What follows belongs to an exercise in optimizing a design on an open flow for small area; a production flow would make more cautious choices. RTL that was checked went through simulation tests only; none was proved equivalent to the original. Some runs may be left out. An edit can pass the tests and still lose a function that they never use. The RTL of runs 7 to 9 was laid out without a check of its function. Power figures rest on the tool's default switching activity, not on a simulated workload. The clock port is modelled as an ideal driver; clocking choices that lean on that would not hold on a real chip.

==> run_1/layers.png <==
Scale bar: 50 um. Two of the layers only.
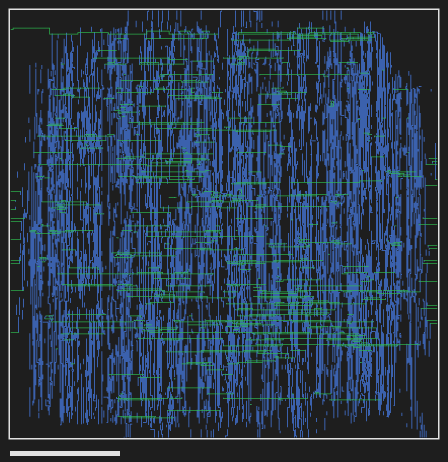
==> run_1/clock_wires.png <==
Scale bar: 50 um.
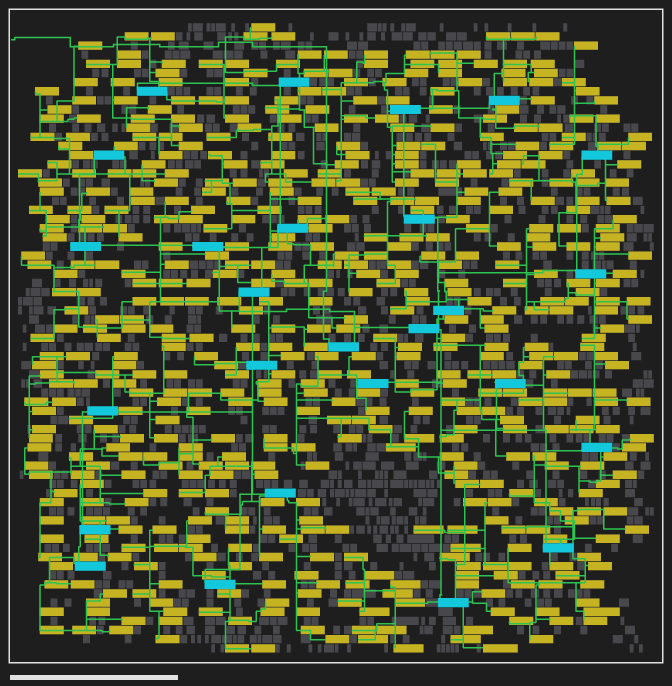
==> run_1/class_map.png <==
Fill, decap, tap and diode cells in gray.
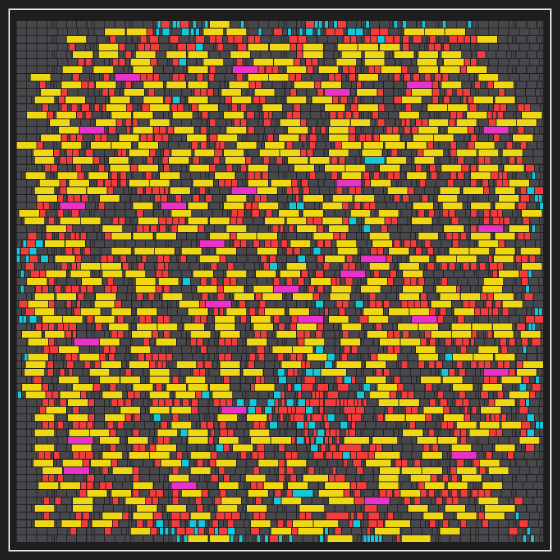
[config.mk]
export PLATFORM = sky130hd
export DESIGN_NAME = Memory
export DESIGN_NICKNAME = Memory
export VERILOG_FILES = /design/flow/design.v
export SDC_FILE = /design/flow/constraint.sdc
export NUM_CORES = 4
export LEC_CHECK = 0
export CAP_MARGIN = 0
export CORE_MARGIN = 2
export CORE_UTILIZATION = 50
export CTS_CLUSTER_DIAMETER = 100
export CTS_CLUSTER_SIZE = 25
export SLEW_MARGIN = 0
export SYNTH_HIERARCHICAL = 1
export SYNTH_MINIMUM_KEEP_SIZE = 0
[flow/run.sh]
#!/bin/bash
# The standard ORFS layout, with two changes passed to its make through the
# environment: ports are buffered with the smallest buffer, and clock tree
# synthesis adds no dummy loads. Each step's full log stays under orfs/logs/.
set -euo pipefail
cd "$(dirname "$0")/.."
export BUFFER_PORTS_ARGS="-buffer_cell sky130_fd_sc_hd__buf_1"
export CTS_ARGS="-sink_clustering_enable -repair_clock_nets -dont_use_dummy_load -sink_clustering_size 25 -sink_clustering_max_diameter 100"
bash standard.sh > standard.log 2>&1
[standard.sh]
#!/bin/bash
# synth_recipe.tcl (not shown) runs the flow's synth.tcl, then flattens the netlist and writes it again
# the make line also repeats each setting of config.mk as NAME=value (left out here)
make -C /OpenROAD-flow-scripts/flow DESIGN_CONFIG=/design/flow/config.mk WORK_HOME=/design/flow/orfs CLKGATE_MAP_FILE= SYNTH_SCRIPT=/design/flow/synth_recipe.tcl "${@:-finish}"
[design.v]
module Memory #(parameter Depth = 4,
                parameter Data_width = 32)
               ( input  wire clk,
                 input  wire rst,
                 input  wire EN,
                 input  wire wr_en,
                 input  wire rd_en,
                 input  wire [  Depth    - 1 : 0] add,
                 input  wire [Data_width - 1 : 0] Data_in,
                 output reg  valid_out,
                 output wire [Data_width - 1 : 0] Data_out
               );
localparam W = Data_width;
wire do_wr = EN & rd_en & ~wr_en;
wire do_rd = EN & wr_en & ~rd_en;
reg          phase;
reg  [W-1:0] st [0:15];
reg  [15:0]  written;
reg  [W-1:0] dq;
always @(posedge clk or negedge rst)
    if (~rst) phase <= 1'b0;
    else      phase <= ~phase;
wire [W-1:0] col = Data_in ^ {W{phase}};
wire [15:0] nsel;
wire [W-1:0] pr [0:7];
genvar r;
generate
    for (r = 0; r < 16; r = r + 1) begin : row
        wire         we  = do_wr & (add == r);
        wire         nwe = ~we;
        wire [W-1:0] nx;
        assign nsel[r] = ~(~do_wr & (add == r));
        oai22 #(W) u_nx (.a1(st[r]), .a2({W{we}}), .b1(col), .b2({W{nwe}}), .y(nx));
        always @(posedge clk)
            st[r] <= nx;
        always @(posedge clk or negedge rst)
            if (~rst)    written[r] <= 1'b0;
            else if (we) written[r] <= 1'b1;
    end
    for (r = 0; r < 8; r = r + 1) begin : rp
        oai22 #(W) u_rd (.a1(st[2*r]),   .a2({W{nsel[2*r]}}),
                         .b1(st[2*r+1]), .b2({W{nsel[2*r+1]}}), .y(pr[r]));
    end
endgenerate
wire [W-1:0] q0, q1, nq, dnx;
or4v   #(W) u_q0 (.a(pr[0]), .b(pr[1]), .c(pr[2]), .d(pr[3]), .y(q0));
or4v   #(W) u_q1 (.a(pr[4]), .b(pr[5]), .c(pr[6]), .d(pr[7]), .y(q1));
nor2v  #(W) u_nq (.a(q0), .b(q1), .y(nq));
oai21v #(W) u_dq (.a1(dq), .a2({W{~do_wr}}), .b(nq), .y(dnx));
always @(posedge clk)
    dq <= dnx;
assign Data_out = dq ^ {W{phase}};
always @(posedge clk)
    if (~do_wr)
        valid_out <= do_rd & written[add];
endmodule
module oai22 #(parameter W = 1)
             (input wire [W-1:0] a1, a2, b1, b2, output wire [W-1:0] y);
assign y = ~((a1 | a2) & (b1 | b2));
endmodule
module or4v #(parameter W = 1)
            (input wire [W-1:0] a, b, c, d, output wire [W-1:0] y);
assign y = a | b | c | d;
endmodule
module nor2v #(parameter W = 1)
             (input wire [W-1:0] a, b, output wire [W-1:0] y);
assign y = ~(a | b);
endmodule
module oai21v #(parameter W = 1)
              (input wire [W-1:0] a1, a2, b, output wire [W-1:0] y);
assign y = ~((a1 | a2) & b);
endmodule
[constraint.sdc]
create_clock -name core_clock -period 5.0 [get_ports {clk}]
set_input_delay 1.0000 -clock core_clock [delete_from_list [all_inputs] [get_ports {clk}]]
set_output_delay 1.0000 -clock core_clock [all_outputs]
set_load 0.01 [all_outputs]
==> summary.txt, run 1 <==
Finish
The final non-filler cell total is 2255.

Power and ir drop
The worst vdd rail ir drop is 0.3214 mV. Of the total power, the share spent switching nets is 0.2544. The static leakage power is 7.665 nW. The share of total power dissipated in sequential elements is 0.633. The internal portion of the total power is 6.780 mW.

Critical path
In this run the register-to-register setup slack is 2180 ps. The endpoint identified for the worst register-to-register timing path is st[0][26]. The peak per-stage delay on the critical path is 990 ps.

The worst setup path is captured at a primary output. The largest driver fanout on the critical path is 47. The termination of the worst setup path is Data_out[21].

The kind of start point of the critical path is a flip-flop. On the critical path, the stage with the largest delay is an instance of dfrtp_4. The critical path in this run is classified as reg -> out.

Logic synthesis
Ranked by total cell area, the synthesized netlist is headed by dfxtp_1 60%, o22ai_1 27%, xor2_1 3.1%. The number of warning messages in the yosys log is 9. Of the synthesized area, sequential elements account for 0.6273. The post-synthesis cell count is 1636.

The synthesized net count is 1677. The largest total area in the synthesized netlist belongs to dfxtp_1.

STA
In this run the tightest slew margin relative to its limit is 0.1197. The post-route worst setup slack is 1597 ps. The final hold violation count was 0. Setup violations remaining at the end of the flow were counted as 0.

The maximum clock rate is 293.8 MHz. The final worst clock skew is 29.63 ps. The worst hold slack is 445.5 ps. The post-route setup TNS is 0 ps. The final critical-path share of the clock period is 0.6807.

Clock tree
The number of buffers between clock root and the deepest sink is 3. The number of buffers created by CTS is 26. For this design, the sink count on the clock tree is 562. TritonCTS built the clock tree. The CTS H-tree depth is 1.

Floorplan
The I/O pin count is 74. The die area is 37710 um^2.

Routing
For this run, design rule violations remaining after detail routing come to 0. The detail route stage leaves a number of antenna-violating nets equal to 0. The wire length after detailed routing is 64.11 mm.

The detailed router placed 16000 vias in this run. Dividing the detail-routed wire length by the instance count gives 28.43 um. The DRC violation total after the first TritonRoute iteration is 1812.

Placed design
Timing analysis after detailed placement gives a worst setup slack of 1084 ps. The area of placed instances is 19520 um^2.

GRT
The initial antenna violation count was 0. The maximum number of pins on one net before global-route repair is 48.

Run status
The flow ran to the end and the layout has no timing, DRC or antenna violations.
About layers.png:
color	layer	wire length
green	M3	4780 um
blue	M2	30.1 mm

About clock_wires.png:
[green] clock wires | length: 5220 um
[yellow] flip-flops | count: 562
[cyan] clock-net drivers | count: 26
routed clock nets	27

About class_map.png:
color	class	cells
cyan	remaining buffers and delay cells	145
magenta	clock-net drivers	26
yellow	registers	562
red	remaining logic cells	1061
share of the final layout cell area in sequential cells: 0.5626
area of all placed cells without fillers: 20170 um^2
Core Rows: 69
core occupancy in the finished layout: 0.5672
Core Footprint: 35570 um^2

==> run 1: worst max-delay path, delay by kind of cell (launching register included) <==
| kind | cells | cell delay [ps] |
|---|---|---|
| flops | 1 | 990 |
| buf+inv | 2 | 630 |
| xor+xnor | 1 | 210 |
==> run 1: cells by family (layout without fill, tap and decap cells) <==
logic type | after synthesis | after routing | share of synthesized area
AOI/OAI and AO/OA | 804 | 804 | 0.2766
DFF | 562 | 562 | 0.6273
and+or+nand+nor | 168 | 168 | 0.05237
xor gates and xnor gates | 64 | 64 | 0.03099
buffers and inverters | 32 | 190 | 0.007955
muxes | 6 | 6 | 0.004842
==> run 1: metal layers <==
metal	wire length [um]	part of all wire	vias up	track usage
li1	-	-	7022	-
met1	27140	0.42	8025	0.4493
met2	30140	0.47	805	0.5397
met3	4783	0.075	152	0.04296
met4	2047	0.032	0	0.1086
met5	0	0	-	0
==> run 1: state kept, by name (all words and copies together), names as in the netlist <==
signal	count
dq	32
valid_out	1
written	16
st	512
phase	1
==> run 1: worst min-delay path by stage <==
stage / start / end / slack, ps
2_1_floorplan: st[11][0] / st[11][0] / 420
3_3_place_gp: st[10][0] / st[10][0] / 430
3_5_place_dp: st[3][29] / st[3][29] / 440
4_1_cts: st[3][24] / st[3][24] / 450
5_1_grt: st[0][17] / st[0][17] / 460
6_report: st[7][21] / st[7][21] / 450
==> run 1: Yosys cell counts (2+ instances only) <==
| cell type | count |
|---|---|
| o22ai_1 | 769 |
| dfxtp_1 | 544 |
| or4_1 | 64 |
| xor2_1 | 64 |
| nor2_1 | 45 |
| o21ai_1 | 32 |
| nand2_1 | 26 |
| inv_1 | 19 |
| dfrtp_1 | 17 |
| nand2b_1 | 11 |
| buf_2 | 10 |
| nand3_1 | 7 |
| or2_2 | 7 |
| mux2_2 | 2 |
| mux2i_1 | 2 |
| mux4_2 | 2 |
| nor2b_1 | 2 |
| nor3_1 | 2 |
==> run 1: final cells by class <==
| cell class | instances | area (um^2) |
|---|---|---|
| clock buffers | 26 | 650.6 |
| fillers | 3130 | 15400 |
| inverters | 19 | 71.32 |
| multi-input cells | 1042 | 6685 |
| flip-flops and latches | 562 | 11350 |
| well taps | 461 | 576.8 |
| repair buffers | 145 | 839.6 |
## Run 2: what changed since run 1
--- a/flow/run.sh
+++ b/flow/run.sh
@@ -5,5 +5,5 @@
 set -euo pipefail
 cd "$(dirname "$0")/.."
 export BUFFER_PORTS_ARGS="-buffer_cell sky130_fd_sc_hd__buf_1"
-export CTS_ARGS="-sink_clustering_enable -repair_clock_nets -dont_use_dummy_load -sink_clustering_size 25 -sink_clustering_max_diameter 100"
+export CTS_ARGS="-sink_clustering_enable -repair_clock_nets -dont_use_dummy_load -sink_clustering_size 30 -sink_clustering_max_diameter 100 -buf_list {sky130_fd_sc_hd__clkbuf_8 sky130_fd_sc_hd__clkbuf_16}"
 bash standard.sh > standard.log 2>&1
--- a/config.mk
+++ b/config.mk
@@ -7,9 +7,8 @@
 export LEC_CHECK = 0
 export CAP_MARGIN = 0
 export CORE_MARGIN = 2
-export CORE_UTILIZATION = 50
-export CTS_CLUSTER_DIAMETER = 100
-export CTS_CLUSTER_SIZE = 25
+export CORE_UTILIZATION = 65
+export GPL_TIMING_DRIVEN = 0
 export SLEW_MARGIN = 0
 export SYNTH_HIERARCHICAL = 1
 export SYNTH_MINIMUM_KEEP_SIZE = 0
==> run_2/class_map.png <==
Fill, decap, tap and diode cells in gray.
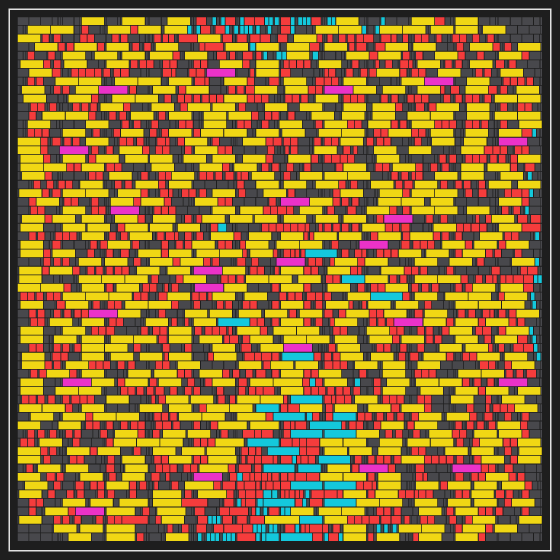
color	class	cells
cyan	remaining buffers and delay cells	107
magenta	clock-net drivers	22
yellow	registers	562
red	remaining logic cells	1061
share of the final layout cell area in sequential cells: 0.5630
area of all placed cells without fillers: 20150 um^2
Core Footprint: 27550 um^2
core occupancy in the finished layout: 0.7315

==> run_2/clock_wires.png <==
Scale bar: 50 um.
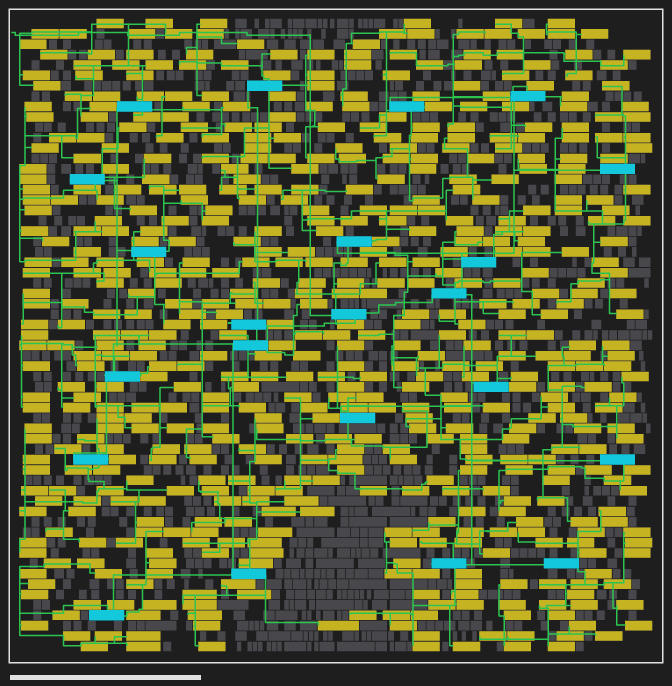
[yellow] flip-flops | count: 562
[green] clock wires | length: 4740 um
[cyan] clock-net drivers | count: 22
flops lie	all over the die
Power Clock: 2.09 mW
clock network fraction of total power: 0.234
setup skew after layout: 27.15 ps

==> run_2/pinout.png <==
Pins as bars across the die edge, other pins in gray.
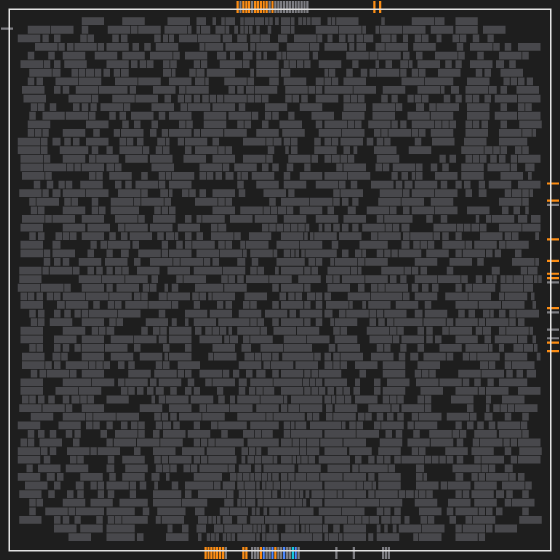
color	port	pins	direction	edge
cyan	valid_out	1	output	bottom
orange	Data_in	32	input	12 top, 11 bottom, 9 right
blue	add	4	input	bottom

==> run 2 against run 1 <==
  * The layout now fails its checks (capacitance limit, slew limit)
  * Final cell count is 5.5% lower
  * Non-clock buffer count is 38 lower
  * Design area hardly changed
  * Synthesized cell count stayed put
  * Clock skew is 2.5 ps lower
  * Sequential power hardly changed
  * First-iteration DRC count is 14% higher
  * Synthesized area stayed put
  * Worst setup slack worse by 1100 ps
  * Global-route usage is 7.6 points higher
  * Die area is 23% lower
  * Highest routed layer unchanged
==> summary.txt, run 2 <==
Logic synthesis
The synthesized net count was 1677 (unchanged). The post-synthesis cell count is 1636 (unchanged). The leading cell type by number of instances after synthesis is o22ai_1. By count the netlist is led by 769 x o22ai_1, 544 x dfxtp_1, 64 x or4_1, 64 x xor2_1, 45 x nor2_1. The post-synthesis cell type with the largest combined area is dfxtp_1.

Run
The total of max-cap violations is 2.

Routing
The post-route DRC violation count came to 0 (unchanged). The wire length after detailed routing came to 60.77 mm (-5.2%). The count of vias placed by the detailed router came to 16250 (+1.5%).

STA
The post-route worst setup slack is 472.0 ps (-1125 ps). The number of max-slew violations in the final report is 66. The setup-violating endpoint count in the final report is 0 (unchanged). The final hold violation count is 0 (unchanged).

Floorplan
The I/O pin count was 74 (unchanged).

Run status
A clean result was blocked by capacitance limit, slew limit. The flow ran to the end, but the layout failed its checks.

GRT
The routing layer with the top usage in global route is met2. The met2 demand-to-capacity share in global routing is 0.6775 (+0.1378).

Power and ir drop
The worst vdd rail ir drop is 0.3589 mV (+12%).

Finish
The flip-flop count of the largest register after layout came to 512 (unchanged). The multi-input logic area was 6775 um^2 (+1.3%).

Critical path
The kind of start point of the critical path is a primary input.

Clock tree
The clock sink total is 562 (unchanged). TritonCTS built the clock tree. The CTS H-tree depth was 1 (unchanged).
[run 2: cell families (layout without fill, tap and decap cells)]
group,count (synthesis),count (layout),synth area share
xor+xnor,64,64,0.03099
flops,562,562,0.6273
simple gates,168,168,0.05237
compound gates,804,804,0.2766
buf+inv,32,148,0.007955
mux,6,6,0.004842
[run 2: per-layer routing]
metal / share of wire / wire, um
met1: 0.37 / 22260
met2: 0.48 / 29040
met3: 0.10 / 6305
met4: 0.052 / 3163
met5: 0 / 0
[run 2: layout make-up]
type	count	area share
Inverter	19	0.003539
Timing Repair Buffer	94	0.04296
Clock buffer	22	0.02732
Buffer	13	0.003601
Sequential cell	562	0.5630
Multi-Input combinational cell	1042	0.3362
Tap cell	378	0.02347
[run 2: per-stage QoR]
stage          total power [mW]  std cells  hold slack [ps]
6_report                  8.927       2130            447.9
3_5_place_dp              6.877       2102            437.7
3_3_place_gp              6.771       2084            430.0
5_1_grt                   9.237       2130            458.7
2_1_floorplan             6.494       1636            422.5
4_1_cts                   8.862       2124            449.7
[run 2: report_power, final]
part | internal (mW) | total (mW) | leakage (nW) | switching [mW]
Combinational | 0.549 | 1.09 | 2.33 | 0.541
Sequential | 5.30 | 5.75 | 4.98 | 0.450
Clock | 0.798 | 2.09 | 0.271 | 1.29
Total | 6.65 | 8.93 | 7.58 | 2.28
[run 2: path summary, 6_finish.rpt]
kind	start	end	slack, ps
max	wr_en	st[0][23]	470
min	st[6][20]	st[6][20]	450
max reg2reg	phase	st[13][12]	2340
min reg2reg	st[6][20]	st[6][20]	450
max in group asynchronous	rst	written[6]	3890
min in group asynchronous	rst	phase	530
[run 2: critical path, cell delays in order]
cell and delay (ps):
buf_1 90, and3b_1 210, buf_2 200, inv_1 480
buf_16 250, nor3_1 120, nand2_2 810, clkinv_1 1110
buf_16 470, o22ai_1 200
## Run 3: what changed since run 2
--- a/config.mk
+++ b/config.mk
@@ -8,7 +8,7 @@
 export CAP_MARGIN = 0
 export CORE_MARGIN = 2
 export CORE_UTILIZATION = 65
-export GPL_TIMING_DRIVEN = 0
+export GPL_TIMING_DRIVEN = 1
 export SLEW_MARGIN = 0
 export SYNTH_HIERARCHICAL = 1
 export SYNTH_MINIMUM_KEEP_SIZE = 0
==> run_3/class_map.png <==
Fill, decap, tap and diode cells in gray.
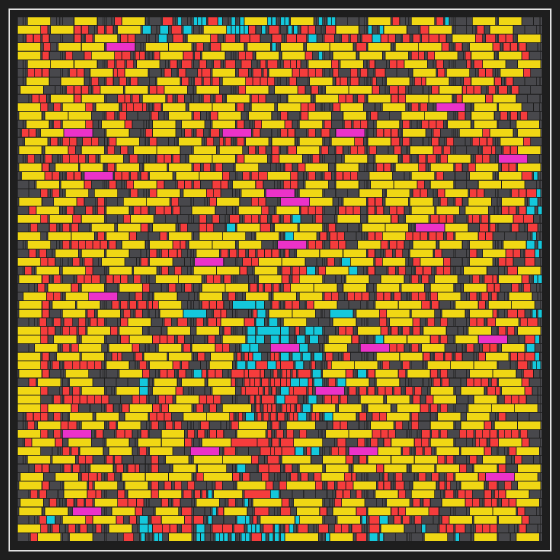
color	class	cells
cyan	remaining buffers and delay cells	147
magenta	clock-net drivers	22
red	remaining logic cells	1061
yellow	registers	562

==> run_3/pinout.png <==
Pins as bars across the die edge, other pins in gray.
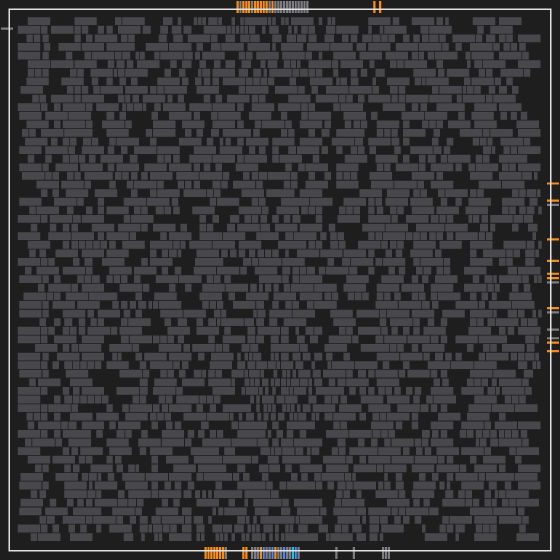
color	port	pins	direction	edge
orange	Data_in	32	input	12 top, 11 bottom, 9 right
cyan	valid_out	1	output	bottom
blue	add	4	input	bottom
all pins by edge	32 bottom, 27 top, 14 right, 1 left
count of port buffers added during placement: 73
die span in x: 170.8 um
die height: 170.8 um

==> run_3/layers.png <==
Scale bar: 50 um. Two of the layers only.
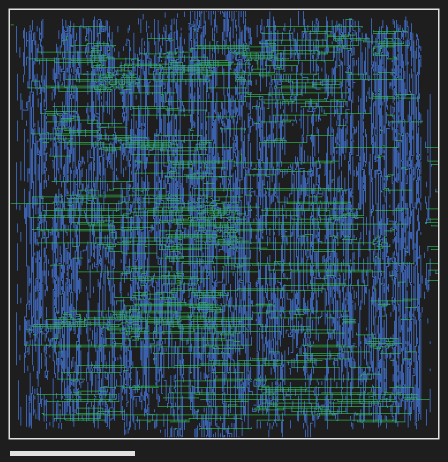
color	layer	wire length
green	M3	8350 um
blue	M2	27.1 mm

==> run 3 against run 2 <==
  * The run now finishes clean
  * Via count increased by 2.3%
  * Global-route usage increased by 1.2 points
  * First-iteration DRC count increased by 18%
  * Critical path type unchanged
==> summary.txt, run 3 <==
STA
The number of max-slew violations in the final report is 0 (-100%). The worst hold slack is 447.6 ps (-0.2480 ps). The final worst clock skew is 27.20 ps (+0.04540 ps). The final hold violation count is 0 (unchanged). The setup-violating endpoint count in the final report came to 0 (unchanged).

Placed design
The placed instance count is 2148 (+2.2%).

Floorplan
The I/O pin count is 74 (unchanged). The area inside the core boundary is 27550 um^2 (unchanged).

Critical path
The peak per-stage delay on the critical path is 620 ps (-490 ps). The kind of start point of the critical path is a primary input. Walking the worst path, the cells encountered are buf_1, inv_1, nand2_1, nor2_1, nand2_1, buf_12, o22ai_1, or4_1, nor2_1, o21ai_1.

Finish
The flip-flop count of the largest register after layout is 512 (unchanged). The final non-filler cell total was 2170 (+1.9%). In the layout the commonest cells are 769 x o22ai_1, 544 x dfxtp_1, 73 x buf_1.

Clock tree
The CTS H-tree depth is 1 (unchanged). The root buffer cell chosen for the clock tree is clkbuf_16. The clock sink total came to 562 (unchanged). TritonCTS built the clock tree.

Logic synthesis
The post-synthesis cell count was 1636 (unchanged). The synthesized net count came to 1677 (unchanged). The leading cell type by number of instances after synthesis is o22ai_1. The post-synthesis cell type with the largest combined area is dfxtp_1.

Power and ir drop
The total power is 8.953 mW (+0.29%). The total internal power is 6.648 mW (about the same). The clock network fraction of design power is 0.235 (about the same).

The reported net switching power is 2.305 mW (+1.0%). The combinational group share of total power was 0.121 (about the same). The share of power burned in registers is 0.644 (about the same). The worst vdd rail ir drop is 0.3380 mV (-5.8%).

Routing
The post-route DRC violation count is 0 (unchanged). The count of vias placed by the detailed router is 16620 (+2.3%). The wire length after detailed routing is 62.59 mm (+3.0%).

Run status
The run finished with no timing, DRC or antenna violations.
run 3: cell counts after synthesis:
No cell type changed its count.
run 3: logic make-up (layout without fill, tap and decap cells):
logic type / count (synthesis) / count (layout) / synth area share
AOI/OAI and AO/OA: 804 / 804 / 0.2766
xor gates and xnor gates: 64 / 64 / 0.03099
buffers and inverters: 32 / 188 / 0.007955
DFF: 562 / 562 / 0.6273
muxes: 6 / 6 / 0.004842
and+or+nand+nor: 168 / 168 / 0.05237
run 3: final timing paths:
kind,start,to,slack (ps)
hold / removal,st[14][31],st[14][31],450
hold reg to reg,st[14][31],st[14][31],450
setup reg to reg,phase,st[8][14],2240
max in group asynchronous,rst,phase,3770
setup / recovery,add[2],dq[7],1690
min in group asynchronous,rst,written[0],550
run 3: per-layer routing:
layer / routed length, um / vias up / global-route usage
met4: 3012 / 0 / 0.1953
met2: 27070 / 1312 / 0.6080
met3: 8348 / 250 / 0.09623
met5: 0 / - / 0
li1: - / 7009 / -
met1: 24160 / 8052 / 0.5905
run 3: final cells by class:
type	count	area, um^2	area share
clock buffers	22	550.5	0.02754
inverters	19	71.32	0.003568
multi-input cells	1042	6665	0.3334
flip-flops and latches	562	11350	0.5678
well taps	378	473.0	0.02366
repair buffers	147	879.6	0.04400
run 3: per-stage QoR:
step / cell area (um^2) / setup slack (ps) / utilization
floorplan: 18090 / 1316 / -
global placement: 19440 / 1320 / 0.7055
detailed placement: 19440 / 1240 / 0.7055
CTS: 19990 / 1723 / 0.7255
global route: 19990 / 1612 / 0.7255
finish: 19990 / 1691 / 0.7255
run 3: critical path: cells and delay by family:
family,cells,cell delay (ps)
AOI/OAI and AO/OA,2,200
buffers and inverters,3,850
and+or+nand+nor,5,1690
run 3: power by group through the flow:
stage          logic (mW)  clock network, mW  registers, mW
2_1_floorplan       0.783                  0           5.71
3_3_place_gp         1.00                  0           5.81
3_5_place_dp         1.06                  0           5.83
4_1_cts              1.06               2.09           5.74
5_1_grt              1.17               2.25           5.83
6_report             1.09               2.10           5.76
## Run 4: what changed since run 3
==> run.sh (new file) <==
#!/bin/bash
# synth_recipe.tcl (not shown) runs the flow's synth.tcl, then flattens the netlist and writes it again
# the make line also repeats each setting of config.mk as NAME=value (left out here)
make -C /OpenROAD-flow-scripts/flow DESIGN_CONFIG=/design/flow/config.mk WORK_HOME=/design/flow/orfs CLKGATE_MAP_FILE= SYNTH_SCRIPT=/design/flow/synth_recipe.tcl finish
==> config.mk (replaced) <==
export PLATFORM = sky130hd
export DESIGN_NAME = Memory
export DESIGN_NICKNAME = Memory
export VERILOG_FILES = /design/flow/design.v
export SDC_FILE = /design/flow/constraint.sdc
export NUM_CORES = 4
export LEC_CHECK = 0
export CAP_MARGIN = 20
export CORE_MARGIN = 2
export CORE_UTILIZATION = 40
export SLEW_MARGIN = 20
export SYNTH_HIERARCHICAL = 1
export SYNTH_MINIMUM_KEEP_SIZE = 0
removed: flow/run.sh
removed: standard.sh
==> run_4/pinout.png <==
Pins as bars across the die edge, other pins in gray.
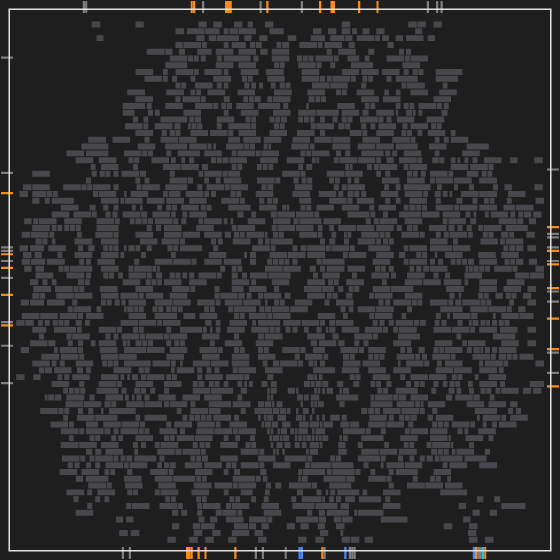
color	port	pins	direction	edge
blue	add	4	input	bottom
cyan	valid_out	1	output	bottom
orange	Data_in	32	input	11 top, 9 bottom, 7 right, 5 left
all pins by edge	25 bottom, 19 top, 16 right, 14 left
die height: 216.6 um
die span in x: 216.6 um

==> run_4/class_map.png <==
Fill, decap, tap and diode cells in gray.
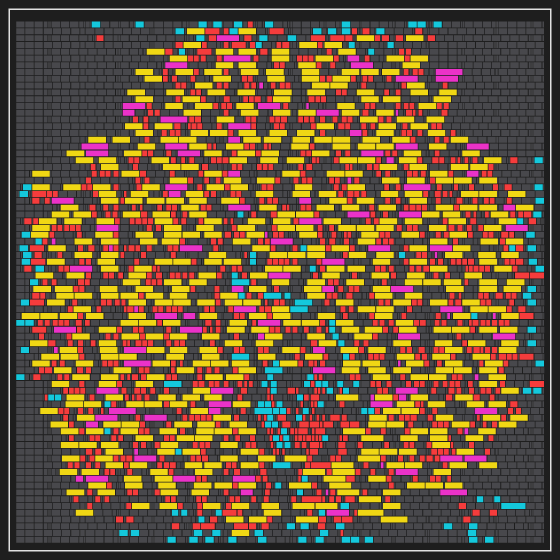
color	class	cells
yellow	registers	562
magenta	clock drivers and dummy loads	104
red	remaining logic cells	1061
cyan	remaining buffers and delay cells	154

==> run_4/clock_wires.png <==
Scale bar: 50 um.
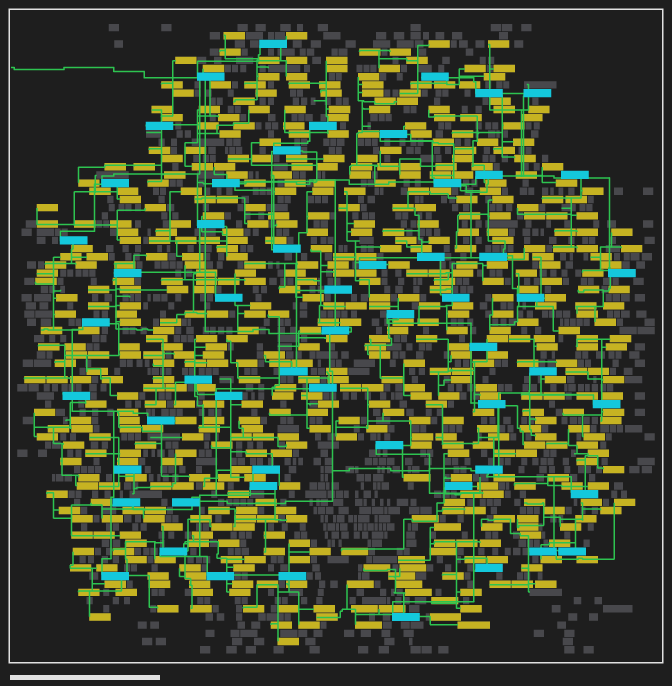
[yellow] flip-flops | count: 562
[green] clock wires | length: 6260 um
[cyan] clock-net drivers | count: 56
flops lie	all over the die

==> run 4 against run 3 <==
  * Core utilization shrank 22 points
  * Global-route usage shrank 15 points
  * Worst setup slack lost 220 ps
  * Sequential power is essentially flat
  * Largest cell class unchanged
  * Clock power grew 110%
  * Fmax shrank 6.1%
  * Critical endpoint is now dq[15]
  * Worst hold slack lost 5.4 ps
  * Total power grew 28%
  * Largest power group unchanged
  * Still clean
  * Clock-buffer cell count grew 60
  * Final cell count grew 14%
  * Non-clock buffer count grew 7
  * Synthesized area is the same
==> summary.txt, run 4 <==
Run status
The run finished with no timing, DRC or antenna violations.

Routing
The wire length on met1 was 27.13 mm (+12%). The count of vias placed by the detailed router is 16260 (-2.2%). The wire length after detailed routing was 64.22 mm (+2.6%). The met3 wirelength from detailed routing came to 5.047 mm (-40%). The post-route DRC violation count is 0 (unchanged). The highest signal layer in the routed design is met4.

Logic synthesis
The post-synthesis cell count is 1636 (unchanged). The post-synthesis cell type with the largest combined area is dfxtp_1. The compound-gate portion of the synthesized area is 0.2766 (unchanged).

The share of synthesized cell area in full adder, half adder and majority cells was 0 (unchanged). The leading cell type by number of instances after synthesis is o22ai_1. The synthesized net count is 1677 (unchanged). The main combinational cell family by area after synthesis is compound AO/OA/AOI/OAI gates.

The multiplexer share of the synthesized area is 0.004842 (unchanged).

Power and ir drop
The total power is 11.45 mW (+28%). The worst vdd rail ir drop came to 0.2707 mV (-20%).

Critical path
The critical path goes through clkdlybuf4s50_1, inv_1, nand2_1, nor2_1, nand2_1, buf_4, o22ai_1, or4_1, nor2_1, o21ai_1. The cell family contributing the most delay on the critical path is simple AND/OR/NAND/NOR gates. The worst register-to-register path ends at st[12][13].

The worst register-to-register path begins at phase. The kind of start point of the critical path is a primary input. The peak per-stage delay on the critical path is 690 ps (+70 ps). The slowest stage of the critical path is the clkdlybuf4s50_1 cell. The worst reg-to-reg setup slack came to 2960 ps (+720 ps). The buffer and inverter count on the worst path was 3 (unchanged).

Clock tree
The tree is rooted in a clkbuf_16. The CTS H-tree depth is 2 (+1). The clock sink total is 562 (unchanged). The number of buffers created by CTS is 56. TritonCTS built the clock tree.

Floorplan
The I/O pin count was 74 (unchanged). The area inside the core boundary came to 44410 um^2 (+61%).

Worst hold path
In this run the most critical hold path is launched from st[7][9]. The end of the worst hold path is st[7][9].

STA
The final worst clock skew is 19.05 ps (-8.149 ps). The post-route worst setup slack was 1475 ps (-215.9 ps). The setup-violating endpoint count in the final report is 0 (unchanged).

The number of max-slew violations in the final report is 0 (unchanged). The relative slew slack is 0.4177.

Finish
In the layout the commonest cells are 769 x o22ai_1, 544 x dfxtp_1, 73 x clkdlybuf4s50_1. The flip-flop count of the largest register after layout is 512 (unchanged). The final non-filler cell total came to 2474 (+14%).

GRT
The global router's overall resource usage is 0.2637.

Placed design
The pre-CTS setup slack is 947.6 ps (-292.3 ps). The placed instance count is 2368 (+10%).
[run 4: cell counts after synthesis]
Identical to the previous run, type by type.
[run 4: final cells by class]
cell class | instances | area (um^2)
Multi-Input combinational cell | 1042 | 6813
Antenna cell | 1 | 2.502
Clock buffer | 82 | 1680
Timing Repair Buffer | 154 | 1471
Inverter | 19 | 71.32
Tap cell | 592 | 740.7
Fill cell | 4007 | 21960
Sequential cell | 562 | 11350
Clock inverter | 22 | 324.1
[run 4: worst reg2reg max path: stages (launching register included)]
cell and delay (ps):
dfrtp_4 690, buf_16 310, xor2_2 730, o22ai_1 160
[run 4: worst max path at each step]
stage | from | to | slack, ps | depth (start not counted)
detailed placement | add[2] | dq[23] | 950 | 10
global placement | add[2] | dq[15] | 990 | 10
floorplan | add[1] | st[13][0] | 1320 | 7
finish | add[2] | dq[15] | 1480 | 10
global route | phase | Data_out[9] | 1400 | 3
CTS | phase | Data_out[10] | 1140 | 3
[run 4: metal layers]
layer,vias to the layer above,global-route usage
met5,-,0
met4,0,0.1071
met3,155,0.04800
met2,831,0.4251
met1,8138,0.3497
li1,7138,-
[run 4: cells by family (layout without fill, tap and decap cells)]
| group | after synthesis | count (layout) |
|---|---|---|
| AOI/OAI and AO/OA | 804 | 804 |
| xor gates and xnor gates | 64 | 64 |
| buffers and inverters | 32 | 277 |
| DFF | 562 | 562 |
| muxes | 6 | 6 |
| other | 0 | 1 |
| and+or+nand+nor | 168 | 168 |
[run 4: power by group]
group          total, mW  leakage [nW]  internal, mW  switching, mW
Clock               4.51         0.994          2.74           1.77
Combinational       1.17          2.68         0.647          0.518
Sequential          5.77          4.98          5.31          0.466
[run 4: metrics by stage]
step | hold slack [ps] | util | cell area (um^2)
3_3_place_gp | 429.7 | 0.4565 | 20280
4_1_cts | 445.6 | 0.5027 | 22330
3_5_place_dp | 437.7 | 0.4575 | 20320
5_1_grt | 450.9 | 0.5055 | 22450
2_1_floorplan | 422.5 | - | 18090
6_report | 442.2 | 0.5055 | 22450
## Run 5: what changed since run 4
==> config.mk (replaced) <==
export PLATFORM = sky130hd
export DESIGN_NAME = Memory
export DESIGN_NICKNAME = Memory
export VERILOG_FILES = /design/flow/design.v
export SDC_FILE = /design/flow/constraint.sdc
export NUM_CORES = 4
export LEC_CHECK = 0
export CAP_MARGIN = 0
export CORE_MARGIN = 2
export CORE_UTILIZATION = 70
export CTS_CLUSTER_DIAMETER = 100
export CTS_CLUSTER_SIZE = 30
export SLEW_MARGIN = 0
export SYNTH_HIERARCHICAL = 1
export SYNTH_MINIMUM_KEEP_SIZE = 0
==> run_5/layers.png <==
Scale bar: 50 um. Two of the layers only.
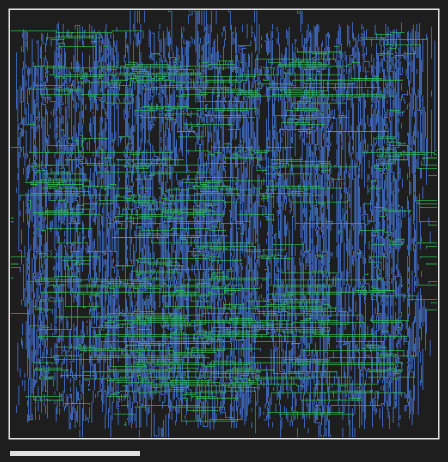
color	layer	wire length
blue	M2	27.7 mm
green	M3	7700 um

==> run_5/routed.png <==
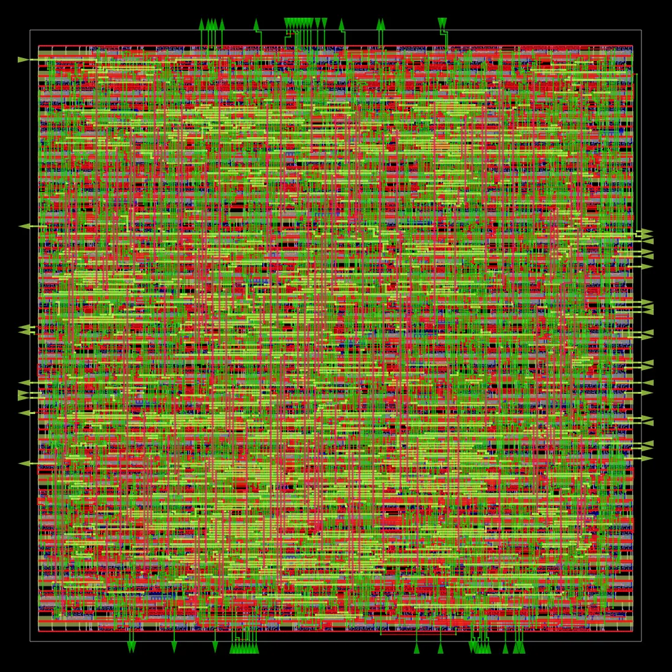
top routing layer in use: met4
Met2 Routed Length: 27.72 mm
final WL: 60.95 mm
met1 wire length: 21.47 mm

==> run_5/pinout.png <==
Pins as bars across the die edge, other pins in gray.
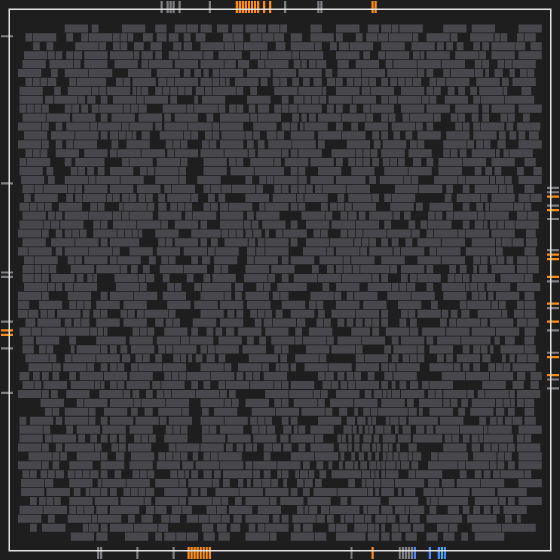
color	port	pins	direction	edge
orange	Data_in	32	input	12 top, 9 right, 9 bottom, 2 left
cyan	valid_out	1	output	bottom
blue	add	4	input	bottom
all pins by edge	24 bottom, 21 top, 20 right, 9 left
die span in x: 164.7 um
die height: 164.7 um

==> run 5 against run 4 <==
  * Global-route usage increased by 18 points
  * Worst setup slack got worse by 210 ps
  * Sequential cell count unchanged
  * Still clean
  * Highest routed layer unchanged
  * Total power decreased by 21%
  * Via count increased by 2.7%
  * Critical path type is now reg -> out
  * Register-to-register slack got worse by 710 ps
  * Largest cell class unchanged
  * Critical path depth decreased by 7
  * Fmax decreased by 5.6%
==> summary.txt, run 5 <==
Routing
The count of vias placed by the detailed router is 16700 (+2.7%). The post-route DRC violation count is 0 (unchanged). The via density per instance is 7.883.

The met3 wirelength from detailed routing is 7.698 mm (+53%).

Finish
The most common library cell in the layout ignoring fill and taps is o22ai_1. The core occupancy in the finished layout is 0.8069 (+0.3014). The sequential standard cell area was 11350 um^2 (unchanged). The multi-input logic area is 6645 um^2 (-2.5%). The library cells used most frequently in the layout, excluding fill and tap cells, are 769 x o22ai_1, 544 x dfxtp_1, 73 x clkdlybuf4s50_1. The flip-flop count of the largest register after layout is 512 (unchanged).

Power and ir drop
The worst vdd rail ir drop was 0.4321 mV (+60%). The total power was 9.081 mW (-21%).

Clock tree
The number of gates resized after CTS was 0. The root buffer cell is clkbuf_16. TritonCTS built the clock tree. The CTS H-tree depth came to 1 (-1). The number of buffers created by CTS is 22 (-61%). The number of buffers between clock root and the deepest sink is 3. The clock sink total is 562 (unchanged).

Placed design
The pre-CTS setup slack is 998.5 ps (+50.85 ps).

Logic synthesis
The cell area that synthesis handed to floorplanning was 18090 um^2. The post-synthesis cell type with the largest combined area is dfxtp_1. The synthesized net count was 1677 (unchanged). The leading cell type by number of instances after synthesis is o22ai_1. The post-synthesis cell count was 1636 (unchanged). In this run the mean area of a mapped cell was 11.06 um^2.

By area the synthesized netlist is led by dfxtp_1 60%, o22ai_1 27%, xor2_1 3.1%.

Critical path
The slowest stage of the critical path belongs to the cell dfrtp_4. The worst reg-to-reg setup slack is 2250 ps (-710 ps). The cell count along the critical path is 3 (-7). The peak per-stage delay on the critical path is 1030 ps (+340 ps). The buffer and inverter count on the worst path was 2 (-1). The startpoint of the worst setup timing path is phase. The startpoint of the most critical register-to-register path is phase. The critical register-to-register path endpoint is st[15][3]. Traced cell by cell, the critical path runs through buf_4, xor2_1, clkdlybuf4s50_1. The critical path's top delay family is flip-flops.

The termination of the worst setup path is Data_out[24]. The kind of start point of the critical path is a flip-flop.

STA
The worst path in the final design needs a cycle of 3734 ps, including I/O delays and setup. The number of max-slew violations in the final report is 0 (unchanged). Setup repair after global routing left no endpoint under its margin. The final worst clock skew came to 17.06 ps (-1.986 ps).

The setup-violating endpoint count in the final report is 0 (unchanged). The relative slew slack was 0.08289 (-0.3348).

Floorplan
The I/O pin count is 74 (unchanged). The area inside the core boundary was 25250 um^2 (-43%).

GRT
The number of global-route vias before repair is 15990. The global router's overall resource usage is 0.4401 (+0.1764).

Run status
The run finished with no timing, DRC or antenna violations.

Run
Max-cap violations in this run came to 0.
run 5: changes by cell type in the layout (fill, tap and decap cells not counted), sizes merged:
cell / before / now
bufinv: 8 / 0
inv: 21 / 18
clkbuf: 82 / 24
clkinvlp: 1 / 0
buf: 81 / 66
clkinv: 11 / 3
run 5: stage by stage:
| step | instance area [um^2] | instances | hold slack, ps |
|---|---|---|---|
| after CTS | 20380 | 2118 | 451.2 |
| after global routing | 20380 | 2118 | 461.5 |
| final | 20380 | 2119 | 448.9 |
| after floorplan | 18090 | 1636 | 422.5 |
| after detailed placement | 19790 | 2092 | 437.7 |
| after global placement | 19790 | 2092 | 429.6 |
run 5: worst min-delay path by stage:
stage,slack (ps),startpoint,depth (start not counted),to
after floorplan,420,st[11][0],1,st[11][0]
after global placement,430,st[9][26],1,st[9][26]
final,450,st[6][25],1,st[6][25]
after CTS,450,st[11][26],1,st[11][26]
after global routing,460,st[1][8],1,st[1][8]
after detailed placement,440,st[11][26],1,st[11][26]
run 5: cells by family after synthesis:
group | synth area share
compound gates | 0.2766
flops | 0.6273
simple gates | 0.05237
xor+xnor | 0.03099
buf+inv | 0.007955
mux | 0.004842
run 5: area by class of cell:
cell class,count,share of cell area
Inverter,19,0.003500
Antenna cell,1,0.0001228
Clock buffer,24,0.02738
Multi-Input combinational cell,1042,0.3261
Tap cell,330,0.02026
Timing Repair Buffer,139,0.06447
Sequential cell,562,0.5569
Clock inverter,2,0.001228
run 5: layer usage:
| metal | up-vias | track usage |
|---|---|---|
| met4 | 0 | 0.2822 |
| met2 | 1403 | 0.7010 |
| met5 | - | 0 |
| li1 | 6991 | - |
| met3 | 361 | 0.1012 |
| met1 | 7949 | 0.5409 |
run 5: report_power, final:
part | internal, mW | switching [mW]
sequential | 5.30 | 0.477
combinational | 0.643 | 0.533
clock | 0.814 | 1.31
total | 6.76 | 2.32
## Run 6: what changed since run 5
--- a/config.mk
+++ b/config.mk
@@ -7,7 +7,7 @@
 export LEC_CHECK = 0
 export CAP_MARGIN = 0
 export CORE_MARGIN = 2
-export CORE_UTILIZATION = 70
+export CORE_UTILIZATION = 50
 export CTS_CLUSTER_DIAMETER = 100
 export CTS_CLUSTER_SIZE = 30
 export SLEW_MARGIN = 0
==> run_6/layers.png <==
Scale bar: 50 um. Two of the layers only.
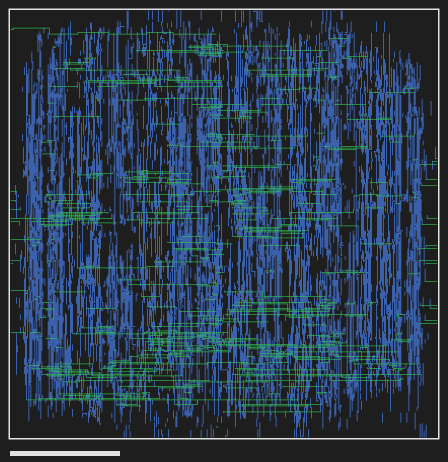
color	layer	wire length
green	M3	5710 um
blue	M2	30.1 mm

==> run_6/class_map.png <==
Fill, decap, tap and diode cells in gray.
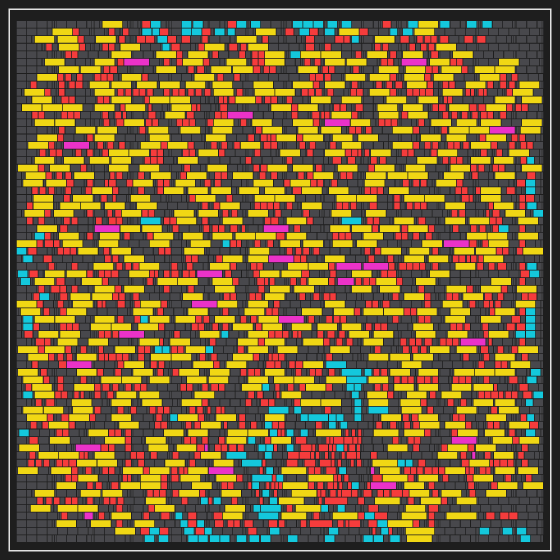
color	class	cells
red	remaining logic cells	1061
yellow	registers	562
magenta	clock drivers and dummy loads	27
cyan	remaining buffers and delay cells	144
area of all placed cells without fillers: 20690 um^2
core occupancy in the finished layout: 0.5816
share of the final layout cell area in sequential cells: 0.5487
Core Footprint: 35570 um^2

==> run_6/clock_wires.png <==
Scale bar: 50 um.
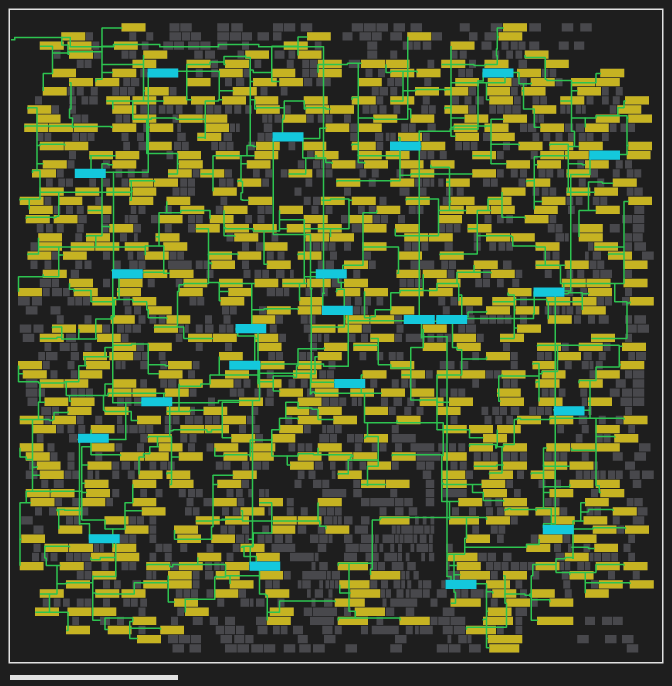
[yellow] flip-flops | count: 562
[green] clock wires | length: 5310 um
[cyan] clock-net drivers | count: 22
routed clock nets	23

==> run 6 against run 5 <==
  * Global-route usage decreased by 11 points
  * First-iteration DRC count is 36% lower
  * Worst hold slack gained 1.6 ps
  * Combinational power about the same
  * Register-to-register slack got worse by 320 ps
  * Highest routed layer unchanged
==> summary.txt, run 6 <==
Run status
The flow ran to the end and the layout has no timing, DRC or antenna violations.

Critical path
The buffer and inverter count on the worst path was 2 (unchanged). The slowest library cell on the worst path is dfrtp_4. The peak per-stage delay on the critical path is 970 ps (-60 ps).

The worst reg-to-reg setup slack is 1930 ps (-320 ps). The critical register-to-register path endpoint is st[12][27]. The most critical setup path has its startpoint at phase.

Logic synthesis
The synthesized net count is 1677 (unchanged). The most common cell in the synthesized netlist is o22ai_1. The xor and xnor fraction of the mapped netlist area is 0.03099 (unchanged). The share of synthesized cell area in full adder, half adder and majority cells was 0 (unchanged).

The compound-gate portion of the synthesized area is 0.2766 (unchanged). The largest total area in the synthesized netlist belongs to dfxtp_1. The cell area after synthesis was 18090 um^2 (unchanged). The simple-gate share of the synthesized area is 0.05237 (unchanged).

Yosys attributes the largest share of cell area to dfxtp_1 60%, o22ai_1 27%, xor2_1 3.1%.

Routing
The post-route DRC violation count is 0 (unchanged). The via density per instance is 7.171 (-9.0%). The count of vias placed by the detailed router is 16170 (-3.2%). The met2 wire length was 30.08 mm (+8.5%). The wire length after detailed routing was 65.32 mm (+7.2%). The met3 wirelength from detailed routing is 5.705 mm (-26%).

Worst hold path
The number of cells on the worst hold path is 1 (unchanged). The worst hold path terminates at st[1][16].

Power and ir drop
The worst vdd rail ir drop was 0.4279 mV (-0.97%). The net switching fraction of the power was 0.2567 (+0.0007403). The reported net switching power is 2.334 mW (+0.44%). The total internal power is 6.760 mW (about the same).

Placed design
The placed instance count is 2228 (+6.5%).

Finish
In the layout the commonest cells are 769 x o22ai_1, 544 x dfxtp_1, 73 x clkdlybuf4s50_1. The flip-flop count of the largest register after layout came to 512 (unchanged).

STA
The number of max-slew violations in the final report is 0 (unchanged). Setup repair after global routing left no endpoint under its margin. The relative slew slack is 0.1017 (+0.01877).

Floorplan
The height of the die is 194.2 um (+18%). The I/O pin count is 74 (unchanged).

GRT
The number of global-route vias before repair came to 15650 (-2.1%).

Clock tree
The number of buffers between clock root and the deepest sink is 3 (unchanged).
-- run 6: cell count changes in the layout (fill, tap and decap cells not counted), sizes merged --
cell	change
inv	+2
clkbuf	+1
buf	+5
clkinv	-2
diode	-1
-- run 6: metrics by stage --
step / hold slack [ps] / setup slack, ps / power [mW] / area [um^2]
floorplan: 422.5 / 1316 / 6.494 / 18090
global placement: 429.8 / 1059 / 6.903 / 20100
detailed placement: 437.7 / 969.1 / 6.968 / 20100
CTS: 452.3 / 1176 / 9.067 / 20690
global route: 461.6 / 1074 / 9.433 / 20690
finish: 450.5 / 1211 / 9.095 / 20690
-- run 6: cell type report --
cell class | instances | area [um^2]
clock buffers | 25 | 561.8
clock inverters | 2 | 25.02
fillers | 3105 | 14880
inverters | 19 | 71.32
multi-input cells | 1042 | 6675
flip-flops and latches | 562 | 11350
well taps | 461 | 576.8
repair buffers | 144 | 1426
-- run 6: metal layers --
layer / GRT usage / up-vias
met3: 0.05844 / 185
met4: 0.1310 / 0
li1: - / 7003
met1: 0.4420 / 8071
met2: 0.5367 / 912
met5: 0 / -
-- run 6: logic make-up (layout without fill, tap and decap cells) --
logic type / count (synthesis) / count (layout)
multiplexers: 6 / 6
XOR/XNOR: 64 / 64
flip-flops: 562 / 562
AND/OR/NAND/NOR: 168 / 168
AO/OA/AOI/OAI: 804 / 804
buffers and inverters: 32 / 190
-- run 6: power groups by stage --
stage	registers (mW)	clock network, mW	logic, mW
after floorplan	5.71	0	0.783
after global placement	5.81	0	1.10
after detailed placement	5.83	0	1.14
after CTS	5.73	2.20	1.14
after global routing	5.83	2.34	1.26
final	5.76	2.18	1.16
-- run 6: worst max path at each step --
stage	end	slack, ps
finish	Data_out[19]	1210
global placement	dq[21]	1060
floorplan	st[13][0]	1320
detailed placement	dq[22]	970
global route	Data_out[19]	1070
CTS	Data_out[21]	1180
## Run 7: what changed since run 6
==> design.v (replaced) <==
module Memory #(parameter Depth = 4,
                parameter Data_width = 32)
               ( input  wire clk,
                 input  wire rst,
                 input  wire EN,
                 input  wire wr_en,
                 input  wire rd_en,
                 input  wire [  Depth    - 1 : 0] add,
                 input  wire [Data_width - 1 : 0] Data_in,
                 output reg  valid_out,
                 output reg  [Data_width - 1 : 0] Data_out
               );
wire do_wr = EN & rd_en & ~wr_en;
wire do_rd = EN & wr_en & ~rd_en;
reg                   phase;
reg  [Data_width-1:0] st [0:15];
reg  [15:0]           written;
wire [Data_width-1:0] col = Data_in ^ {Data_width{phase}};
always @(posedge clk or negedge rst)
    if (~rst) phase <= 1'b0;
    else      phase <= ~phase;
wire [15:0] nsel;
wire [Data_width-1:0] pair [0:7];
genvar r;
generate
    for (r = 0; r < 16; r = r + 1) begin : row
        wire we  = do_wr & (add == r);
        wire nwe = ~(we & rst);
        assign nsel[r] = ~(add == r);
        always @(posedge clk)
            st[r] <= ~((st[r] | {Data_width{we}}) & (col | {Data_width{nwe}}));
        always @(posedge clk or negedge rst)
            if (~rst)    written[r] <= 1'b0;
            else if (we) written[r] <= 1'b1;
    end
    for (r = 0; r < 8; r = r + 1) begin : rp
        assign pair[r] = ~((st[2*r]   | {Data_width{nsel[2*r]}}) &
                           (st[2*r+1] | {Data_width{nsel[2*r+1]}}));
    end
endgenerate
wire [Data_width-1:0] nst = pair[0] | pair[1] | pair[2] | pair[3] |
                              pair[4] | pair[5] | pair[6] | pair[7];
always @(posedge clk) begin
    if (~do_wr) begin
        valid_out <= do_rd & written[add];
        Data_out  <= ~nst ^ {Data_width{phase}};
    end
end
endmodule
==> config.mk (replaced) <==
export PLATFORM = sky130hd
export DESIGN_NAME = Memory
export DESIGN_NICKNAME = Memory
export VERILOG_FILES = /design/flow/design.v
export SDC_FILE = /design/flow/constraint.sdc
export NUM_CORES = 4
export LEC_CHECK = 0
export CAP_MARGIN = 20
export CORE_MARGIN = 2
export CORE_UTILIZATION = 70
export CTS_BUF_LIST = sky130_fd_sc_hd__clkbuf_4 sky130_fd_sc_hd__clkbuf_8
export CTS_CLUSTER_SIZE = 30
export SLEW_MARGIN = 20
==> run_7/clock_wires.png <==
Scale bar: 50 um.
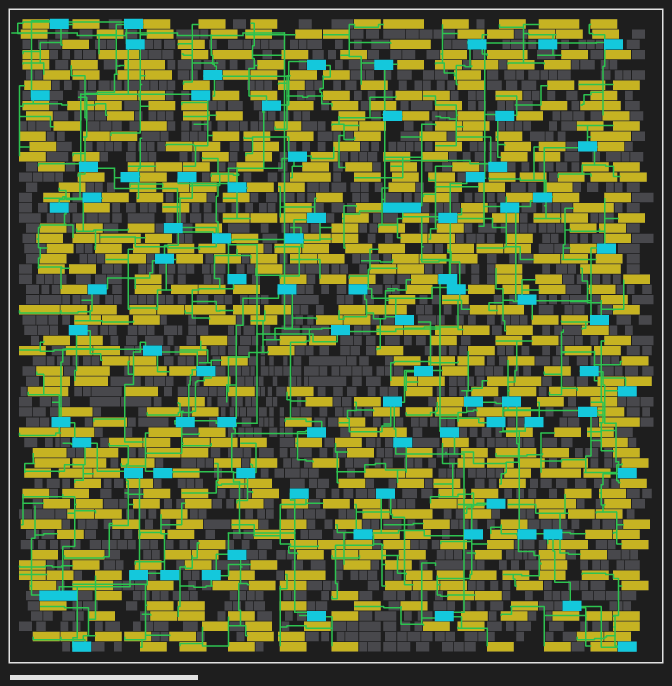
[cyan] clock-net drivers | count: 86
[yellow] flip-flops | count: 562
[green] clock wires | length: 6150 um
routed clock nets	87

==> run_7/routed.png <==
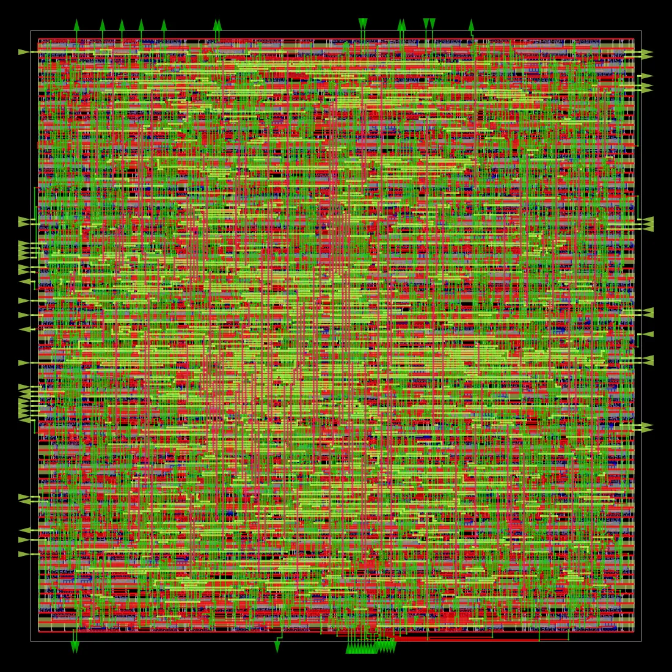
number of vias in the routed layout: 17520
final WL: 67.26 mm

==> run_7/layers.png <==
Scale bar: 50 um. Two of the layers only.
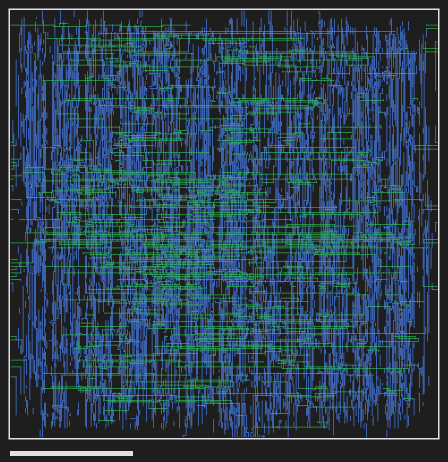
color	layer	wire length
green	M3	9080 um
blue	M2	29.7 mm

==> run 7 against run 6 <==
  * Still clean on timing, DRC and antenna
  * Clock skew up 14 ps
  * First-iteration DRC count rose by 55%
  * Clock-buffer cell count rose by 114
  * Critical endpoint is now st[13][26]
==> summary.txt, run 7 <==
Floorplan
The area inside the core boundary came to 28550 um^2 (-20%). The die is 173.7 um wide. The I/O pin count came to 74 (unchanged).

The height of the die is 173.7 um (-11%).

Critical path
The peak per-stage delay on the critical path was 630 ps (-340 ps). The endpoint type of the worst setup path is a flip-flop. The largest driver fanout on the critical path is 21. On the critical path, the stage with the largest delay is an instance of nand2_1. The critical path's top delay family is simple AND/OR/NAND/NOR gates. The buffer and inverter count on the worst path is 2 (unchanged).

GRT
Across every metal layer, demand over resource in global routing totals 0.4324. The maximum number of pins on one net before global-route repair is 48. The number of global-route vias before repair is 17060 (+9.0%). Summed over all layers, the global routing overflow is 0.

STA
On the final layout, the worst clock skew is 27.09 ps. The transition at the pin with the smallest max-transition slack is 1179 ps. Setup repair after global routing left no endpoint under its margin. The number of max-slew violations in the final report is 0 (unchanged). The worst hold slack was 451.1 ps (+0.6260 ps).

The post-route worst setup slack is 1723 ps (+512.0 ps). The relative slew slack came to 0.2131 (+0.1115).

Finish
The core occupancy in the finished layout is 0.8110 (+0.2294). 0 antenna diodes ended up in the layout. The post-route cell area is 23150 um^2 (+12%).

The sequential standard cell area came to 11670 um^2 (+2.8%). The multi-input logic area is 7769 um^2 (+16%). The filler cell count is 1785 (-43%).

The flip-flop count of the largest register after layout is 512 (unchanged). In the final layout, the registers with the most flip-flops are st x512, Data_out x32, written x16. In the layout the commonest cells are 668 x o22ai_1, 512 x dfxtp_1, 108 x clkbuf_8.

Run status
The flow ran to the end and the layout has no timing, DRC or antenna violations.

Clock tree
The clock sink total is 562. The number of buffers between clock root and the deepest sink was 3 (unchanged).

Logic synthesis
The synthesized design spends more area on one cell type than any other, namely dfxtp_1. The cell area after synthesis is 20160 um^2 (+11%). The synthesized net count is 1881 (+12%). The compound-gate portion of the synthesized area is 0.2669 (-0.009669). Of the synthesized area, sequential elements account for 0.5786.

In this run, synthesis inferred 33 flip-flops with an integrated enable. In the post-synthesis netlist, the biggest area contributors are dfxtp_1 51%, o22ai_1 21%, edfxtp_1 4.9%. The simple-gate share of the synthesized area is 0.02383 (-0.02854). The xor and xnor fraction of the mapped netlist area is 0.02780 (-0.003190).

The share of synthesized cell area in full adder, half adder and majority cells was 0 (unchanged). Yosys instantiated no cell more often than o22ai_1.

Placed design
The area of placed instances was 21170 um^2 (+5.3%). The pre-CTS setup slack is 1255 ps (+285.6 ps). The placed instance count is 2157 (-3.2%). Buffers placed on the I/O ports in this run total 73.

Power and ir drop
The total power is 10.98 mW (+21%). The worst vdd rail ir drop is 0.3554 mV (-17%).

Routing
The post-route DRC violation count is 0 (unchanged). The via density per instance is 7.571 (+5.6%).
run 7: cell types whose count changed in the layout (fill, tap and decap cells not counted), sizes merged, moves of 33 or more:
cell    previous run  this run
o22ai            769       668
or4               64         0
a22oi              0        33
mux2               2        60
clkbuf            25       139
run 7: cells by family after synthesis:
| group | Yosys count |
|---|---|
| xor+xnor | 64 |
| compound gates | 804 |
| buf+inv | 218 |
| mux | 97 |
| flops | 562 |
| simple gates | 95 |
run 7: worst paths after layout:
check                      startpoint         end  slack [ps]  cells after the start
max                             rd_en  st[13][26]        1720                      7
min                         st[5][29]   st[5][29]         450                      1
min reg2reg                 st[5][29]   st[5][29]         450                      1
min in group asynchronous         rst  written[6]         700                      2
max in group asynchronous         rst       phase        4090                      2
max reg2reg                     phase  st[11][17]        2310                      3
run 7: layer usage:
metal,track usage,routed length [um],vias up
li1,-,-,7301
met1,0.5552,24790,8450
met3,0.1377,9079,325
met4,0.2363,3720,0
met2,0.6527,29670,1443
met5,0,0,-
run 7: area by class of cell:
cell class                 count  share of cell area
inverter                       6           0.0009728
tap                          384             0.02075
clock inverter                16            0.005026
sequential                   562              0.5040
timing repair buffer         147             0.05945
clock buffer                 139             0.07426
multi-input combinational   1060              0.3356
run 7: power breakdown:
group / internal (mW) / switching, mW
registers: 5.25 / 0.378
logic: 0.748 / 0.603
clock network: 2.23 / 1.77
total: 8.23 / 2.75
## Run 8: what changed since run 7
--- a/config.mk
+++ b/config.mk
@@ -7,7 +7,5 @@
 export LEC_CHECK = 0
 export CAP_MARGIN = 20
 export CORE_MARGIN = 2
-export CORE_UTILIZATION = 70
-export CTS_BUF_LIST = sky130_fd_sc_hd__clkbuf_4 sky130_fd_sc_hd__clkbuf_8
-export CTS_CLUSTER_SIZE = 30
+export CORE_UTILIZATION = 40
 export SLEW_MARGIN = 20
==> run_8/layers.png <==
Scale bar: 50 um. Two of the layers only.
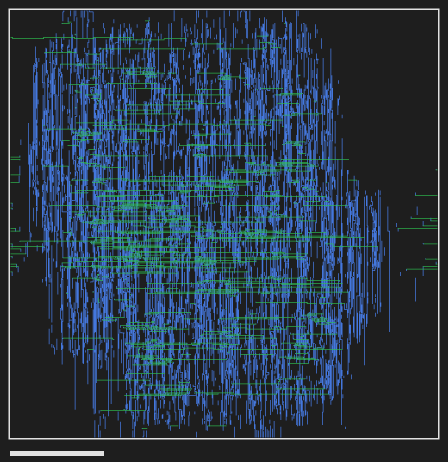
color	layer	wire length
blue	M2	31.3 mm
green	M3	6510 um

==> run_8/pinout.png <==
Pins as bars across the die edge, other pins in gray.
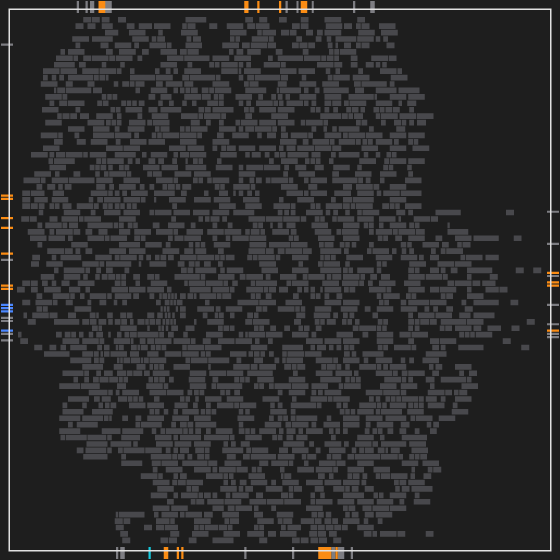
color	port	pins	direction	edge
cyan	valid_out	1	output	bottom
blue	add	4	input	left
orange	Data_in	32	input	11 bottom, 10 top, 7 left, 4 right
all pins by edge	23 bottom, 23 top, 17 left, 11 right
die height: 228.5 um
die span in x: 228.5 um

==> run_8/class_map.png <==
Fill, decap, tap and diode cells in gray.
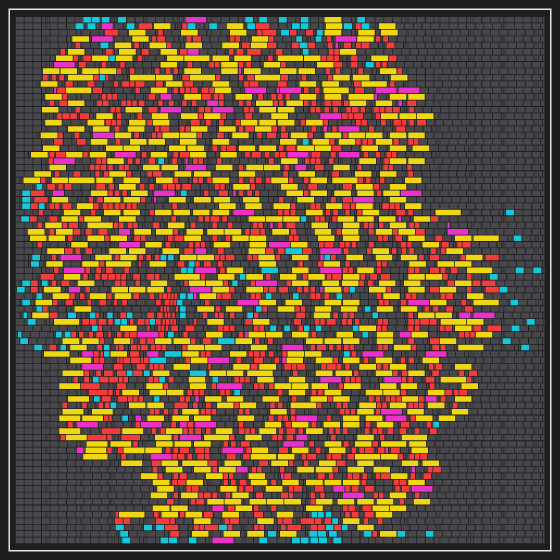
color	class	cells
yellow	registers	562
red	remaining logic cells	1066
magenta	clock drivers and dummy loads	100
cyan	remaining buffers and delay cells	150

==> run 8 against run 7 <==
  * Sequential cell count did not move
  * Sequential share of layout area shrank 0.70 points
  * Still clean
  * Global-route usage down 17 points
  * Die area rose by 73%
  * Clock power rose by 3%
  * Total power up 0.94%
  * Critical path type unchanged
  * Worst hold slack lost 0.79 ps
  * Synthesized cell count unchanged
  * Combinational power hardly changed
  * Final cell count is 10% higher
  * Routed wire length increased by 4.4%
  * Synthesized area is the same
==> summary.txt, run 8 <==
Critical path
The slowest library cell on the worst path is or3b_2. Among cell families on the critical path, the largest total delay comes from buffers and inverters. The peak per-stage delay on the critical path was 900 ps (+270 ps).

Placed design
The area of placed instances is 21570 um^2 (+1.9%). The count of buffers inserted at the top-level ports was 73 (unchanged). The placed instance count is 2449 (+14%).

STA
Setup repair after global routing left no endpoint under its margin. The worst hold slack came to 450.3 ps (-0.7910 ps). The transition at the pin with the smallest max-transition slack was 1166 ps (-12.37 ps). The final worst clock skew is 11.82 ps (-15.27 ps).

Routing
The post-route DRC violation count is 0 (unchanged).

Power and ir drop
The clock network fraction of design power came to 0.372 (+0.008). The net switching fraction of the power came to 0.2466 (-0.003769). The worst vdd rail ir drop is 0.2580 mV (-27%). The total internal power was 8.351 mW (+1.5%). The reported net switching power was 2.733 mW (-0.58%).

Finish
The multi-input logic area is 7786 um^2 (+0.23%). In the final layout, the registers with the most flip-flops are st x512, Data_out x32, written x16. The flip-flop count of the largest register after layout is 512 (unchanged). The sequential standard cell area is 11670 um^2 (about the same).

The core occupancy in the finished layout is 0.4699 (-0.3410). The filler cell count is 4512 (+150%).

Logic synthesis
The share of the yosys chip area belonging to registers is 0.5786 (unchanged). The cell area after synthesis is 20160 um^2 (unchanged). The number of enable flip-flop cells after synthesis was 33 (unchanged).

GRT
The global router's overall resource usage was 0.2614 (-0.1710).

Floorplan
The area inside the core boundary came to 49970 um^2 (+75%).

Run status
The flow ran to the end and the layout has no timing, DRC or antenna violations.
[run 8: power by group through the flow]
stage	clock (mW)	sequential [mW]	combinational [mW]
floorplan	0	5.61	0.947
global placement	0	5.66	1.29
detailed placement	0	5.69	1.33
CTS	4.14	5.60	1.33
global route	4.34	5.69	1.45
finish	4.12	5.62	1.35
[run 8: worst paths after layout]
kind / slack, ps / start / to / cells after the start
setup reg to reg: 2550 / phase / st[13][14] / 3
max in group asynchronous: 4040 / rst / phase / 2
setup / recovery: 1690 / add[1] / Data_out[24] / 7
hold / removal: 450 / st[14][6] / st[14][6] / 1
hold reg to reg: 450 / st[14][6] / st[14][6] / 1
min in group asynchronous: 740 / rst / written[8] / 2
[run 8: layout make-up]
class	instances	share of cell area
multi-input cells	1060	0.3316
well taps	672	0.03581
repair buffers	150	0.05840
inverters	6	0.0009592
clock inverters	11	0.004476
flip-flops and latches	562	0.4970
clock buffers	89	0.07173
[run 8: cells by family (layout without fill, tap and decap cells)]
group / count (synthesis) / count (layout) / share of synthesized area
AOI/OAI and AO/OA: 804 / 804 / 0.2669
buffers and inverters: 218 / 256 / 0.04791
xor gates and xnor gates: 64 / 64 / 0.02780
and+or+nand+nor: 95 / 95 / 0.02383
muxes: 97 / 97 / 0.05498
DFF: 562 / 562 / 0.5786
[run 8: metrics by stage]
stage          power (mW)  setup slack (ps)
2_1_floorplan       6.559              2397
3_5_place_dp        7.019              1181
3_3_place_gp        6.951              1057
6_report            11.08              1694
5_1_grt             11.48              1663
4_1_cts             11.08              1816
[run 8: layer usage]
layer,vias up,global-route usage,wire (um)
met5,-,0,0
met4,0,0.1103,2807
met3,191,0.06375,6513
met2,898,0.4075,31340
met1,8438,0.3464,29550
li1,7269,-,-
## Run 9: what changed since run 8
==> design.v (replaced) <==
module Memory #(parameter Depth = 4,
			  parameter Data_width = 32)
			 ( input  wire clk,
			   input  wire rst,
			   input  wire EN,
			   input  wire wr_en,
			   input  wire rd_en,
			   input  wire [  Depth    - 1 : 0] add,
			   input  wire [Data_width - 1 : 0] Data_in,
			   output reg  valid_out,
			   output reg  [Data_width - 1 : 0] Data_out
			 );
reg [Data_width-1:0] mem [0:15];
reg [15:0] arr_add [0:15];
integer i;													
integer counter;
always @(posedge clk or negedge rst) begin
	if (~rst) begin
		for (i = 0; i < 16; i = i + 1)
	      begin
	        arr_add[i] <= 16'hFFFF;
	      end
	      counter <= 0; 
	end else if (EN)begin
		if (~wr_en && rd_en)begin
			mem[add]     <= Data_in;
			arr_add[add] <= add;
			if (counter == 15) begin 
				counter <= 1;
			end else begin
			counter <= counter + 1;
			end
		end else if (~rd_en && wr_en)begin
			if (counter == 0 || arr_add[add] != add) begin
			valid_out <= 0;
			Data_out <= 32'hXXXXXXXX;	
			end else begin
			Data_out  <= mem[add];
			valid_out <= 1;	
			end 
			end else begin 
			valid_out <= 0;
			Data_out <= 32'hXXXXXXXX;
			end
	end else begin 
		Data_out <= 32'hXXXXXXXX;
		valid_out <= 0;
	end
end
endmodule
==> run_9/routed.png <==
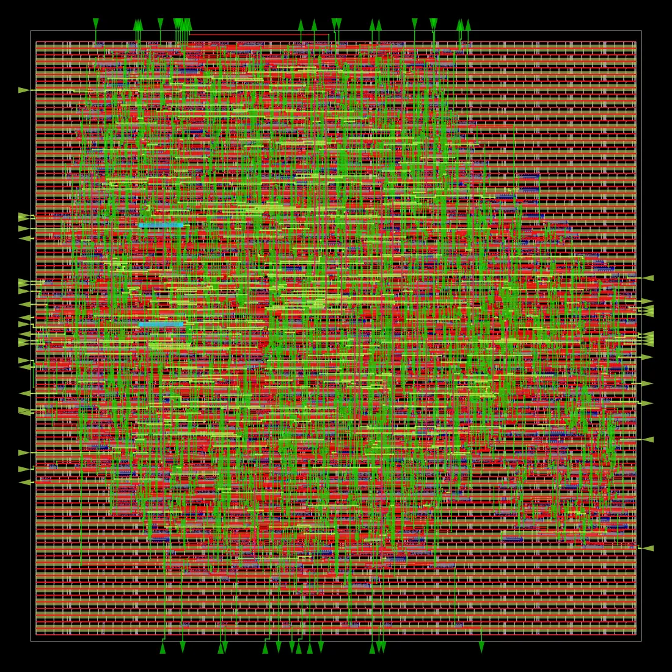
final WL: 65.66 mm
Met2 Routed Length: 31.16 mm
all-layer global routing usage: 0.2068
routed length on met3: 5.384 mm
Routed wire per std cell: 27.27 um

==> run_9/clock_wires.png <==
Scale bar: 100 um.
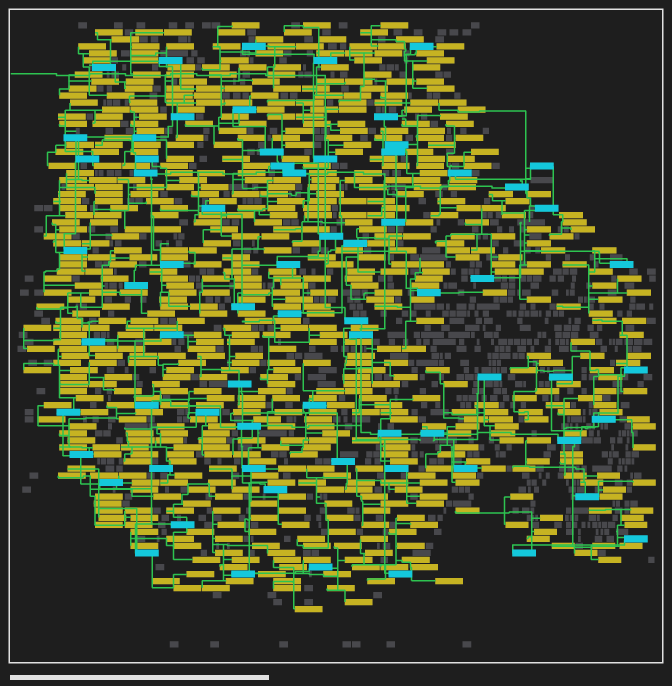
[yellow] flip-flops | count: 657
[cyan] clock-net drivers | count: 69
[green] clock wires | length: 7510 um
flops lie	all over the die
routed clock nets	70

==> run_9/pinout.png <==
Pins as bars across the die edge, other pins in gray.
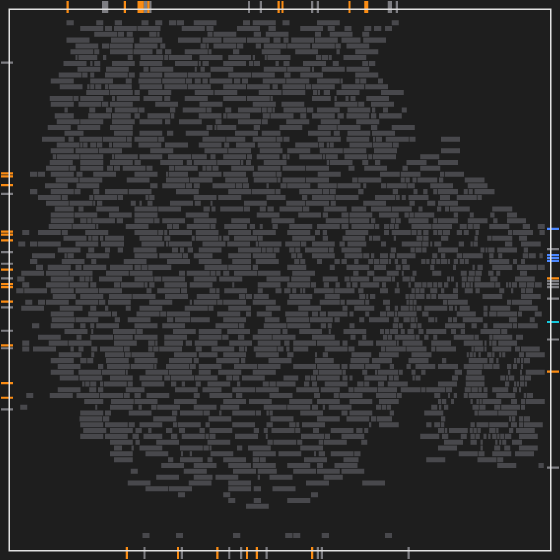
color	port	pins	direction	edge
blue	add	4	input	right
cyan	valid_out	1	output	right
orange	Data_in	32	input	13 left, 11 top, 6 bottom, 2 right
die height: 252.1 um
die span in x: 252.1 um

==> run 9 against run 8 <==
  * Routed wire length decreased by 6.5%
  * Clock-buffer cell count grew 2
  * Worst hold slack got worse by 3.6 ps
==> summary.txt, run 9 <==
Run status
The flow ran to the end and the layout has no timing, DRC or antenna violations.

Floorplan
The die covers 63530 um^2. The area inside the core boundary was 60580 um^2 (+21%).

Finish
The core occupancy in the finished layout is 0.4780 (+0.008121). The antenna cell count is 0. The flip-flop count of the largest register after layout is 512 (unchanged). The largest registers in the layout are mem x512, arr_add x80. The register containing the most flip-flops in the final layout is mem.

Critical path
Along the worst path, the maximum fanout reaches 68. Tracing the worst setup path back leads to its startpoint at add[2]. For the worst setup path, the data required time is 5340 ps.

The startpoint of the most critical register-to-register path is counter[0].

GRT
The number of global-route vias before repair was 14020.

Placed design
The placed instance count is 2282 (-6.8%). The pre-CTS setup slack is 845.7 ps (-335.8 ps). Summed over all nets, the half-perimeter wirelength after detailed placement is 35.82 mm. The area of placed instances came to 26750 um^2 (+24%).

The count of buffers inserted at the top-level ports is 73 (unchanged).

Power and ir drop
The analysis attributes to cell leakage a power of 9.745 nW. The total power was 11.69 mW (+5.5%). The worst vdd rail ir drop is 0.2021 mV (-22%).

Logic synthesis
Counting instances in the post-synthesis netlist gives the leading cell types as 545 x edfxtp_1, 106 x a22oi_1, 80 x dfstp_2. The share of the yosys chip area belonging to registers is 0.7828 (+0.2042). The cell area after synthesis is 24610 um^2 (+22%). The number of enable flip-flop cells after synthesis was 545 (+1600%).

STA
The transition at the pin with the smallest max-transition slack is 1019 ps (-146.9 ps). Setup repair after global routing left no endpoint under its margin.

Routing
The post-route DRC violation count is 0 (unchanged).

Clock tree
For the worst-skew pair, the clock arrives at the later sink with an insertion delay of 610 ps.
==> run 9: cell types whose count changed after synthesis, sizes merged, moves of 39 or more <==
cell,delta
buf,-58
clkbuf,-71
o22ai,-666
nand2,+39
dfxtp,-512
nor2b,+45
a22oi,+73
a22o,+65
dfstp,+80
nand4,+45
nand3,+41
edfxtp,+512
mux2,-56
a221oi,+63
==> run 9: cell families (layout without fill, tap and decap cells) <==
family | Yosys count | count (layout) | synth area share
AOI/OAI and AO/OA | 312 | 312 | 0.1031
adders and majority gates | 2 | 2 | 0.001017
muxes | 11 | 11 | 0.004677
DFF | 657 | 657 | 0.7828
and+or+nand+nor | 343 | 343 | 0.08205
buffers and inverters | 91 | 275 | 0.01708
xor gates and xnor gates | 26 | 26 | 0.009251
==> run 9: final timing paths <==
check                           cells after the start  slack [ps]             to
worst max-delay path                                7        1400      valid_out
worst min-delay path                                1         450    counter[17]
worst min register to register                      1         480    counter[31]
max in group asynchronous                           2        3500  arr_add[6][3]
worst max register to register                      7        2840    counter[28]
min in group core_clock                             1         480    counter[31]
==> run 9: report_power, final <==
group / internal (mW) / leakage, nW / total (mW) / switching [mW]
logic: 0.233 / 2.48 / 0.565 / 0.332
registers: 6.09 / 6.19 / 6.16 / 0.0665
clock network: 2.85 / 1.07 / 4.97 / 2.12
total: 9.18 / 9.74 / 11.7 / 2.52
==> run 9: cell type report <==
cell class | instances | area [um^2]
flip-flops and latches | 657 | 19270
multi-input cells | 694 | 5039
repair buffers | 141 | 1434
fillers | 5103 | 31620
well taps | 782 | 978.4
inverters | 8 | 30.03
clock inverters | 35 | 320.3
clock buffers | 91 | 1892
==> run 9: routing by layer <==
metal / vias to the layer above / GRT usage / part of all wire
met5: - / 0 / 0.00050
met3: 108 / 0.04178 / 0.082
met1: 7447 / 0.2929 / 0.42
li1: 6098 / - / -
met2: 657 / 0.3286 / 0.47
met4: 4 / 0.05173 / 0.020
==> run 9: critical path: stages <==
cell             delay, ps
clkdlybuf4s50_1       1110
or4_2                  270
buf_4                  760
nand3_1                190
nor3_2                 250
mux2i_1                260
nor4_2                  80
## Run 10: what changed since run 9
==> design.v (replaced) <==
module Memory #(parameter Depth = 4,
                parameter Data_width = 32)
               ( input  wire clk,
                 input  wire rst,
                 input  wire EN,
                 input  wire wr_en,
                 input  wire rd_en,
                 input  wire [  Depth    - 1 : 0] add,
                 input  wire [Data_width - 1 : 0] Data_in,
                 output reg  valid_out,
                 output wire [Data_width - 1 : 0] Data_out
               );
localparam W = Data_width;
wire do_wr = EN & rd_en & ~wr_en;
wire do_rd = EN & wr_en & ~rd_en;
reg          phase;
reg  [W-1:0] st [0:15];
reg  [15:0]  written;
reg  [W-1:0] dq;
always @(posedge clk or negedge rst)
    if (~rst) phase <= 1'b0;
    else      phase <= ~phase;
wire [W-1:0] col = Data_in ^ {W{phase}};
wire [15:0] nsel;
wire [W-1:0] pr [0:7];
wire [7:0]   pw;
genvar r;
generate
    for (r = 0; r < 16; r = r + 1) begin : row
        wire         we  = do_wr & (add == r);
        wire         nwe = ~we;
        wire [W-1:0] nx;
        assign nsel[r] = ~(~do_wr & (add == r));
        oai22 #(W) u_nx (.a1(st[r]), .a2({W{we}}), .b1(col), .b2({W{nwe}}), .y(nx));
        always @(posedge clk)
            st[r] <= nx;
        always @(posedge clk or negedge rst)
            if (~rst)    written[r] <= 1'b0;
            else if (we) written[r] <= 1'b1;
    end
    for (r = 0; r < 8; r = r + 1) begin : rp
        oai22 #(W) u_rd (.a1(st[2*r]),   .a2({W{nsel[2*r]}}),
                         .b1(st[2*r+1]), .b2({W{nsel[2*r+1]}}), .y(pr[r]));
        oai22 #(1) u_wr (.a1(written[2*r]),   .a2(nsel[2*r]),
                         .b1(written[2*r+1]), .b2(nsel[2*r+1]), .y(pw[r]));
    end
endgenerate
wire [W-1:0] n0, n1, dnx;
nor4v   #(W) u_n0 (.a(pr[0]), .b(pr[1]), .c(pr[2]), .d(pr[3]), .y(n0));
nor4v   #(W) u_n1 (.a(pr[4]), .b(pr[5]), .c(pr[6]), .d(pr[7]), .y(n1));
oai211v #(W) u_dq (.a1(dq), .a2({W{~do_wr}}), .b(n0), .c(n1), .y(dnx));
always @(posedge clk)
    dq <= dnx;
assign Data_out = dq ^ {W{phase}};
always @(posedge clk)
    if (~do_wr)
        valid_out <= do_rd & ~|pw;
endmodule
module oai22 #(parameter W = 1)
             (input wire [W-1:0] a1, a2, b1, b2, output wire [W-1:0] y);
assign y = ~((a1 | a2) & (b1 | b2));
endmodule
module nor4v #(parameter W = 1)
             (input wire [W-1:0] a, b, c, d, output wire [W-1:0] y);
assign y = ~(a | b | c | d);
endmodule
module oai211v #(parameter W = 1)
               (input wire [W-1:0] a1, a2, b, c, output wire [W-1:0] y);
assign y = ~((a1 | a2) & b & c);
endmodule
==> flow/run.sh (new file) <==
#!/bin/bash
# The standard ORFS layout with these changes:
#  - after the standard synthesis, the read-path NOR4 and OAI211 gates that
#    ABC mapped at drive strength 2 are set back to strength 1 (same
#    function; each drives a single gate input),
#  - ports are buffered with the smallest buffer,
#  - clock tree synthesis uses clkbuf_8 leaves and adds no dummy loads.
# The log of each standard.sh call is kept here; each ORFS step's full log
# stays under orfs/logs/.
set -euo pipefail
cd "$(dirname "$0")/.."
export BUFFER_PORTS_ARGS="-buffer_cell sky130_fd_sc_hd__buf_1"
export CTS_ARGS="-sink_clustering_enable -repair_clock_nets -dont_use_dummy_load -sink_clustering_size 18 -sink_clustering_max_diameter 100 -buf_list sky130_fd_sc_hd__clkbuf_8"
bash standard.sh synth > synth.log 2>&1
NET=orfs/results/sky130hd/Memory/base/1_2_yosys.v
cp "$NET" 1_2_yosys.standard.v
sed -i -e 's/sky130_fd_sc_hd__nor4_2 /sky130_fd_sc_hd__nor4_1 /' \
       -e 's/sky130_fd_sc_hd__o211ai_2 /sky130_fd_sc_hd__o211ai_1 /' "$NET"
rm -f orfs/results/sky130hd/Memory/base/1_synth.odb orfs/results/sky130hd/Memory/base/1_synth.sdc
bash standard.sh > layout.log 2>&1
==> standard.sh (new file) <==
#!/bin/bash
# synth_recipe.tcl (not shown) runs the flow's synth.tcl, then flattens the netlist and writes it again
# the make line also repeats each setting of config.mk as NAME=value (left out here)
make -C /OpenROAD-flow-scripts/flow DESIGN_CONFIG=/design/flow/config.mk WORK_HOME=/design/flow/orfs CLKGATE_MAP_FILE= SYNTH_SCRIPT=/design/flow/synth_recipe.tcl "${@:-finish}"
==> config.mk (replaced) <==
export PLATFORM = sky130hd
export DESIGN_NAME = Memory
export DESIGN_NICKNAME = Memory
export VERILOG_FILES = /design/flow/design.v
export SDC_FILE = /design/flow/constraint.sdc
export NUM_CORES = 4
export LEC_CHECK = 0
export CAP_MARGIN = 0
export CORE_MARGIN = 2
export CORE_UTILIZATION = 62
export SLEW_MARGIN = 0
export SYNTH_HIERARCHICAL = 1
export SYNTH_MINIMUM_KEEP_SIZE = 0
removed: run.sh
==> run_10/class_map.png <==
Fill, decap, tap and diode cells in gray.
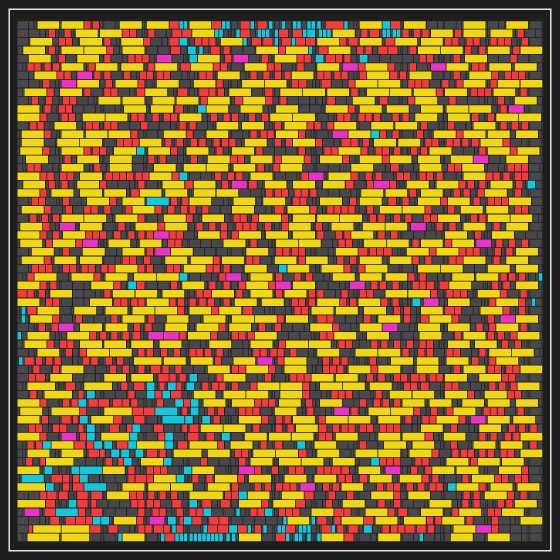
color	class	cells
cyan	remaining buffers and delay cells	146
red	remaining logic cells	1015
yellow	registers	562
magenta	clock-net drivers	37
area of all placed cells without fillers: 19910 um^2
Core Rows: 62
Core Footprint: 28700 um^2

==> run_10/pinout.png <==
Pins as bars across the die edge, other pins in gray.
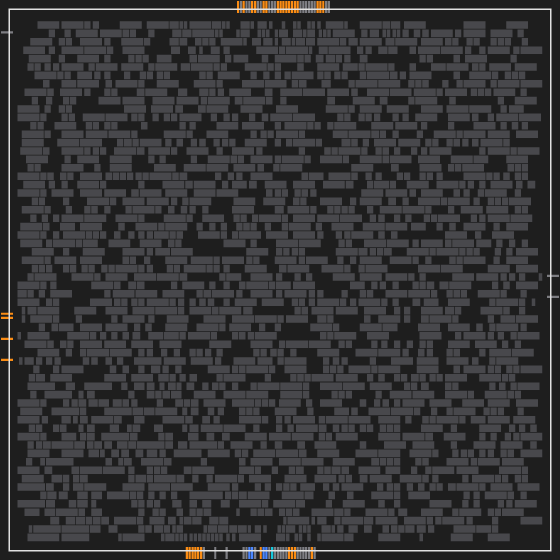
color	port	pins	direction	edge
blue	add	4	input	bottom
orange	Data_in	32	input	17 top, 11 bottom, 4 left
cyan	valid_out	1	output	bottom

==> run_10/clock_wires.png <==
Scale bar: 50 um.
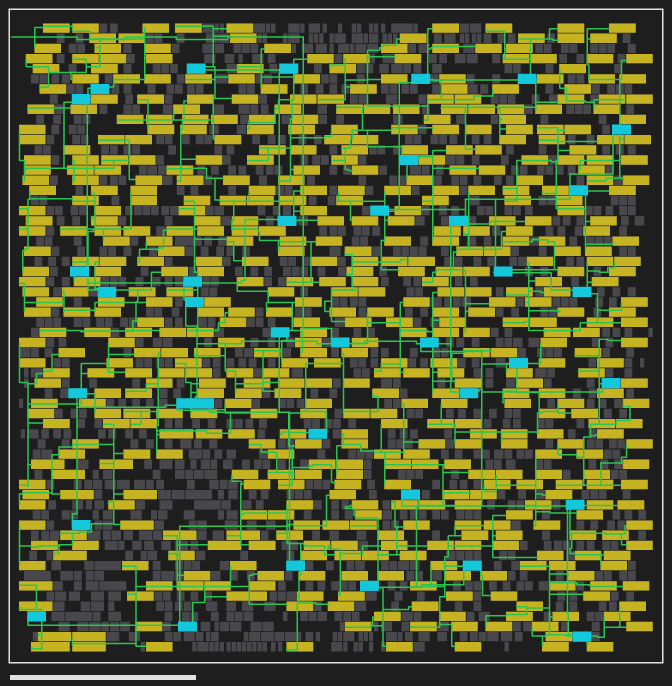
[cyan] clock-net drivers | count: 37
[green] clock wires | length: 5220 um
[yellow] flip-flops | count: 562
routed clock nets	38
clock latency on the worst-skew pair: 590 ps
setup skew after layout: 63.59 ps
clock network fraction of total power: 0.227
Power Clock: 2.00 mW

==> run 10 against run 9 <==
  * Worst hold slack improved by 3.9 ps
  * Sequential power decreased by 6.5%
  * Design area fell by 31%
  * Combinational power rose by 89%
  * Clock skew grew 44 ps
  * First-iteration DRC count grew 30%
==> summary.txt, run 10 <==
Run status
The run finished with no timing, DRC or antenna violations.

Power and ir drop
For this design the ratio of total power to cell area is 444.0 nW/um^2. The static leakage power is 7.266 nW (-25%). The worst vdd rail ir drop came to 0.3080 mV (+52%).

Routing
The detailed router finished its first iteration with 2199 violations. The post-route DRC violation count was 0 (unchanged). The wire length after detailed routing is 61.99 mm (-5.6%). The mean routed wirelength per cell is 28.91 um (+6.0%).

Worst hold path
Along the worst hold path, the cell count comes to 1. The startpoint of the most critical hold path is st[1][16]. The worst hold path terminates at st[1][16].

Logic synthesis
The cell area after synthesis is 18100 um^2 (-26%). The number of warning messages in the yosys log is 9.

Clock tree
The clock sink total is 562. The clock passes through at most 3 buffers. The clock-pin slew of the registers on the worst-case setup and hold paths is 100 ps. The number of gates resized after cts is 0. The TritonCTS clock tree is built.

Floorplan
For this configuration, the core starts out at a cell density of 0.6306. The die area is 30580 um^2 (-52%). The height of the die was 174.9 um (-31%). The overall die width is 174.9 um (-31%).

Critical path
The number of cells on the worst reg-to-reg path came to 3 (-4). The peak per-stage delay on the critical path is 980 ps (-130 ps). The largest driver fanout on the critical path came to 45 (-34%).

The critical path in this run is classified as reg -> out. The startpoint of the most critical register-to-register path is phase. The signal on the critical path passes through buf_4, xor2_1, buf_1. The worst path required time is 4000 ps (-1340 ps). The critical register-to-register path endpoint is st[1][17].

The worst reg-to-reg setup slack is 2050 ps (-790 ps). On the critical path the largest part of the delay comes from flip-flops. For this design, the slowest cell found on the critical path is dfrtp_4. The buffer and inverter count on the worst path came to 2 (unchanged).

Placed design
The count of buffers inserted at the top-level ports is 73 (unchanged). The placed wire-length estimate is 35.54 mm (-0.79%). The placed instance count came to 2107 (-7.7%).

STA
Setup repair after global routing left no endpoint under its margin. The transition at the pin with the smallest max-transition slack is 1395 ps (+375.9 ps).

GRT
The number of global-route vias before repair is 15580 (+11%). The global router's overall resource usage came to 0.3945 (+0.1877).

Finish
The largest registers in the layout are st x512, dq x32, written x16. The final non-filler cell total is 2144. The filler cell count came to 2278 (-55%). More flip-flops sit in one register than any other, and that register is st. The antenna cell count was 0 (unchanged). The core occupancy in the finished layout is 0.6937 (+0.2157).

The sequential standard cell area was 11350 um^2 (-41%). The flip-flop count of the largest register after layout is 512 (unchanged). The multi-input logic area is 6655 um^2 (+32%).
## run 10: changes by cell type in the layout (fill, tap and decap cells not counted), sizes merged, moves of 64 or more
cell,delta
edfxtp,-544
o22ai,+774
a22oi,-106
dfstp,-80
a221oi,-64
dfxtp,+544
clkdlybuf4s50,-71
a22o,-65
buf,+76
## run 10: through the flow
| step | area [um^2] | setup slack (ps) |
|---|---|---|
| floorplan | 18100 | 1848 |
| global placement | 19390 | 1359 |
| detailed placement | 19390 | 1265 |
| CTS | 19900 | 1583 |
| global route | 19910 | 1473 |
| finish | 19910 | 1561 |
## run 10: worst register-to-register path, cell delays in order (launching register included)
cell	delay [ps]
dfrtp_4	980
buf_4	520
xor2_1	1120
o22ai_1	180
## run 10: worst max path at each step
stage                     depth (start not counted)  slack, ps  start            to
after floorplan                                   8       1850  rd_en     valid_out
after global placement                            8       1360  wr_en     valid_out
after detailed placement                          8       1270  rd_en     valid_out
after CTS                                         3       1580  phase  Data_out[11]
after global routing                              3       1470  phase  Data_out[13]
final                                             3       1560  phase   Data_out[0]
## run 10: final cells by class
type	instances	area share
tap	384	0.02413
multi-input combinational	1013	0.3342
sequential	562	0.5700
inverter	2	0.0003770
clock buffer	37	0.02557
timing repair buffer	146	0.04568
## run 10: power by group
part	internal, mW	total (mW)	switching (mW)
Clock	0.671	2.00	1.33
Sequential	5.30	5.76	0.463
Combinational	0.537	1.07	0.536
Total	6.51	8.84	2.33
## run 10: layer usage
layer,part of all wire,track usage
met4,0.046,0.1788
met2,0.44,0.5965
met3,0.11,0.08138
met1,0.41,0.5479
met5,0,0
## Run 11: what changed since run 10
--- a/config.mk
+++ b/config.mk
@@ -7,7 +7,8 @@
 export LEC_CHECK = 0
 export CAP_MARGIN = 0
 export CORE_MARGIN = 2
-export CORE_UTILIZATION = 62
+export CORE_UTILIZATION = 50
+export PLACE_DENSITY = 0.8
 export SLEW_MARGIN = 0
 export SYNTH_HIERARCHICAL = 1
 export SYNTH_MINIMUM_KEEP_SIZE = 0
==> run_11/class_map.png <==
Fill, decap, tap and diode cells in gray.
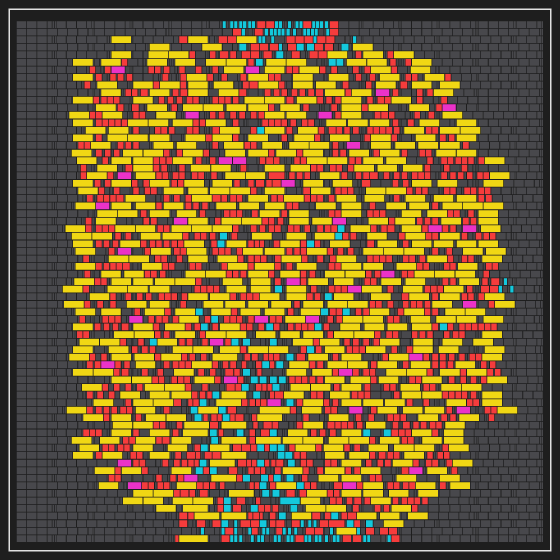
color	class	cells
magenta	clock-net drivers	37
red	remaining logic cells	1015
cyan	remaining buffers and delay cells	156
yellow	registers	562
Core Footprint: 35570 um^2
area of all placed cells without fillers: 19910 um^2
Core Rows: 69
share of the final layout cell area in sequential cells: 0.5700

==> run_11/routed.png <==
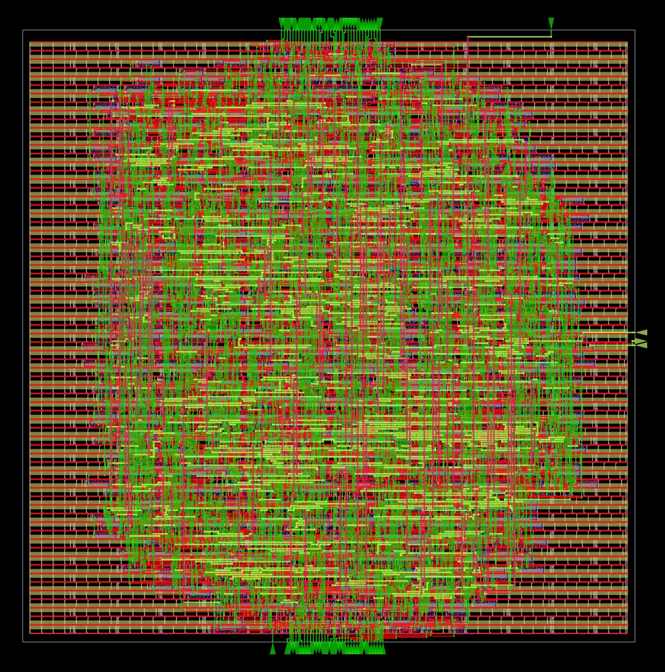
number of vias in the routed layout: 16750
routed length on met3: 6.044 mm

==> run_11/layers.png <==
Scale bar: 50 um. Two of the layers only.
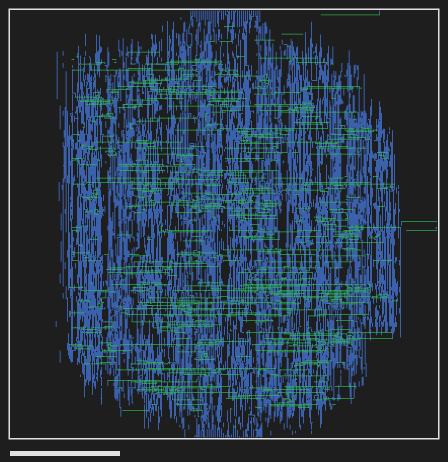
color	layer	wire length
blue	M2	28.1 mm
green	M3	6040 um

==> run 11 against run 10 <==
  * Synthesized cell count unchanged
  * Sequential share of layout area about the same
  * Die area up 23%
  * First-iteration DRC count down 1.2%
  * Clock skew up 7.1 ps
  * Synthesized area unchanged
  * Still clean
  * Worst hold slack worse by 3.3 ps
==> summary.txt, run 11 <==
Run status
The flow ran to the end and the layout has no timing, DRC or antenna violations.

GRT
The global router's overall resource usage came to 0.3083 (-0.08614).

Clock tree
The clock sink total is 562 (unchanged). The number of gates resized after cts was 0 (unchanged). The insertion delay to the later sink of the worst-skew pair is 580 ps (about the same).

Floorplan
The height of the die is 194.3 um (+11%). The starting utilization of the core area is 0.5089 (-0.1217).

Finish
The flip-flop count of the largest register after layout is 512 (unchanged). More flip-flops sit in one register than any other, and that register is st. The filler cell count was 2981 (+31%). In the final layout, the registers with the most flip-flops are st x512, dq x32, written x16.

Routing
The mean routed wirelength per cell was 27.36 um (-5.4%). The wire length after detailed routing is 61.05 mm (-1.5%). The post-route DRC violation count is 0 (unchanged).

Critical path
The start-to-end type of the worst setup path is reg -> out. The largest driver fanout on the critical path was 44 (-2.2%). The number of cells on the worst reg-to-reg path is 3 (unchanged). The worst reg-to-reg setup slack is 2080 ps (+30 ps).

Power and ir drop
The clock network fraction of design power was 0.225 (-0.002). The combinational group share of total power is 0.121 (about the same). The net switching fraction of the power is 0.2667 (+0.002759). The reported net switching power is 2.367 mW (+1.4%).

Worst hold path
The path with the worst hold slack has its endpoint at st[5][31]. The startpoint of the most critical hold path is st[5][31].

Placed design
The count of buffers inserted at the top-level ports is 73 (unchanged). The pre-CTS setup slack is 1437 ps (+171.5 ps).

STA
The post-route worst setup slack was 1562 ps (+1.260 ps). The transition at the pin with the smallest max-transition slack was 1388 ps (-7.474 ps). Setup repair after global routing left no endpoint under its margin. The final worst clock skew is 70.74 ps (+7.146 ps).
-- run 11: final cells by class --
cell class / instances / area (um^2) / area share
clock buffers: 37 / 509.2 / 0.02558
well taps: 461 / 576.8 / 0.02897
repair buffers: 156 / 909.6 / 0.04569
multi-input cells: 1013 / 6558 / 0.3294
flip-flops and latches: 562 / 11350 / 0.5700
inverters: 2 / 7.507 / 0.0003771
-- run 11: worst max-delay path: cells and delay by family, from the launching register on --
family,cells,cell delay (ps)
DFF,1,1000
xor gates and xnor gates,1,200
buffers and inverters,2,620
-- run 11: per-layer routing --
| metal | track usage | vias to the layer above | wire (um) |
|---|---|---|---|
| met4 | 0.1933 | 0 | 4008 |
| li1 | - | 7033 | - |
| met1 | 0.3868 | 8132 | 22880 |
| met5 | 0 | - | 0 |
| met2 | 0.4949 | 1272 | 28120 |
| met3 | 0.05340 | 308 | 6044 |
-- run 11: power by group through the flow --
stage / Combinational (mW) / Clock, mW / Sequential [mW]
2_1_floorplan: 0.775 / 0 / 5.71
3_3_place_gp: 0.989 / 0 / 5.82
3_5_place_dp: 1.05 / 0 / 5.86
4_1_cts: 1.05 / 1.99 / 5.76
5_1_grt: 1.15 / 2.14 / 5.86
6_report: 1.08 / 2.00 / 5.80
-- run 11: worst max path at each step --
stage          startpoint            to  slack, ps  cells past startpoint
6_report            phase  Data_out[15]       1560                      3
5_1_grt             phase  Data_out[23]       1440                      3
4_1_cts             phase  Data_out[15]       1610                      3
3_5_place_dp        wr_en        dq[29]       1440                      9
3_3_place_gp        wr_en        dq[29]       1430                      9
2_1_floorplan       rd_en     valid_out       1850                      8
-- run 11: through the flow --
| step | util | total power, mW | cells | instance area, um^2 | hold WS [ps] |
|---|---|---|---|---|---|
| 2_1_floorplan | - | 6.488 | 1605 | 18100 | 422.5 |
| 4_1_cts | 0.5589 | 8.805 | 2229 | 19880 | 443.4 |
| 3_3_place_gp | 0.5446 | 6.810 | 2192 | 19370 | 429.5 |
| 3_5_place_dp | 0.5446 | 6.908 | 2192 | 19370 | 437.7 |
| 5_1_grt | 0.5598 | 9.157 | 2231 | 19910 | 460.7 |
| 6_report | 0.5598 | 8.875 | 2231 | 19910 | 447.4 |
## Run 12: what changed since run 11
--- a/config.mk
+++ b/config.mk
@@ -8,7 +8,6 @@
 export CAP_MARGIN = 0
 export CORE_MARGIN = 2
 export CORE_UTILIZATION = 50
-export PLACE_DENSITY = 0.8
 export SLEW_MARGIN = 0
 export SYNTH_HIERARCHICAL = 1
 export SYNTH_MINIMUM_KEEP_SIZE = 0
==> run_12/clock_wires.png <==
Scale bar: 50 um.
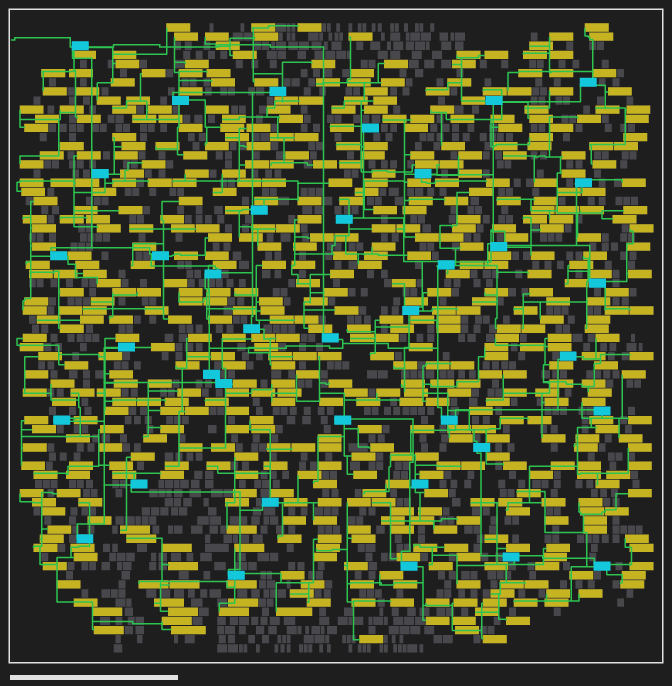
[cyan] clock-net drivers | count: 37
[green] clock wires | length: 5560 um
[yellow] flip-flops | count: 562
flops lie	all over the die
routed clock nets	38

==> run_12/layers.png <==
Scale bar: 50 um. Two of the layers only.
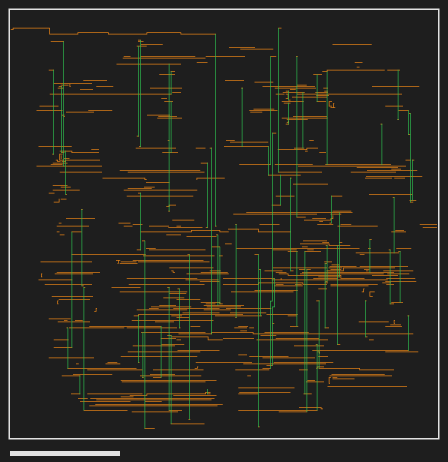
color	layer	wire length
orange	M3	5320 um
green	M4	2380 um

==> run_12/pinout.png <==
Pins as bars across the die edge, other pins in gray.
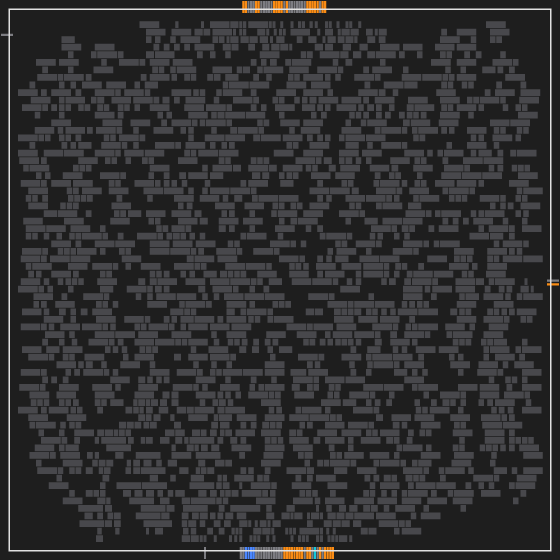
color	port	pins	direction	edge
cyan	valid_out	1	output	bottom
blue	add	4	input	bottom
orange	Data_in	32	input	16 top, 15 bottom, 1 right
all pins by edge	38 bottom, 33 top, 2 right, 1 left
die height: 194.3 um
die span in x: 194.3 um

==> run 12 against run 11 <==
  * Highest routed layer is now met5
  * First-iteration DRC count down 24%
  * Register-to-register slack better by 110 ps
  * Still clean
  * Critical endpoint is now Data_out[9]
  * Sequential cell count stayed put
  * Combinational power about the same
==> summary.txt, run 12 <==
Routing
The wire length after detailed routing came to 65.05 mm (+6.6%). The post-route DRC violation count came to 0 (unchanged). The count of vias placed by the detailed router is 16050 (-4.2%). The via density per instance is 7.184. For this block, the initial DRC count from the detailed router was 1643. The mean routed wirelength per cell is 29.12 um (+6.4%). The number of detailed-routing iterations run before antenna repair is 5.

Clock tree
The total setup buffers inserted after CTS is 0. The number of gates resized after cts came to 0 (unchanged). The CTS H-tree depth is 2. The insertion delay to the later sink of the worst-skew pair is 560 ps (-20 ps).

CTS placed an instance of clkbuf_8 at the clock tree root. The clock sink total is 562 (unchanged).

Power and ir drop
The total power is 8.874 mW (about the same). VDD sags by at most 0.2958 mV. For this design the ratio of total power to cell area is 444.1 nW/um^2.

Worst hold path
The path class of the tightest hold or removal check is reg -> reg. In this run the most critical hold path is launched from st[3][21].

Finish
In the final design database the tool counted 1816 nets. The largest registers in the layout are st x512, dq x32, written x16. In the final layout, the share of cells above drive strength 1 is 0.08742. Counting flops per register, the top entry is st. The filler cell count is 3217 (+7.9%). The repair_antennas step left the layout with diodes totalling 0. The flip-flop count of the largest register after layout is 512 (unchanged).

Critical path
The buffer and inverter count on the worst path is 2 (unchanged). For the worst setup path, the data required time is 4000 ps. In this run the worst setup path begins at phase. The largest driver fanout on the critical path came to 52 (+18%).

The peak per-stage delay on the critical path is 1040 ps. The critical path's top delay family is flip-flops. The start-to-end type of the worst setup path is reg -> out.

STA
Setup repair after global routing left no endpoint under its margin. In the finished design, the share of the clock period the worst path needs comes to 0.6961. In this run the tightest slew margin relative to its limit is 0.08587. The transition at the pin with the smallest max-transition slack is 1367 ps (-21.19 ps). The final worst clock skew is 55.77 ps (-14.97 ps).

GRT
The global router's overall resource usage is 0.3310 (+0.02270). The wire length of the first global-routing pass is 96.25 mm.

Floorplan
The number of placement rows is 69 (unchanged). The starting utilization of the core area is 0.5089 (unchanged). The area inside the core boundary is 35570 um^2 (unchanged).

Placed design
The count of buffers inserted at the top-level ports is 73 (unchanged).

Logic synthesis
Summing every instance area after synthesis gives 18100 um^2. In the synthesized netlist, the number of instances is 1605.

Run status
The run finished with no timing, DRC or antenna violations.

Run
Across the run, the number of max-cap violations was 0.
[run 12: changes by cell type in the layout (fill, tap and decap cells not counted)]
| cell | delta |
|---|---|
| xor2_2 | -1 |
| xor2_1 | +1 |
| buf_4 | +3 |
| nand3_1 | -11 |
| nand3_2 | +11 |
[run 12: cell type report]
type | count | area [um^2] | share of cell area
Tap cell | 461 | 576.8 | 0.02887
Multi-Input combinational cell | 1013 | 6605 | 0.3306
Sequential cell | 562 | 11350 | 0.5680
Clock buffer | 37 | 509.2 | 0.02549
Inverter | 2 | 7.507 | 0.0003757
Timing Repair Buffer | 159 | 932.1 | 0.04665
[run 12: final timing paths]
check	to	slack, ps	depth (start not counted)
worst min register to register	st[3][21]	450	1
min in group asynchronous	written[11]	540	1
worst min-delay path	st[3][21]	450	1
worst max-delay path	Data_out[9]	1520	3
max in group asynchronous	phase	3770	1
worst max register to register	st[4][0]	2190	3
[run 12: layer usage]
metal  part of all wire  track usage
met5            0.00088      0.01149
met1               0.41       0.4309
met3              0.082      0.05705
met2               0.47       0.5476
met4              0.037       0.1316
[run 12: metrics by stage]
| step | setup slack [ps] | area, um^2 | utilization | hold slack, ps | cells |
|---|---|---|---|---|---|
| after detailed placement | 1296 | 19460 | 0.5472 | 437.7 | 2197 |
| after global routing | 1456 | 19980 | 0.5617 | 462.6 | 2234 |
| after global placement | 1293 | 19460 | 0.5472 | 430.0 | 2197 |
| after CTS | 1544 | 19970 | 0.5615 | 449.7 | 2234 |
| final | 1520 | 19980 | 0.5617 | 448.2 | 2234 |
| after floorplan | 1848 | 18100 | - | 422.5 | 1605 |
[run 12: power breakdown]
group	switching [mW]	total, mW	internal (mW)
combinational	0.532	1.07	0.539
clock	1.36	2.03	0.672
sequential	0.475	5.77	5.30
[run 12: worst reg2reg max path, cell delays in order (launching register included)]
cell and delay [ps]:
dfrtp_4 1040, buf_4 450, xor2_1 980, o22ai_1 200
## Run 13: what changed since run 12
--- a/config.mk
+++ b/config.mk
@@ -8,6 +8,8 @@
 export CAP_MARGIN = 0
 export CORE_MARGIN = 2
 export CORE_UTILIZATION = 50
+export GPL_ROUTABILITY_DRIVEN = 0
+export PLACE_DENSITY = 0.7
 export SLEW_MARGIN = 0
 export SYNTH_HIERARCHICAL = 1
 export SYNTH_MINIMUM_KEEP_SIZE = 0
==> run_13/class_map.png <==
Fill, decap, tap and diode cells in gray.
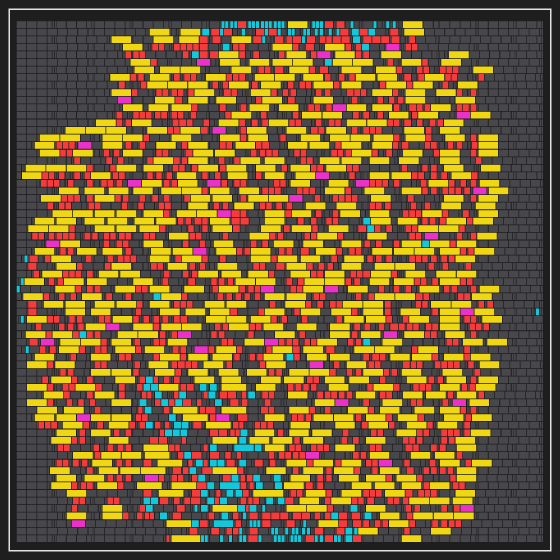
color	class	cells
red	remaining logic cells	1015
yellow	registers	562
magenta	clock-net drivers	37
cyan	remaining buffers and delay cells	150
core occupancy in the finished layout: 0.5598

==> run_13/pinout.png <==
Pins as bars across the die edge, other pins in gray.
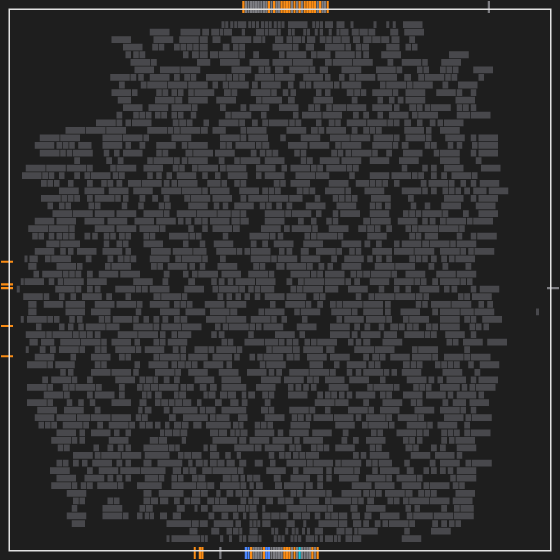
color	port	pins	direction	edge
blue	add	4	input	bottom
orange	Data_in	32	input	16 top, 11 bottom, 5 left
cyan	valid_out	1	output	bottom
all pins by edge	35 top, 33 bottom, 5 left, 1 right

==> run_13/routed.png <==
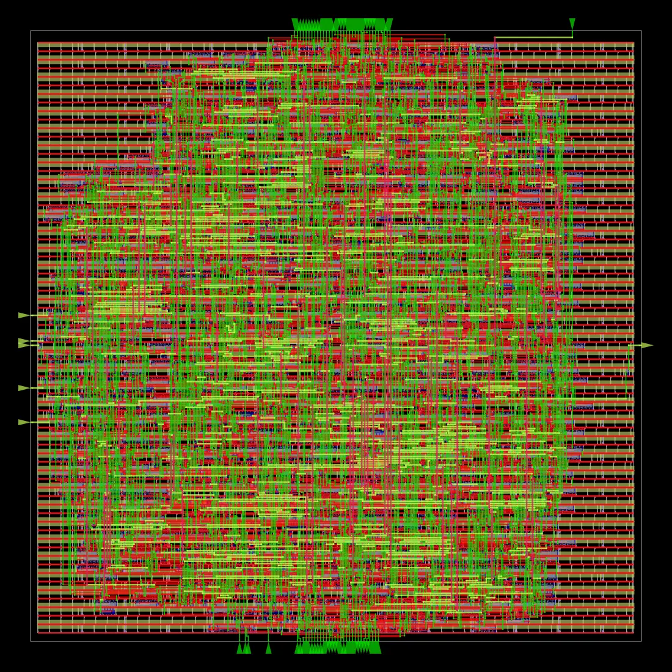
routed length on met3: 6.196 mm
all-layer global routing usage: 0.3110
final WL: 61.46 mm
met1 wire length: 24.70 mm

==> run 13 against run 12 <==
  * Worst setup slack better by 150 ps
  * Die area stayed put
  * Clock skew rose by 35 ps
  * Final cell count decreased by 0.40%
  * Non-clock buffer count fell by 9
  * Clock-buffer cell count is the same
  * Register-to-register slack improved by 160 ps
  * Fmax rose by 4.5%
  * Highest routed layer is now met4
==> summary.txt, run 13 <==
STA
The final worst clock skew was 90.82 ps (+35.05 ps). Setup repair after global routing left no endpoint under its margin. The final critical-path share of the clock period is 0.6663 (-0.02983). The transition at the pin with the smallest max-transition slack is 1367 ps (+0.06129 ps). The relative slew slack is 0.08583 (about the same).

Critical path
The worst reg-to-reg setup slack was 2350 ps (+160 ps). The endpoint identified for the worst register-to-register timing path is st[14][14]. The start-to-end type of the worst setup path is reg -> out. The buffer and inverter count on the worst path is 2 (unchanged). The largest driver fanout on the critical path came to 27 (-48%). The peak per-stage delay on the critical path is 800 ps (-240 ps).

Worst hold path
The number of cells on the worst hold path is 1 (unchanged). The path type of the worst min-delay path is reg -> reg. The startpoint of the most critical hold path is st[6][28].

For hold timing, the worst endpoint is st[6][28].

Clock tree
The CTS H-tree depth is 2 (unchanged). The root buffer cell is clkbuf_8. The insertion delay to the later sink of the worst-skew pair is 600 ps (+40 ps).

Finish
The post-route cell area came to 19910 um^2 (-0.35%). The filler cell count is 3073 (-4.5%). The flip-flop count of the largest register after layout is 512 (unchanged).

The final non-filler cell total came to 2225 (-0.40%). In the final layout, the registers with the most flip-flops are st x512, dq x32, written x16. The share of post-route cells with drive strength above 1 is 0.07993 (-0.007490). The layout net count is 1807 (-0.50%).

Placed design
The area of placed instances is 19390 um^2 (-0.36%). The count of buffers inserted at the top-level ports is 73 (unchanged).

Floorplan
The area inside the core boundary was 35570 um^2 (unchanged). The number of placement rows was 69 (unchanged).

Power and ir drop
The total power density per cell area was 444.4 nW/um^2 (about the same).

Routing
The number of detailed-routing iterations run before antenna repair is 5 (unchanged). The count of vias placed by the detailed router is 16330 (+1.7%). The post-route DRC violation count was 0 (unchanged).

Run status
The flow ran to the end and the layout has no timing, DRC or antenna violations.

Run
The total of max-cap violations is 0 (unchanged).
-- run 13: cell count changes in the layout (fill, tap and decap cells not counted), sizes merged --
| cell | delta |
|---|---|
| buf | -9 |
-- run 13: where the power goes --
group | total, mW | leakage, nW | internal, mW | switching (mW)
sequential | 5.77 | 4.98 | 5.30 | 0.474
clock | 2.01 | 0.266 | 0.672 | 1.33
combinational | 1.07 | 2.01 | 0.535 | 0.534
total | 8.85 | 7.25 | 6.51 | 2.34
-- run 13: routing by layer --
metal	up-vias	global-route usage	share of wire
met1	8085	0.4239	0.40
li1	7024	-	-
met3	172	0.05044	0.10
met5	-	0	0
met4	0	0.1465	0.043
met2	1044	0.4850	0.45
-- run 13: through the flow --
stage,setup slack [ps],power (mW),hold WS (ps),utilization
2_1_floorplan,1848,6.488,422.5,-
3_3_place_gp,1635,6.812,429.5,0.5452
3_5_place_dp,1557,6.890,437.7,0.5452
4_1_cts,1681,8.806,443.7,0.5596
5_1_grt,1602,9.158,452.9,0.5598
6_report,1669,8.848,443.2,0.5598
-- run 13: how the worst max path moves through the flow --
stage | start | endpoint | slack (ps) | depth (start not counted)
floorplan | rd_en | valid_out | 1850 | 8
detailed placement | wr_en | dq[27] | 1560 | 9
finish | phase | Data_out[19] | 1670 | 3
global route | phase | Data_out[19] | 1600 | 3
CTS | phase | Data_out[19] | 1680 | 3
global placement | wr_en | dq[6] | 1630 | 9
-- run 13: area by class of cell --
type | instances | area [um^2] | area share
Clock buffer | 37 | 509.2 | 0.02558
Sequential cell | 562 | 11350 | 0.5700
Timing Repair Buffer | 150 | 889.6 | 0.04468
Multi-Input combinational cell | 1013 | 6578 | 0.3304
Tap cell | 461 | 576.8 | 0.02897
Inverter | 2 | 7.507 | 0.0003771
## Run 14: what changed since run 13
--- a/design.v
+++ b/design.v
@@ -34,9 +34,11 @@
         oai22 #(W) u_nx (.a1(st[r]), .a2({W{we}}), .b1(col), .b2({W{nwe}}), .y(nx));
         always @(posedge clk)
             st[r] <= nx;
+        wire         wnx;
+        or2v #(1) u_wn (.a(written[r]), .b(we), .y(wnx));
         always @(posedge clk or negedge rst)
-            if (~rst)    written[r] <= 1'b0;
-            else if (we) written[r] <= 1'b1;
+            if (~rst) written[r] <= 1'b0;
+            else      written[r] <= wnx;
     end
     for (r = 0; r < 8; r = r + 1) begin : rp
         oai22 #(W) u_rd (.a1(st[2*r]),   .a2({W{nsel[2*r]}}),
@@ -60,6 +62,10 @@
              (input wire [W-1:0] a1, a2, b1, b2, output wire [W-1:0] y);
 assign y = ~((a1 | a2) & (b1 | b2));
 endmodule
+module or2v #(parameter W = 1)
+            (input wire [W-1:0] a, b, output wire [W-1:0] y);
+assign y = a | b;
+endmodule
 module nor4v #(parameter W = 1)
              (input wire [W-1:0] a, b, c, d, output wire [W-1:0] y);
 assign y = ~(a | b | c | d);
--- a/config.mk
+++ b/config.mk
@@ -8,8 +8,7 @@
 export CAP_MARGIN = 0
 export CORE_MARGIN = 2
 export CORE_UTILIZATION = 50
-export GPL_ROUTABILITY_DRIVEN = 0
-export PLACE_DENSITY = 0.7
+export PLACE_DENSITY = 0.8
 export SLEW_MARGIN = 0
 export SYNTH_HIERARCHICAL = 1
 export SYNTH_MINIMUM_KEEP_SIZE = 0
==> run_14/clock_wires.png <==
Scale bar: 50 um.
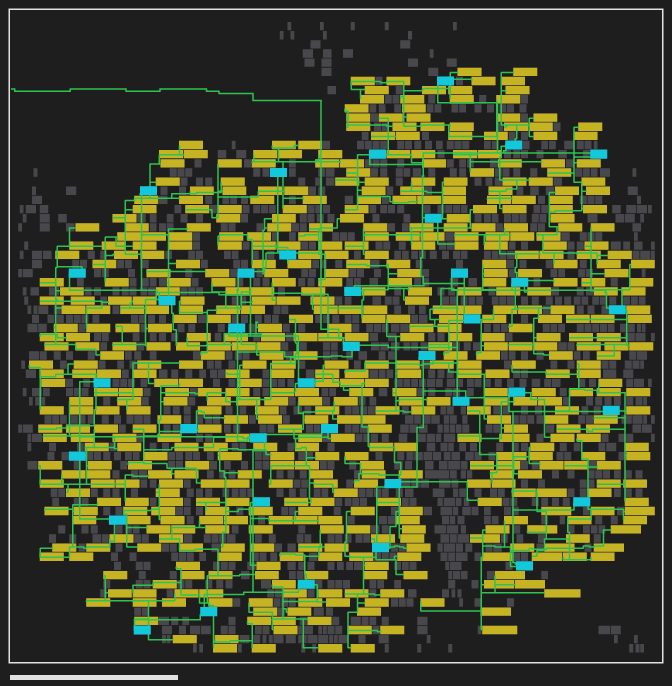
[cyan] clock-net drivers | count: 37
[green] clock wires | length: 5110 um
[yellow] flip-flops | count: 562
routed clock nets	38
setup skew after layout: 39.80 ps

==> run_14/layers.png <==
Scale bar: 50 um. Two of the layers only.
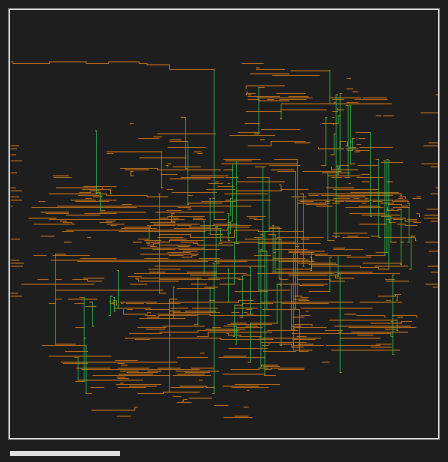
color	layer	wire length
green	M4	2080 um
orange	M3	6680 um

==> run_14/class_map.png <==
Fill, decap, tap and diode cells in gray.
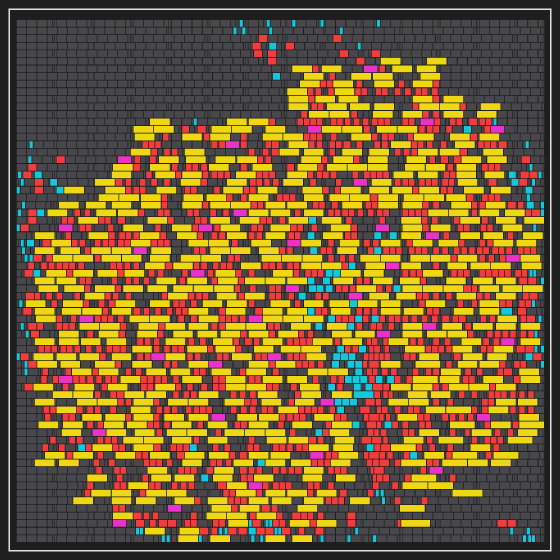
color	class	cells
magenta	clock-net drivers	37
cyan	remaining buffers and delay cells	143
yellow	registers	562
red	remaining logic cells	1015
area of all placed cells without fillers: 19820 um^2
core occupancy in the finished layout: 0.5572
share of the final layout cell area in sequential cells: 0.5727

==> run 14 against run 13 <==
  * Non-clock buffer count down 7
  * Clock-buffer cell count unchanged
  * Global-route usage down 1.6 points
  * Still clean on timing, DRC and antenna
  * Largest cell class unchanged
  * Synthesized cell count down 0.50%
  * Combinational power about the same
  * Sequential power about the same
  * Design area down 0.46%
  * Sequential cell count unchanged
  * Via count down 0.22%
  * Core utilization down 0.26 points
==> summary.txt, run 14 <==
STA
Setup repair after global routing left no endpoint under its margin. The final critical-path share of the clock period was 0.7063 (+0.04006). The post-route worst setup slack came to 1468 ps (-200.3 ps).

The transition at the pin with the smallest max-transition slack is 1349 ps (-18.08 ps).

GRT
The met2 demand-to-capacity share in global routing came to 0.4587 (-0.02631). The met1 usage in global routing is 0.4021 (-0.02180). After global routing, the most crowded layer is met2. The global router's overall resource usage is 0.2953 (-0.01570).

Placed design
The count of buffers inserted at the top-level ports was 73 (unchanged). The pre-CTS setup slack was 1030 ps (-526.9 ps).

Critical path
The peak per-stage delay on the critical path is 720 ps (-80 ps). The largest driver fanout on the critical path is 49 (+81%).

Run status
The flow ran to the end and the layout has no timing, DRC or antenna violations.

Routing
The count of vias placed by the detailed router was 16290 (-0.22%). The post-route DRC violation count came to 0 (unchanged).

Worst hold path
The path type of the worst min-delay path is reg -> reg.

Floorplan
The number of placement rows is 69 (unchanged). The area inside the core boundary is 35570 um^2 (unchanged).

Finish
The largest registers in the layout are st x512, dq x32, written x16. The layout net count was 1800 (-0.39%). The share of post-route cells with drive strength above 1 is 0.06887 (-0.01106).

The filler cell count is 3033 (-1.3%).

Power and ir drop
The total power came to 8.809 mW (-0.45%).

Clock tree
The tree is rooted in a clkbuf_8. The insertion delay to the later sink of the worst-skew pair is 590 ps (about the same).
-- run 14: worst paths after layout --
path / start / endpoint / slack, ps / cells past startpoint
worst max-delay path: wr_en / dq[20] / 1470 / 9
worst min-delay path: st[0][27] / st[0][27] / 450 / 1
worst max register to register: phase / st[11][14] / 2140 / 3
worst min register to register: st[0][27] / st[0][27] / 450 / 1
max in group asynchronous: rst / phase / 3760 / 1
min in group asynchronous: rst / written[8] / 540 / 1
-- run 14: area by class of cell --
cell class / count / area, um^2 / area share
sequential: 562 / 11350 / 0.5727
multi-input combinational: 1013 / 6558 / 0.3309
timing repair buffer: 143 / 815.8 / 0.04116
tap: 461 / 576.8 / 0.02910
clock buffer: 37 / 509.2 / 0.02569
inverter: 2 / 10.01 / 0.0005051
-- run 14: worst reg2reg max path, delay by kind of cell (launching register included) --
| kind | cells | cell delay (ps) |
|---|---|---|
| buf+inv | 1 | 390 |
| compound gates | 1 | 180 |
| xor+xnor | 1 | 1070 |
| flops | 1 | 1050 |
-- run 14: where the power goes --
part,internal [mW],leakage [nW],switching (mW),total (mW)
registers,5.30,4.98,0.471,5.77
clock network,0.671,0.266,1.33,2.00
logic,0.524,1.99,0.517,1.04
-- run 14: layer usage --
| metal | routed length [um] | vias to the layer above |
|---|---|---|
| met4 | 2076 | 2 |
| met5 | 54 | - |
| li1 | - | 6970 |
| met2 | 26390 | 1199 |
| met1 | 23220 | 7929 |
| met3 | 6682 | 189 |

## Gallery

Pin placement.
Pins as bars across the die edge, other pins in gray.
picture 1
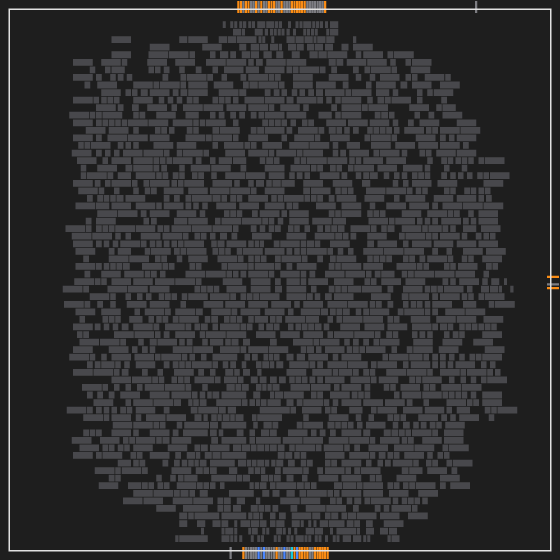
picture 2
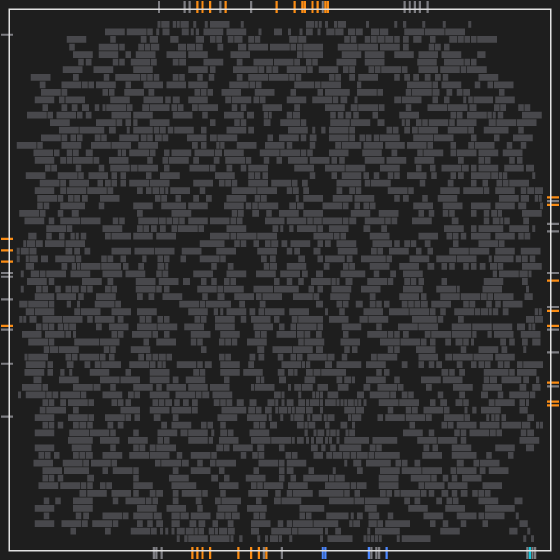
picture 3
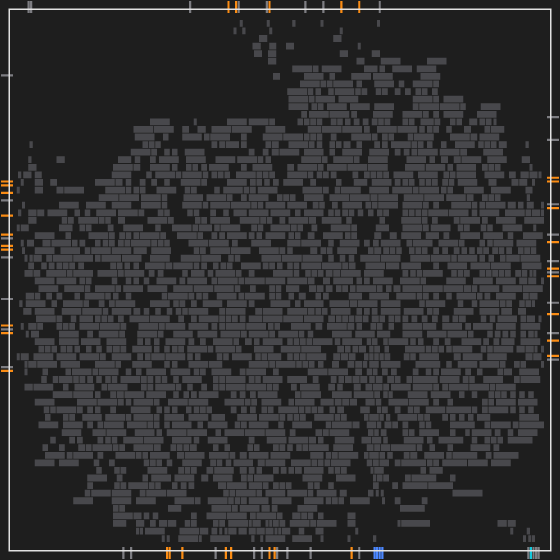
picture 4
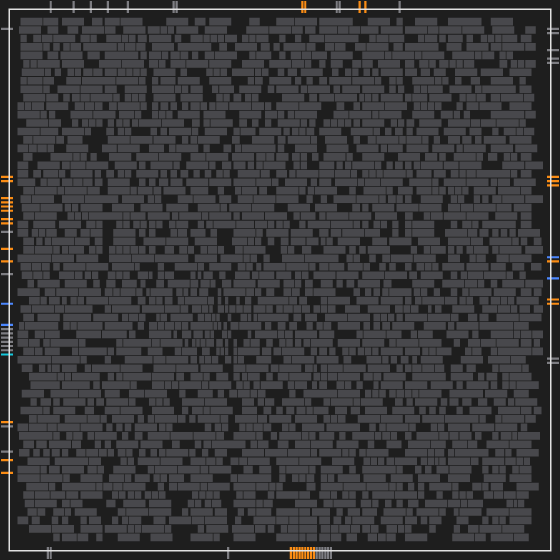
picture 5
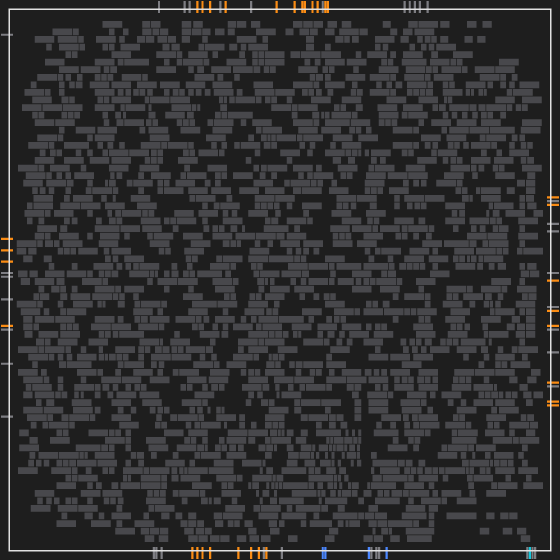
- picture 2 = run 1
- picture 1 = run 11
- picture 5 = run 6
- picture 4 = run 7
- picture 3 = run 14

Key to picture 1:
color	port	pins	direction	edge
cyan	valid_out	1	output	bottom
orange	Data_in	32	input	17 top, 13 bottom, 2 right
blue	add	4	input	bottom
all pins by edge	36 top, 35 bottom, 3 right


## Gallery

Routed metal, one color a layer.
image #1
Scale bar: 50 um. Two of the layers only.
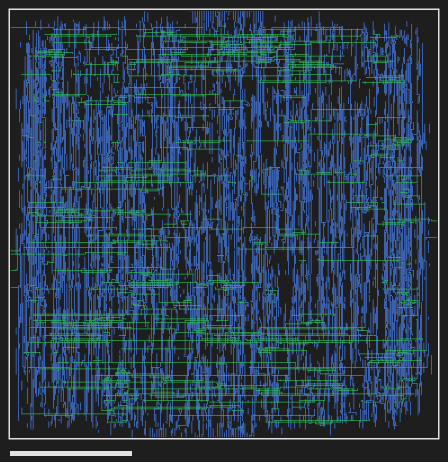
image #2
Scale bar: 100 um. Two of the layers only.
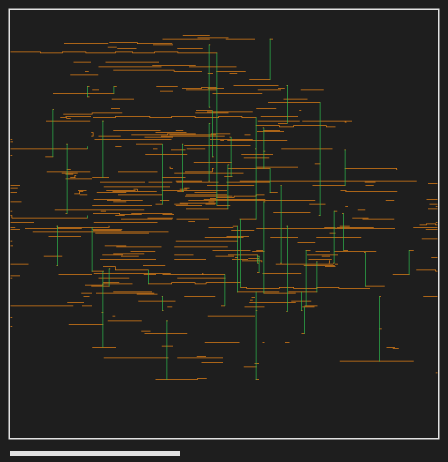
image #3
Scale bar: 50 um. Two of the layers only.
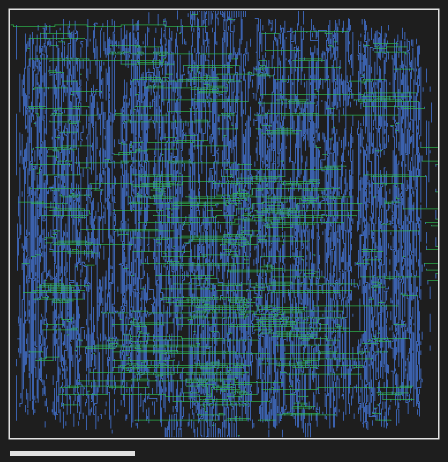
image #4
Scale bar: 50 um. Two of the layers only.
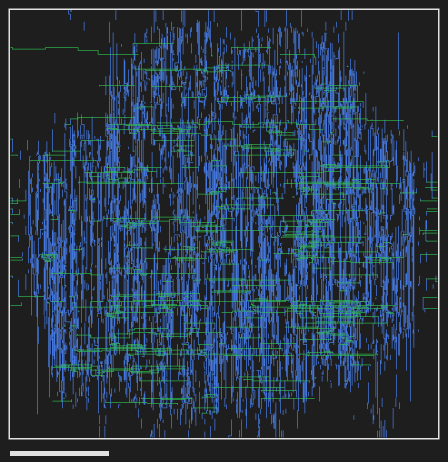
- largest die: image #2
| from | picture |
|---|---|
| run 10 | image #1 |
| run 2 | image #3 |
| run 9 | image #2 |
| run 4 | image #4 |

[static timing again, ports no longer ideal]
No port has a modelled driver above. Below, the same layouts with a new extraction and two added sets of constraints. Step 1, drivers: a clkbuf_16 drives clk and a buf_2 each remaining input, both assumed. Step 2, shift: input delay + t, output delay - t, t = (earliest + latest rising clock arrival at the registers) / 2. This alone moves slack from input paths to output paths. a / b / c = ideal ports / drivers / drivers and shift; a / b = the first two.
| run | shift t [ns] | setup slack, ns |
|---|---|---|
| run 1 | 0.613 | 1.597 / 1.540 / 1.026 |
| run 2 | 0.595 | 0.472 / 0.498 / -0.097 |
| run 3 | 0.593 | 1.691 / 1.652 / 1.124 |
| run 4 | 0.661 | 1.475 / 1.478 / 0.849 |
| run 5 | 0.614 | 1.266 / 1.212 / 0.873 |
| run 6 | 0.627 | 1.211 / 1.156 / 0.899 |
| run 7 | 0.661 | 1.723 / 1.750 / 1.088 |
| run 8 | 0.667 | 1.694 / 1.710 / 1.043 |
| run 9 | 0.659 | 1.400 / 1.435 / 0.776 |
| run 10 | 0.613 | 1.561 / 1.511 / 1.256 |
| run 11 | 0.600 | 1.562 / 1.513 / 1.304 |
| run 12 | 0.600 | 1.520 / 1.470 / 1.186 |
| run 13 | 0.602 | 1.669 / 1.618 / 1.512 |
| run 14 | 0.621 | 1.468 / 1.493 / 0.872 |
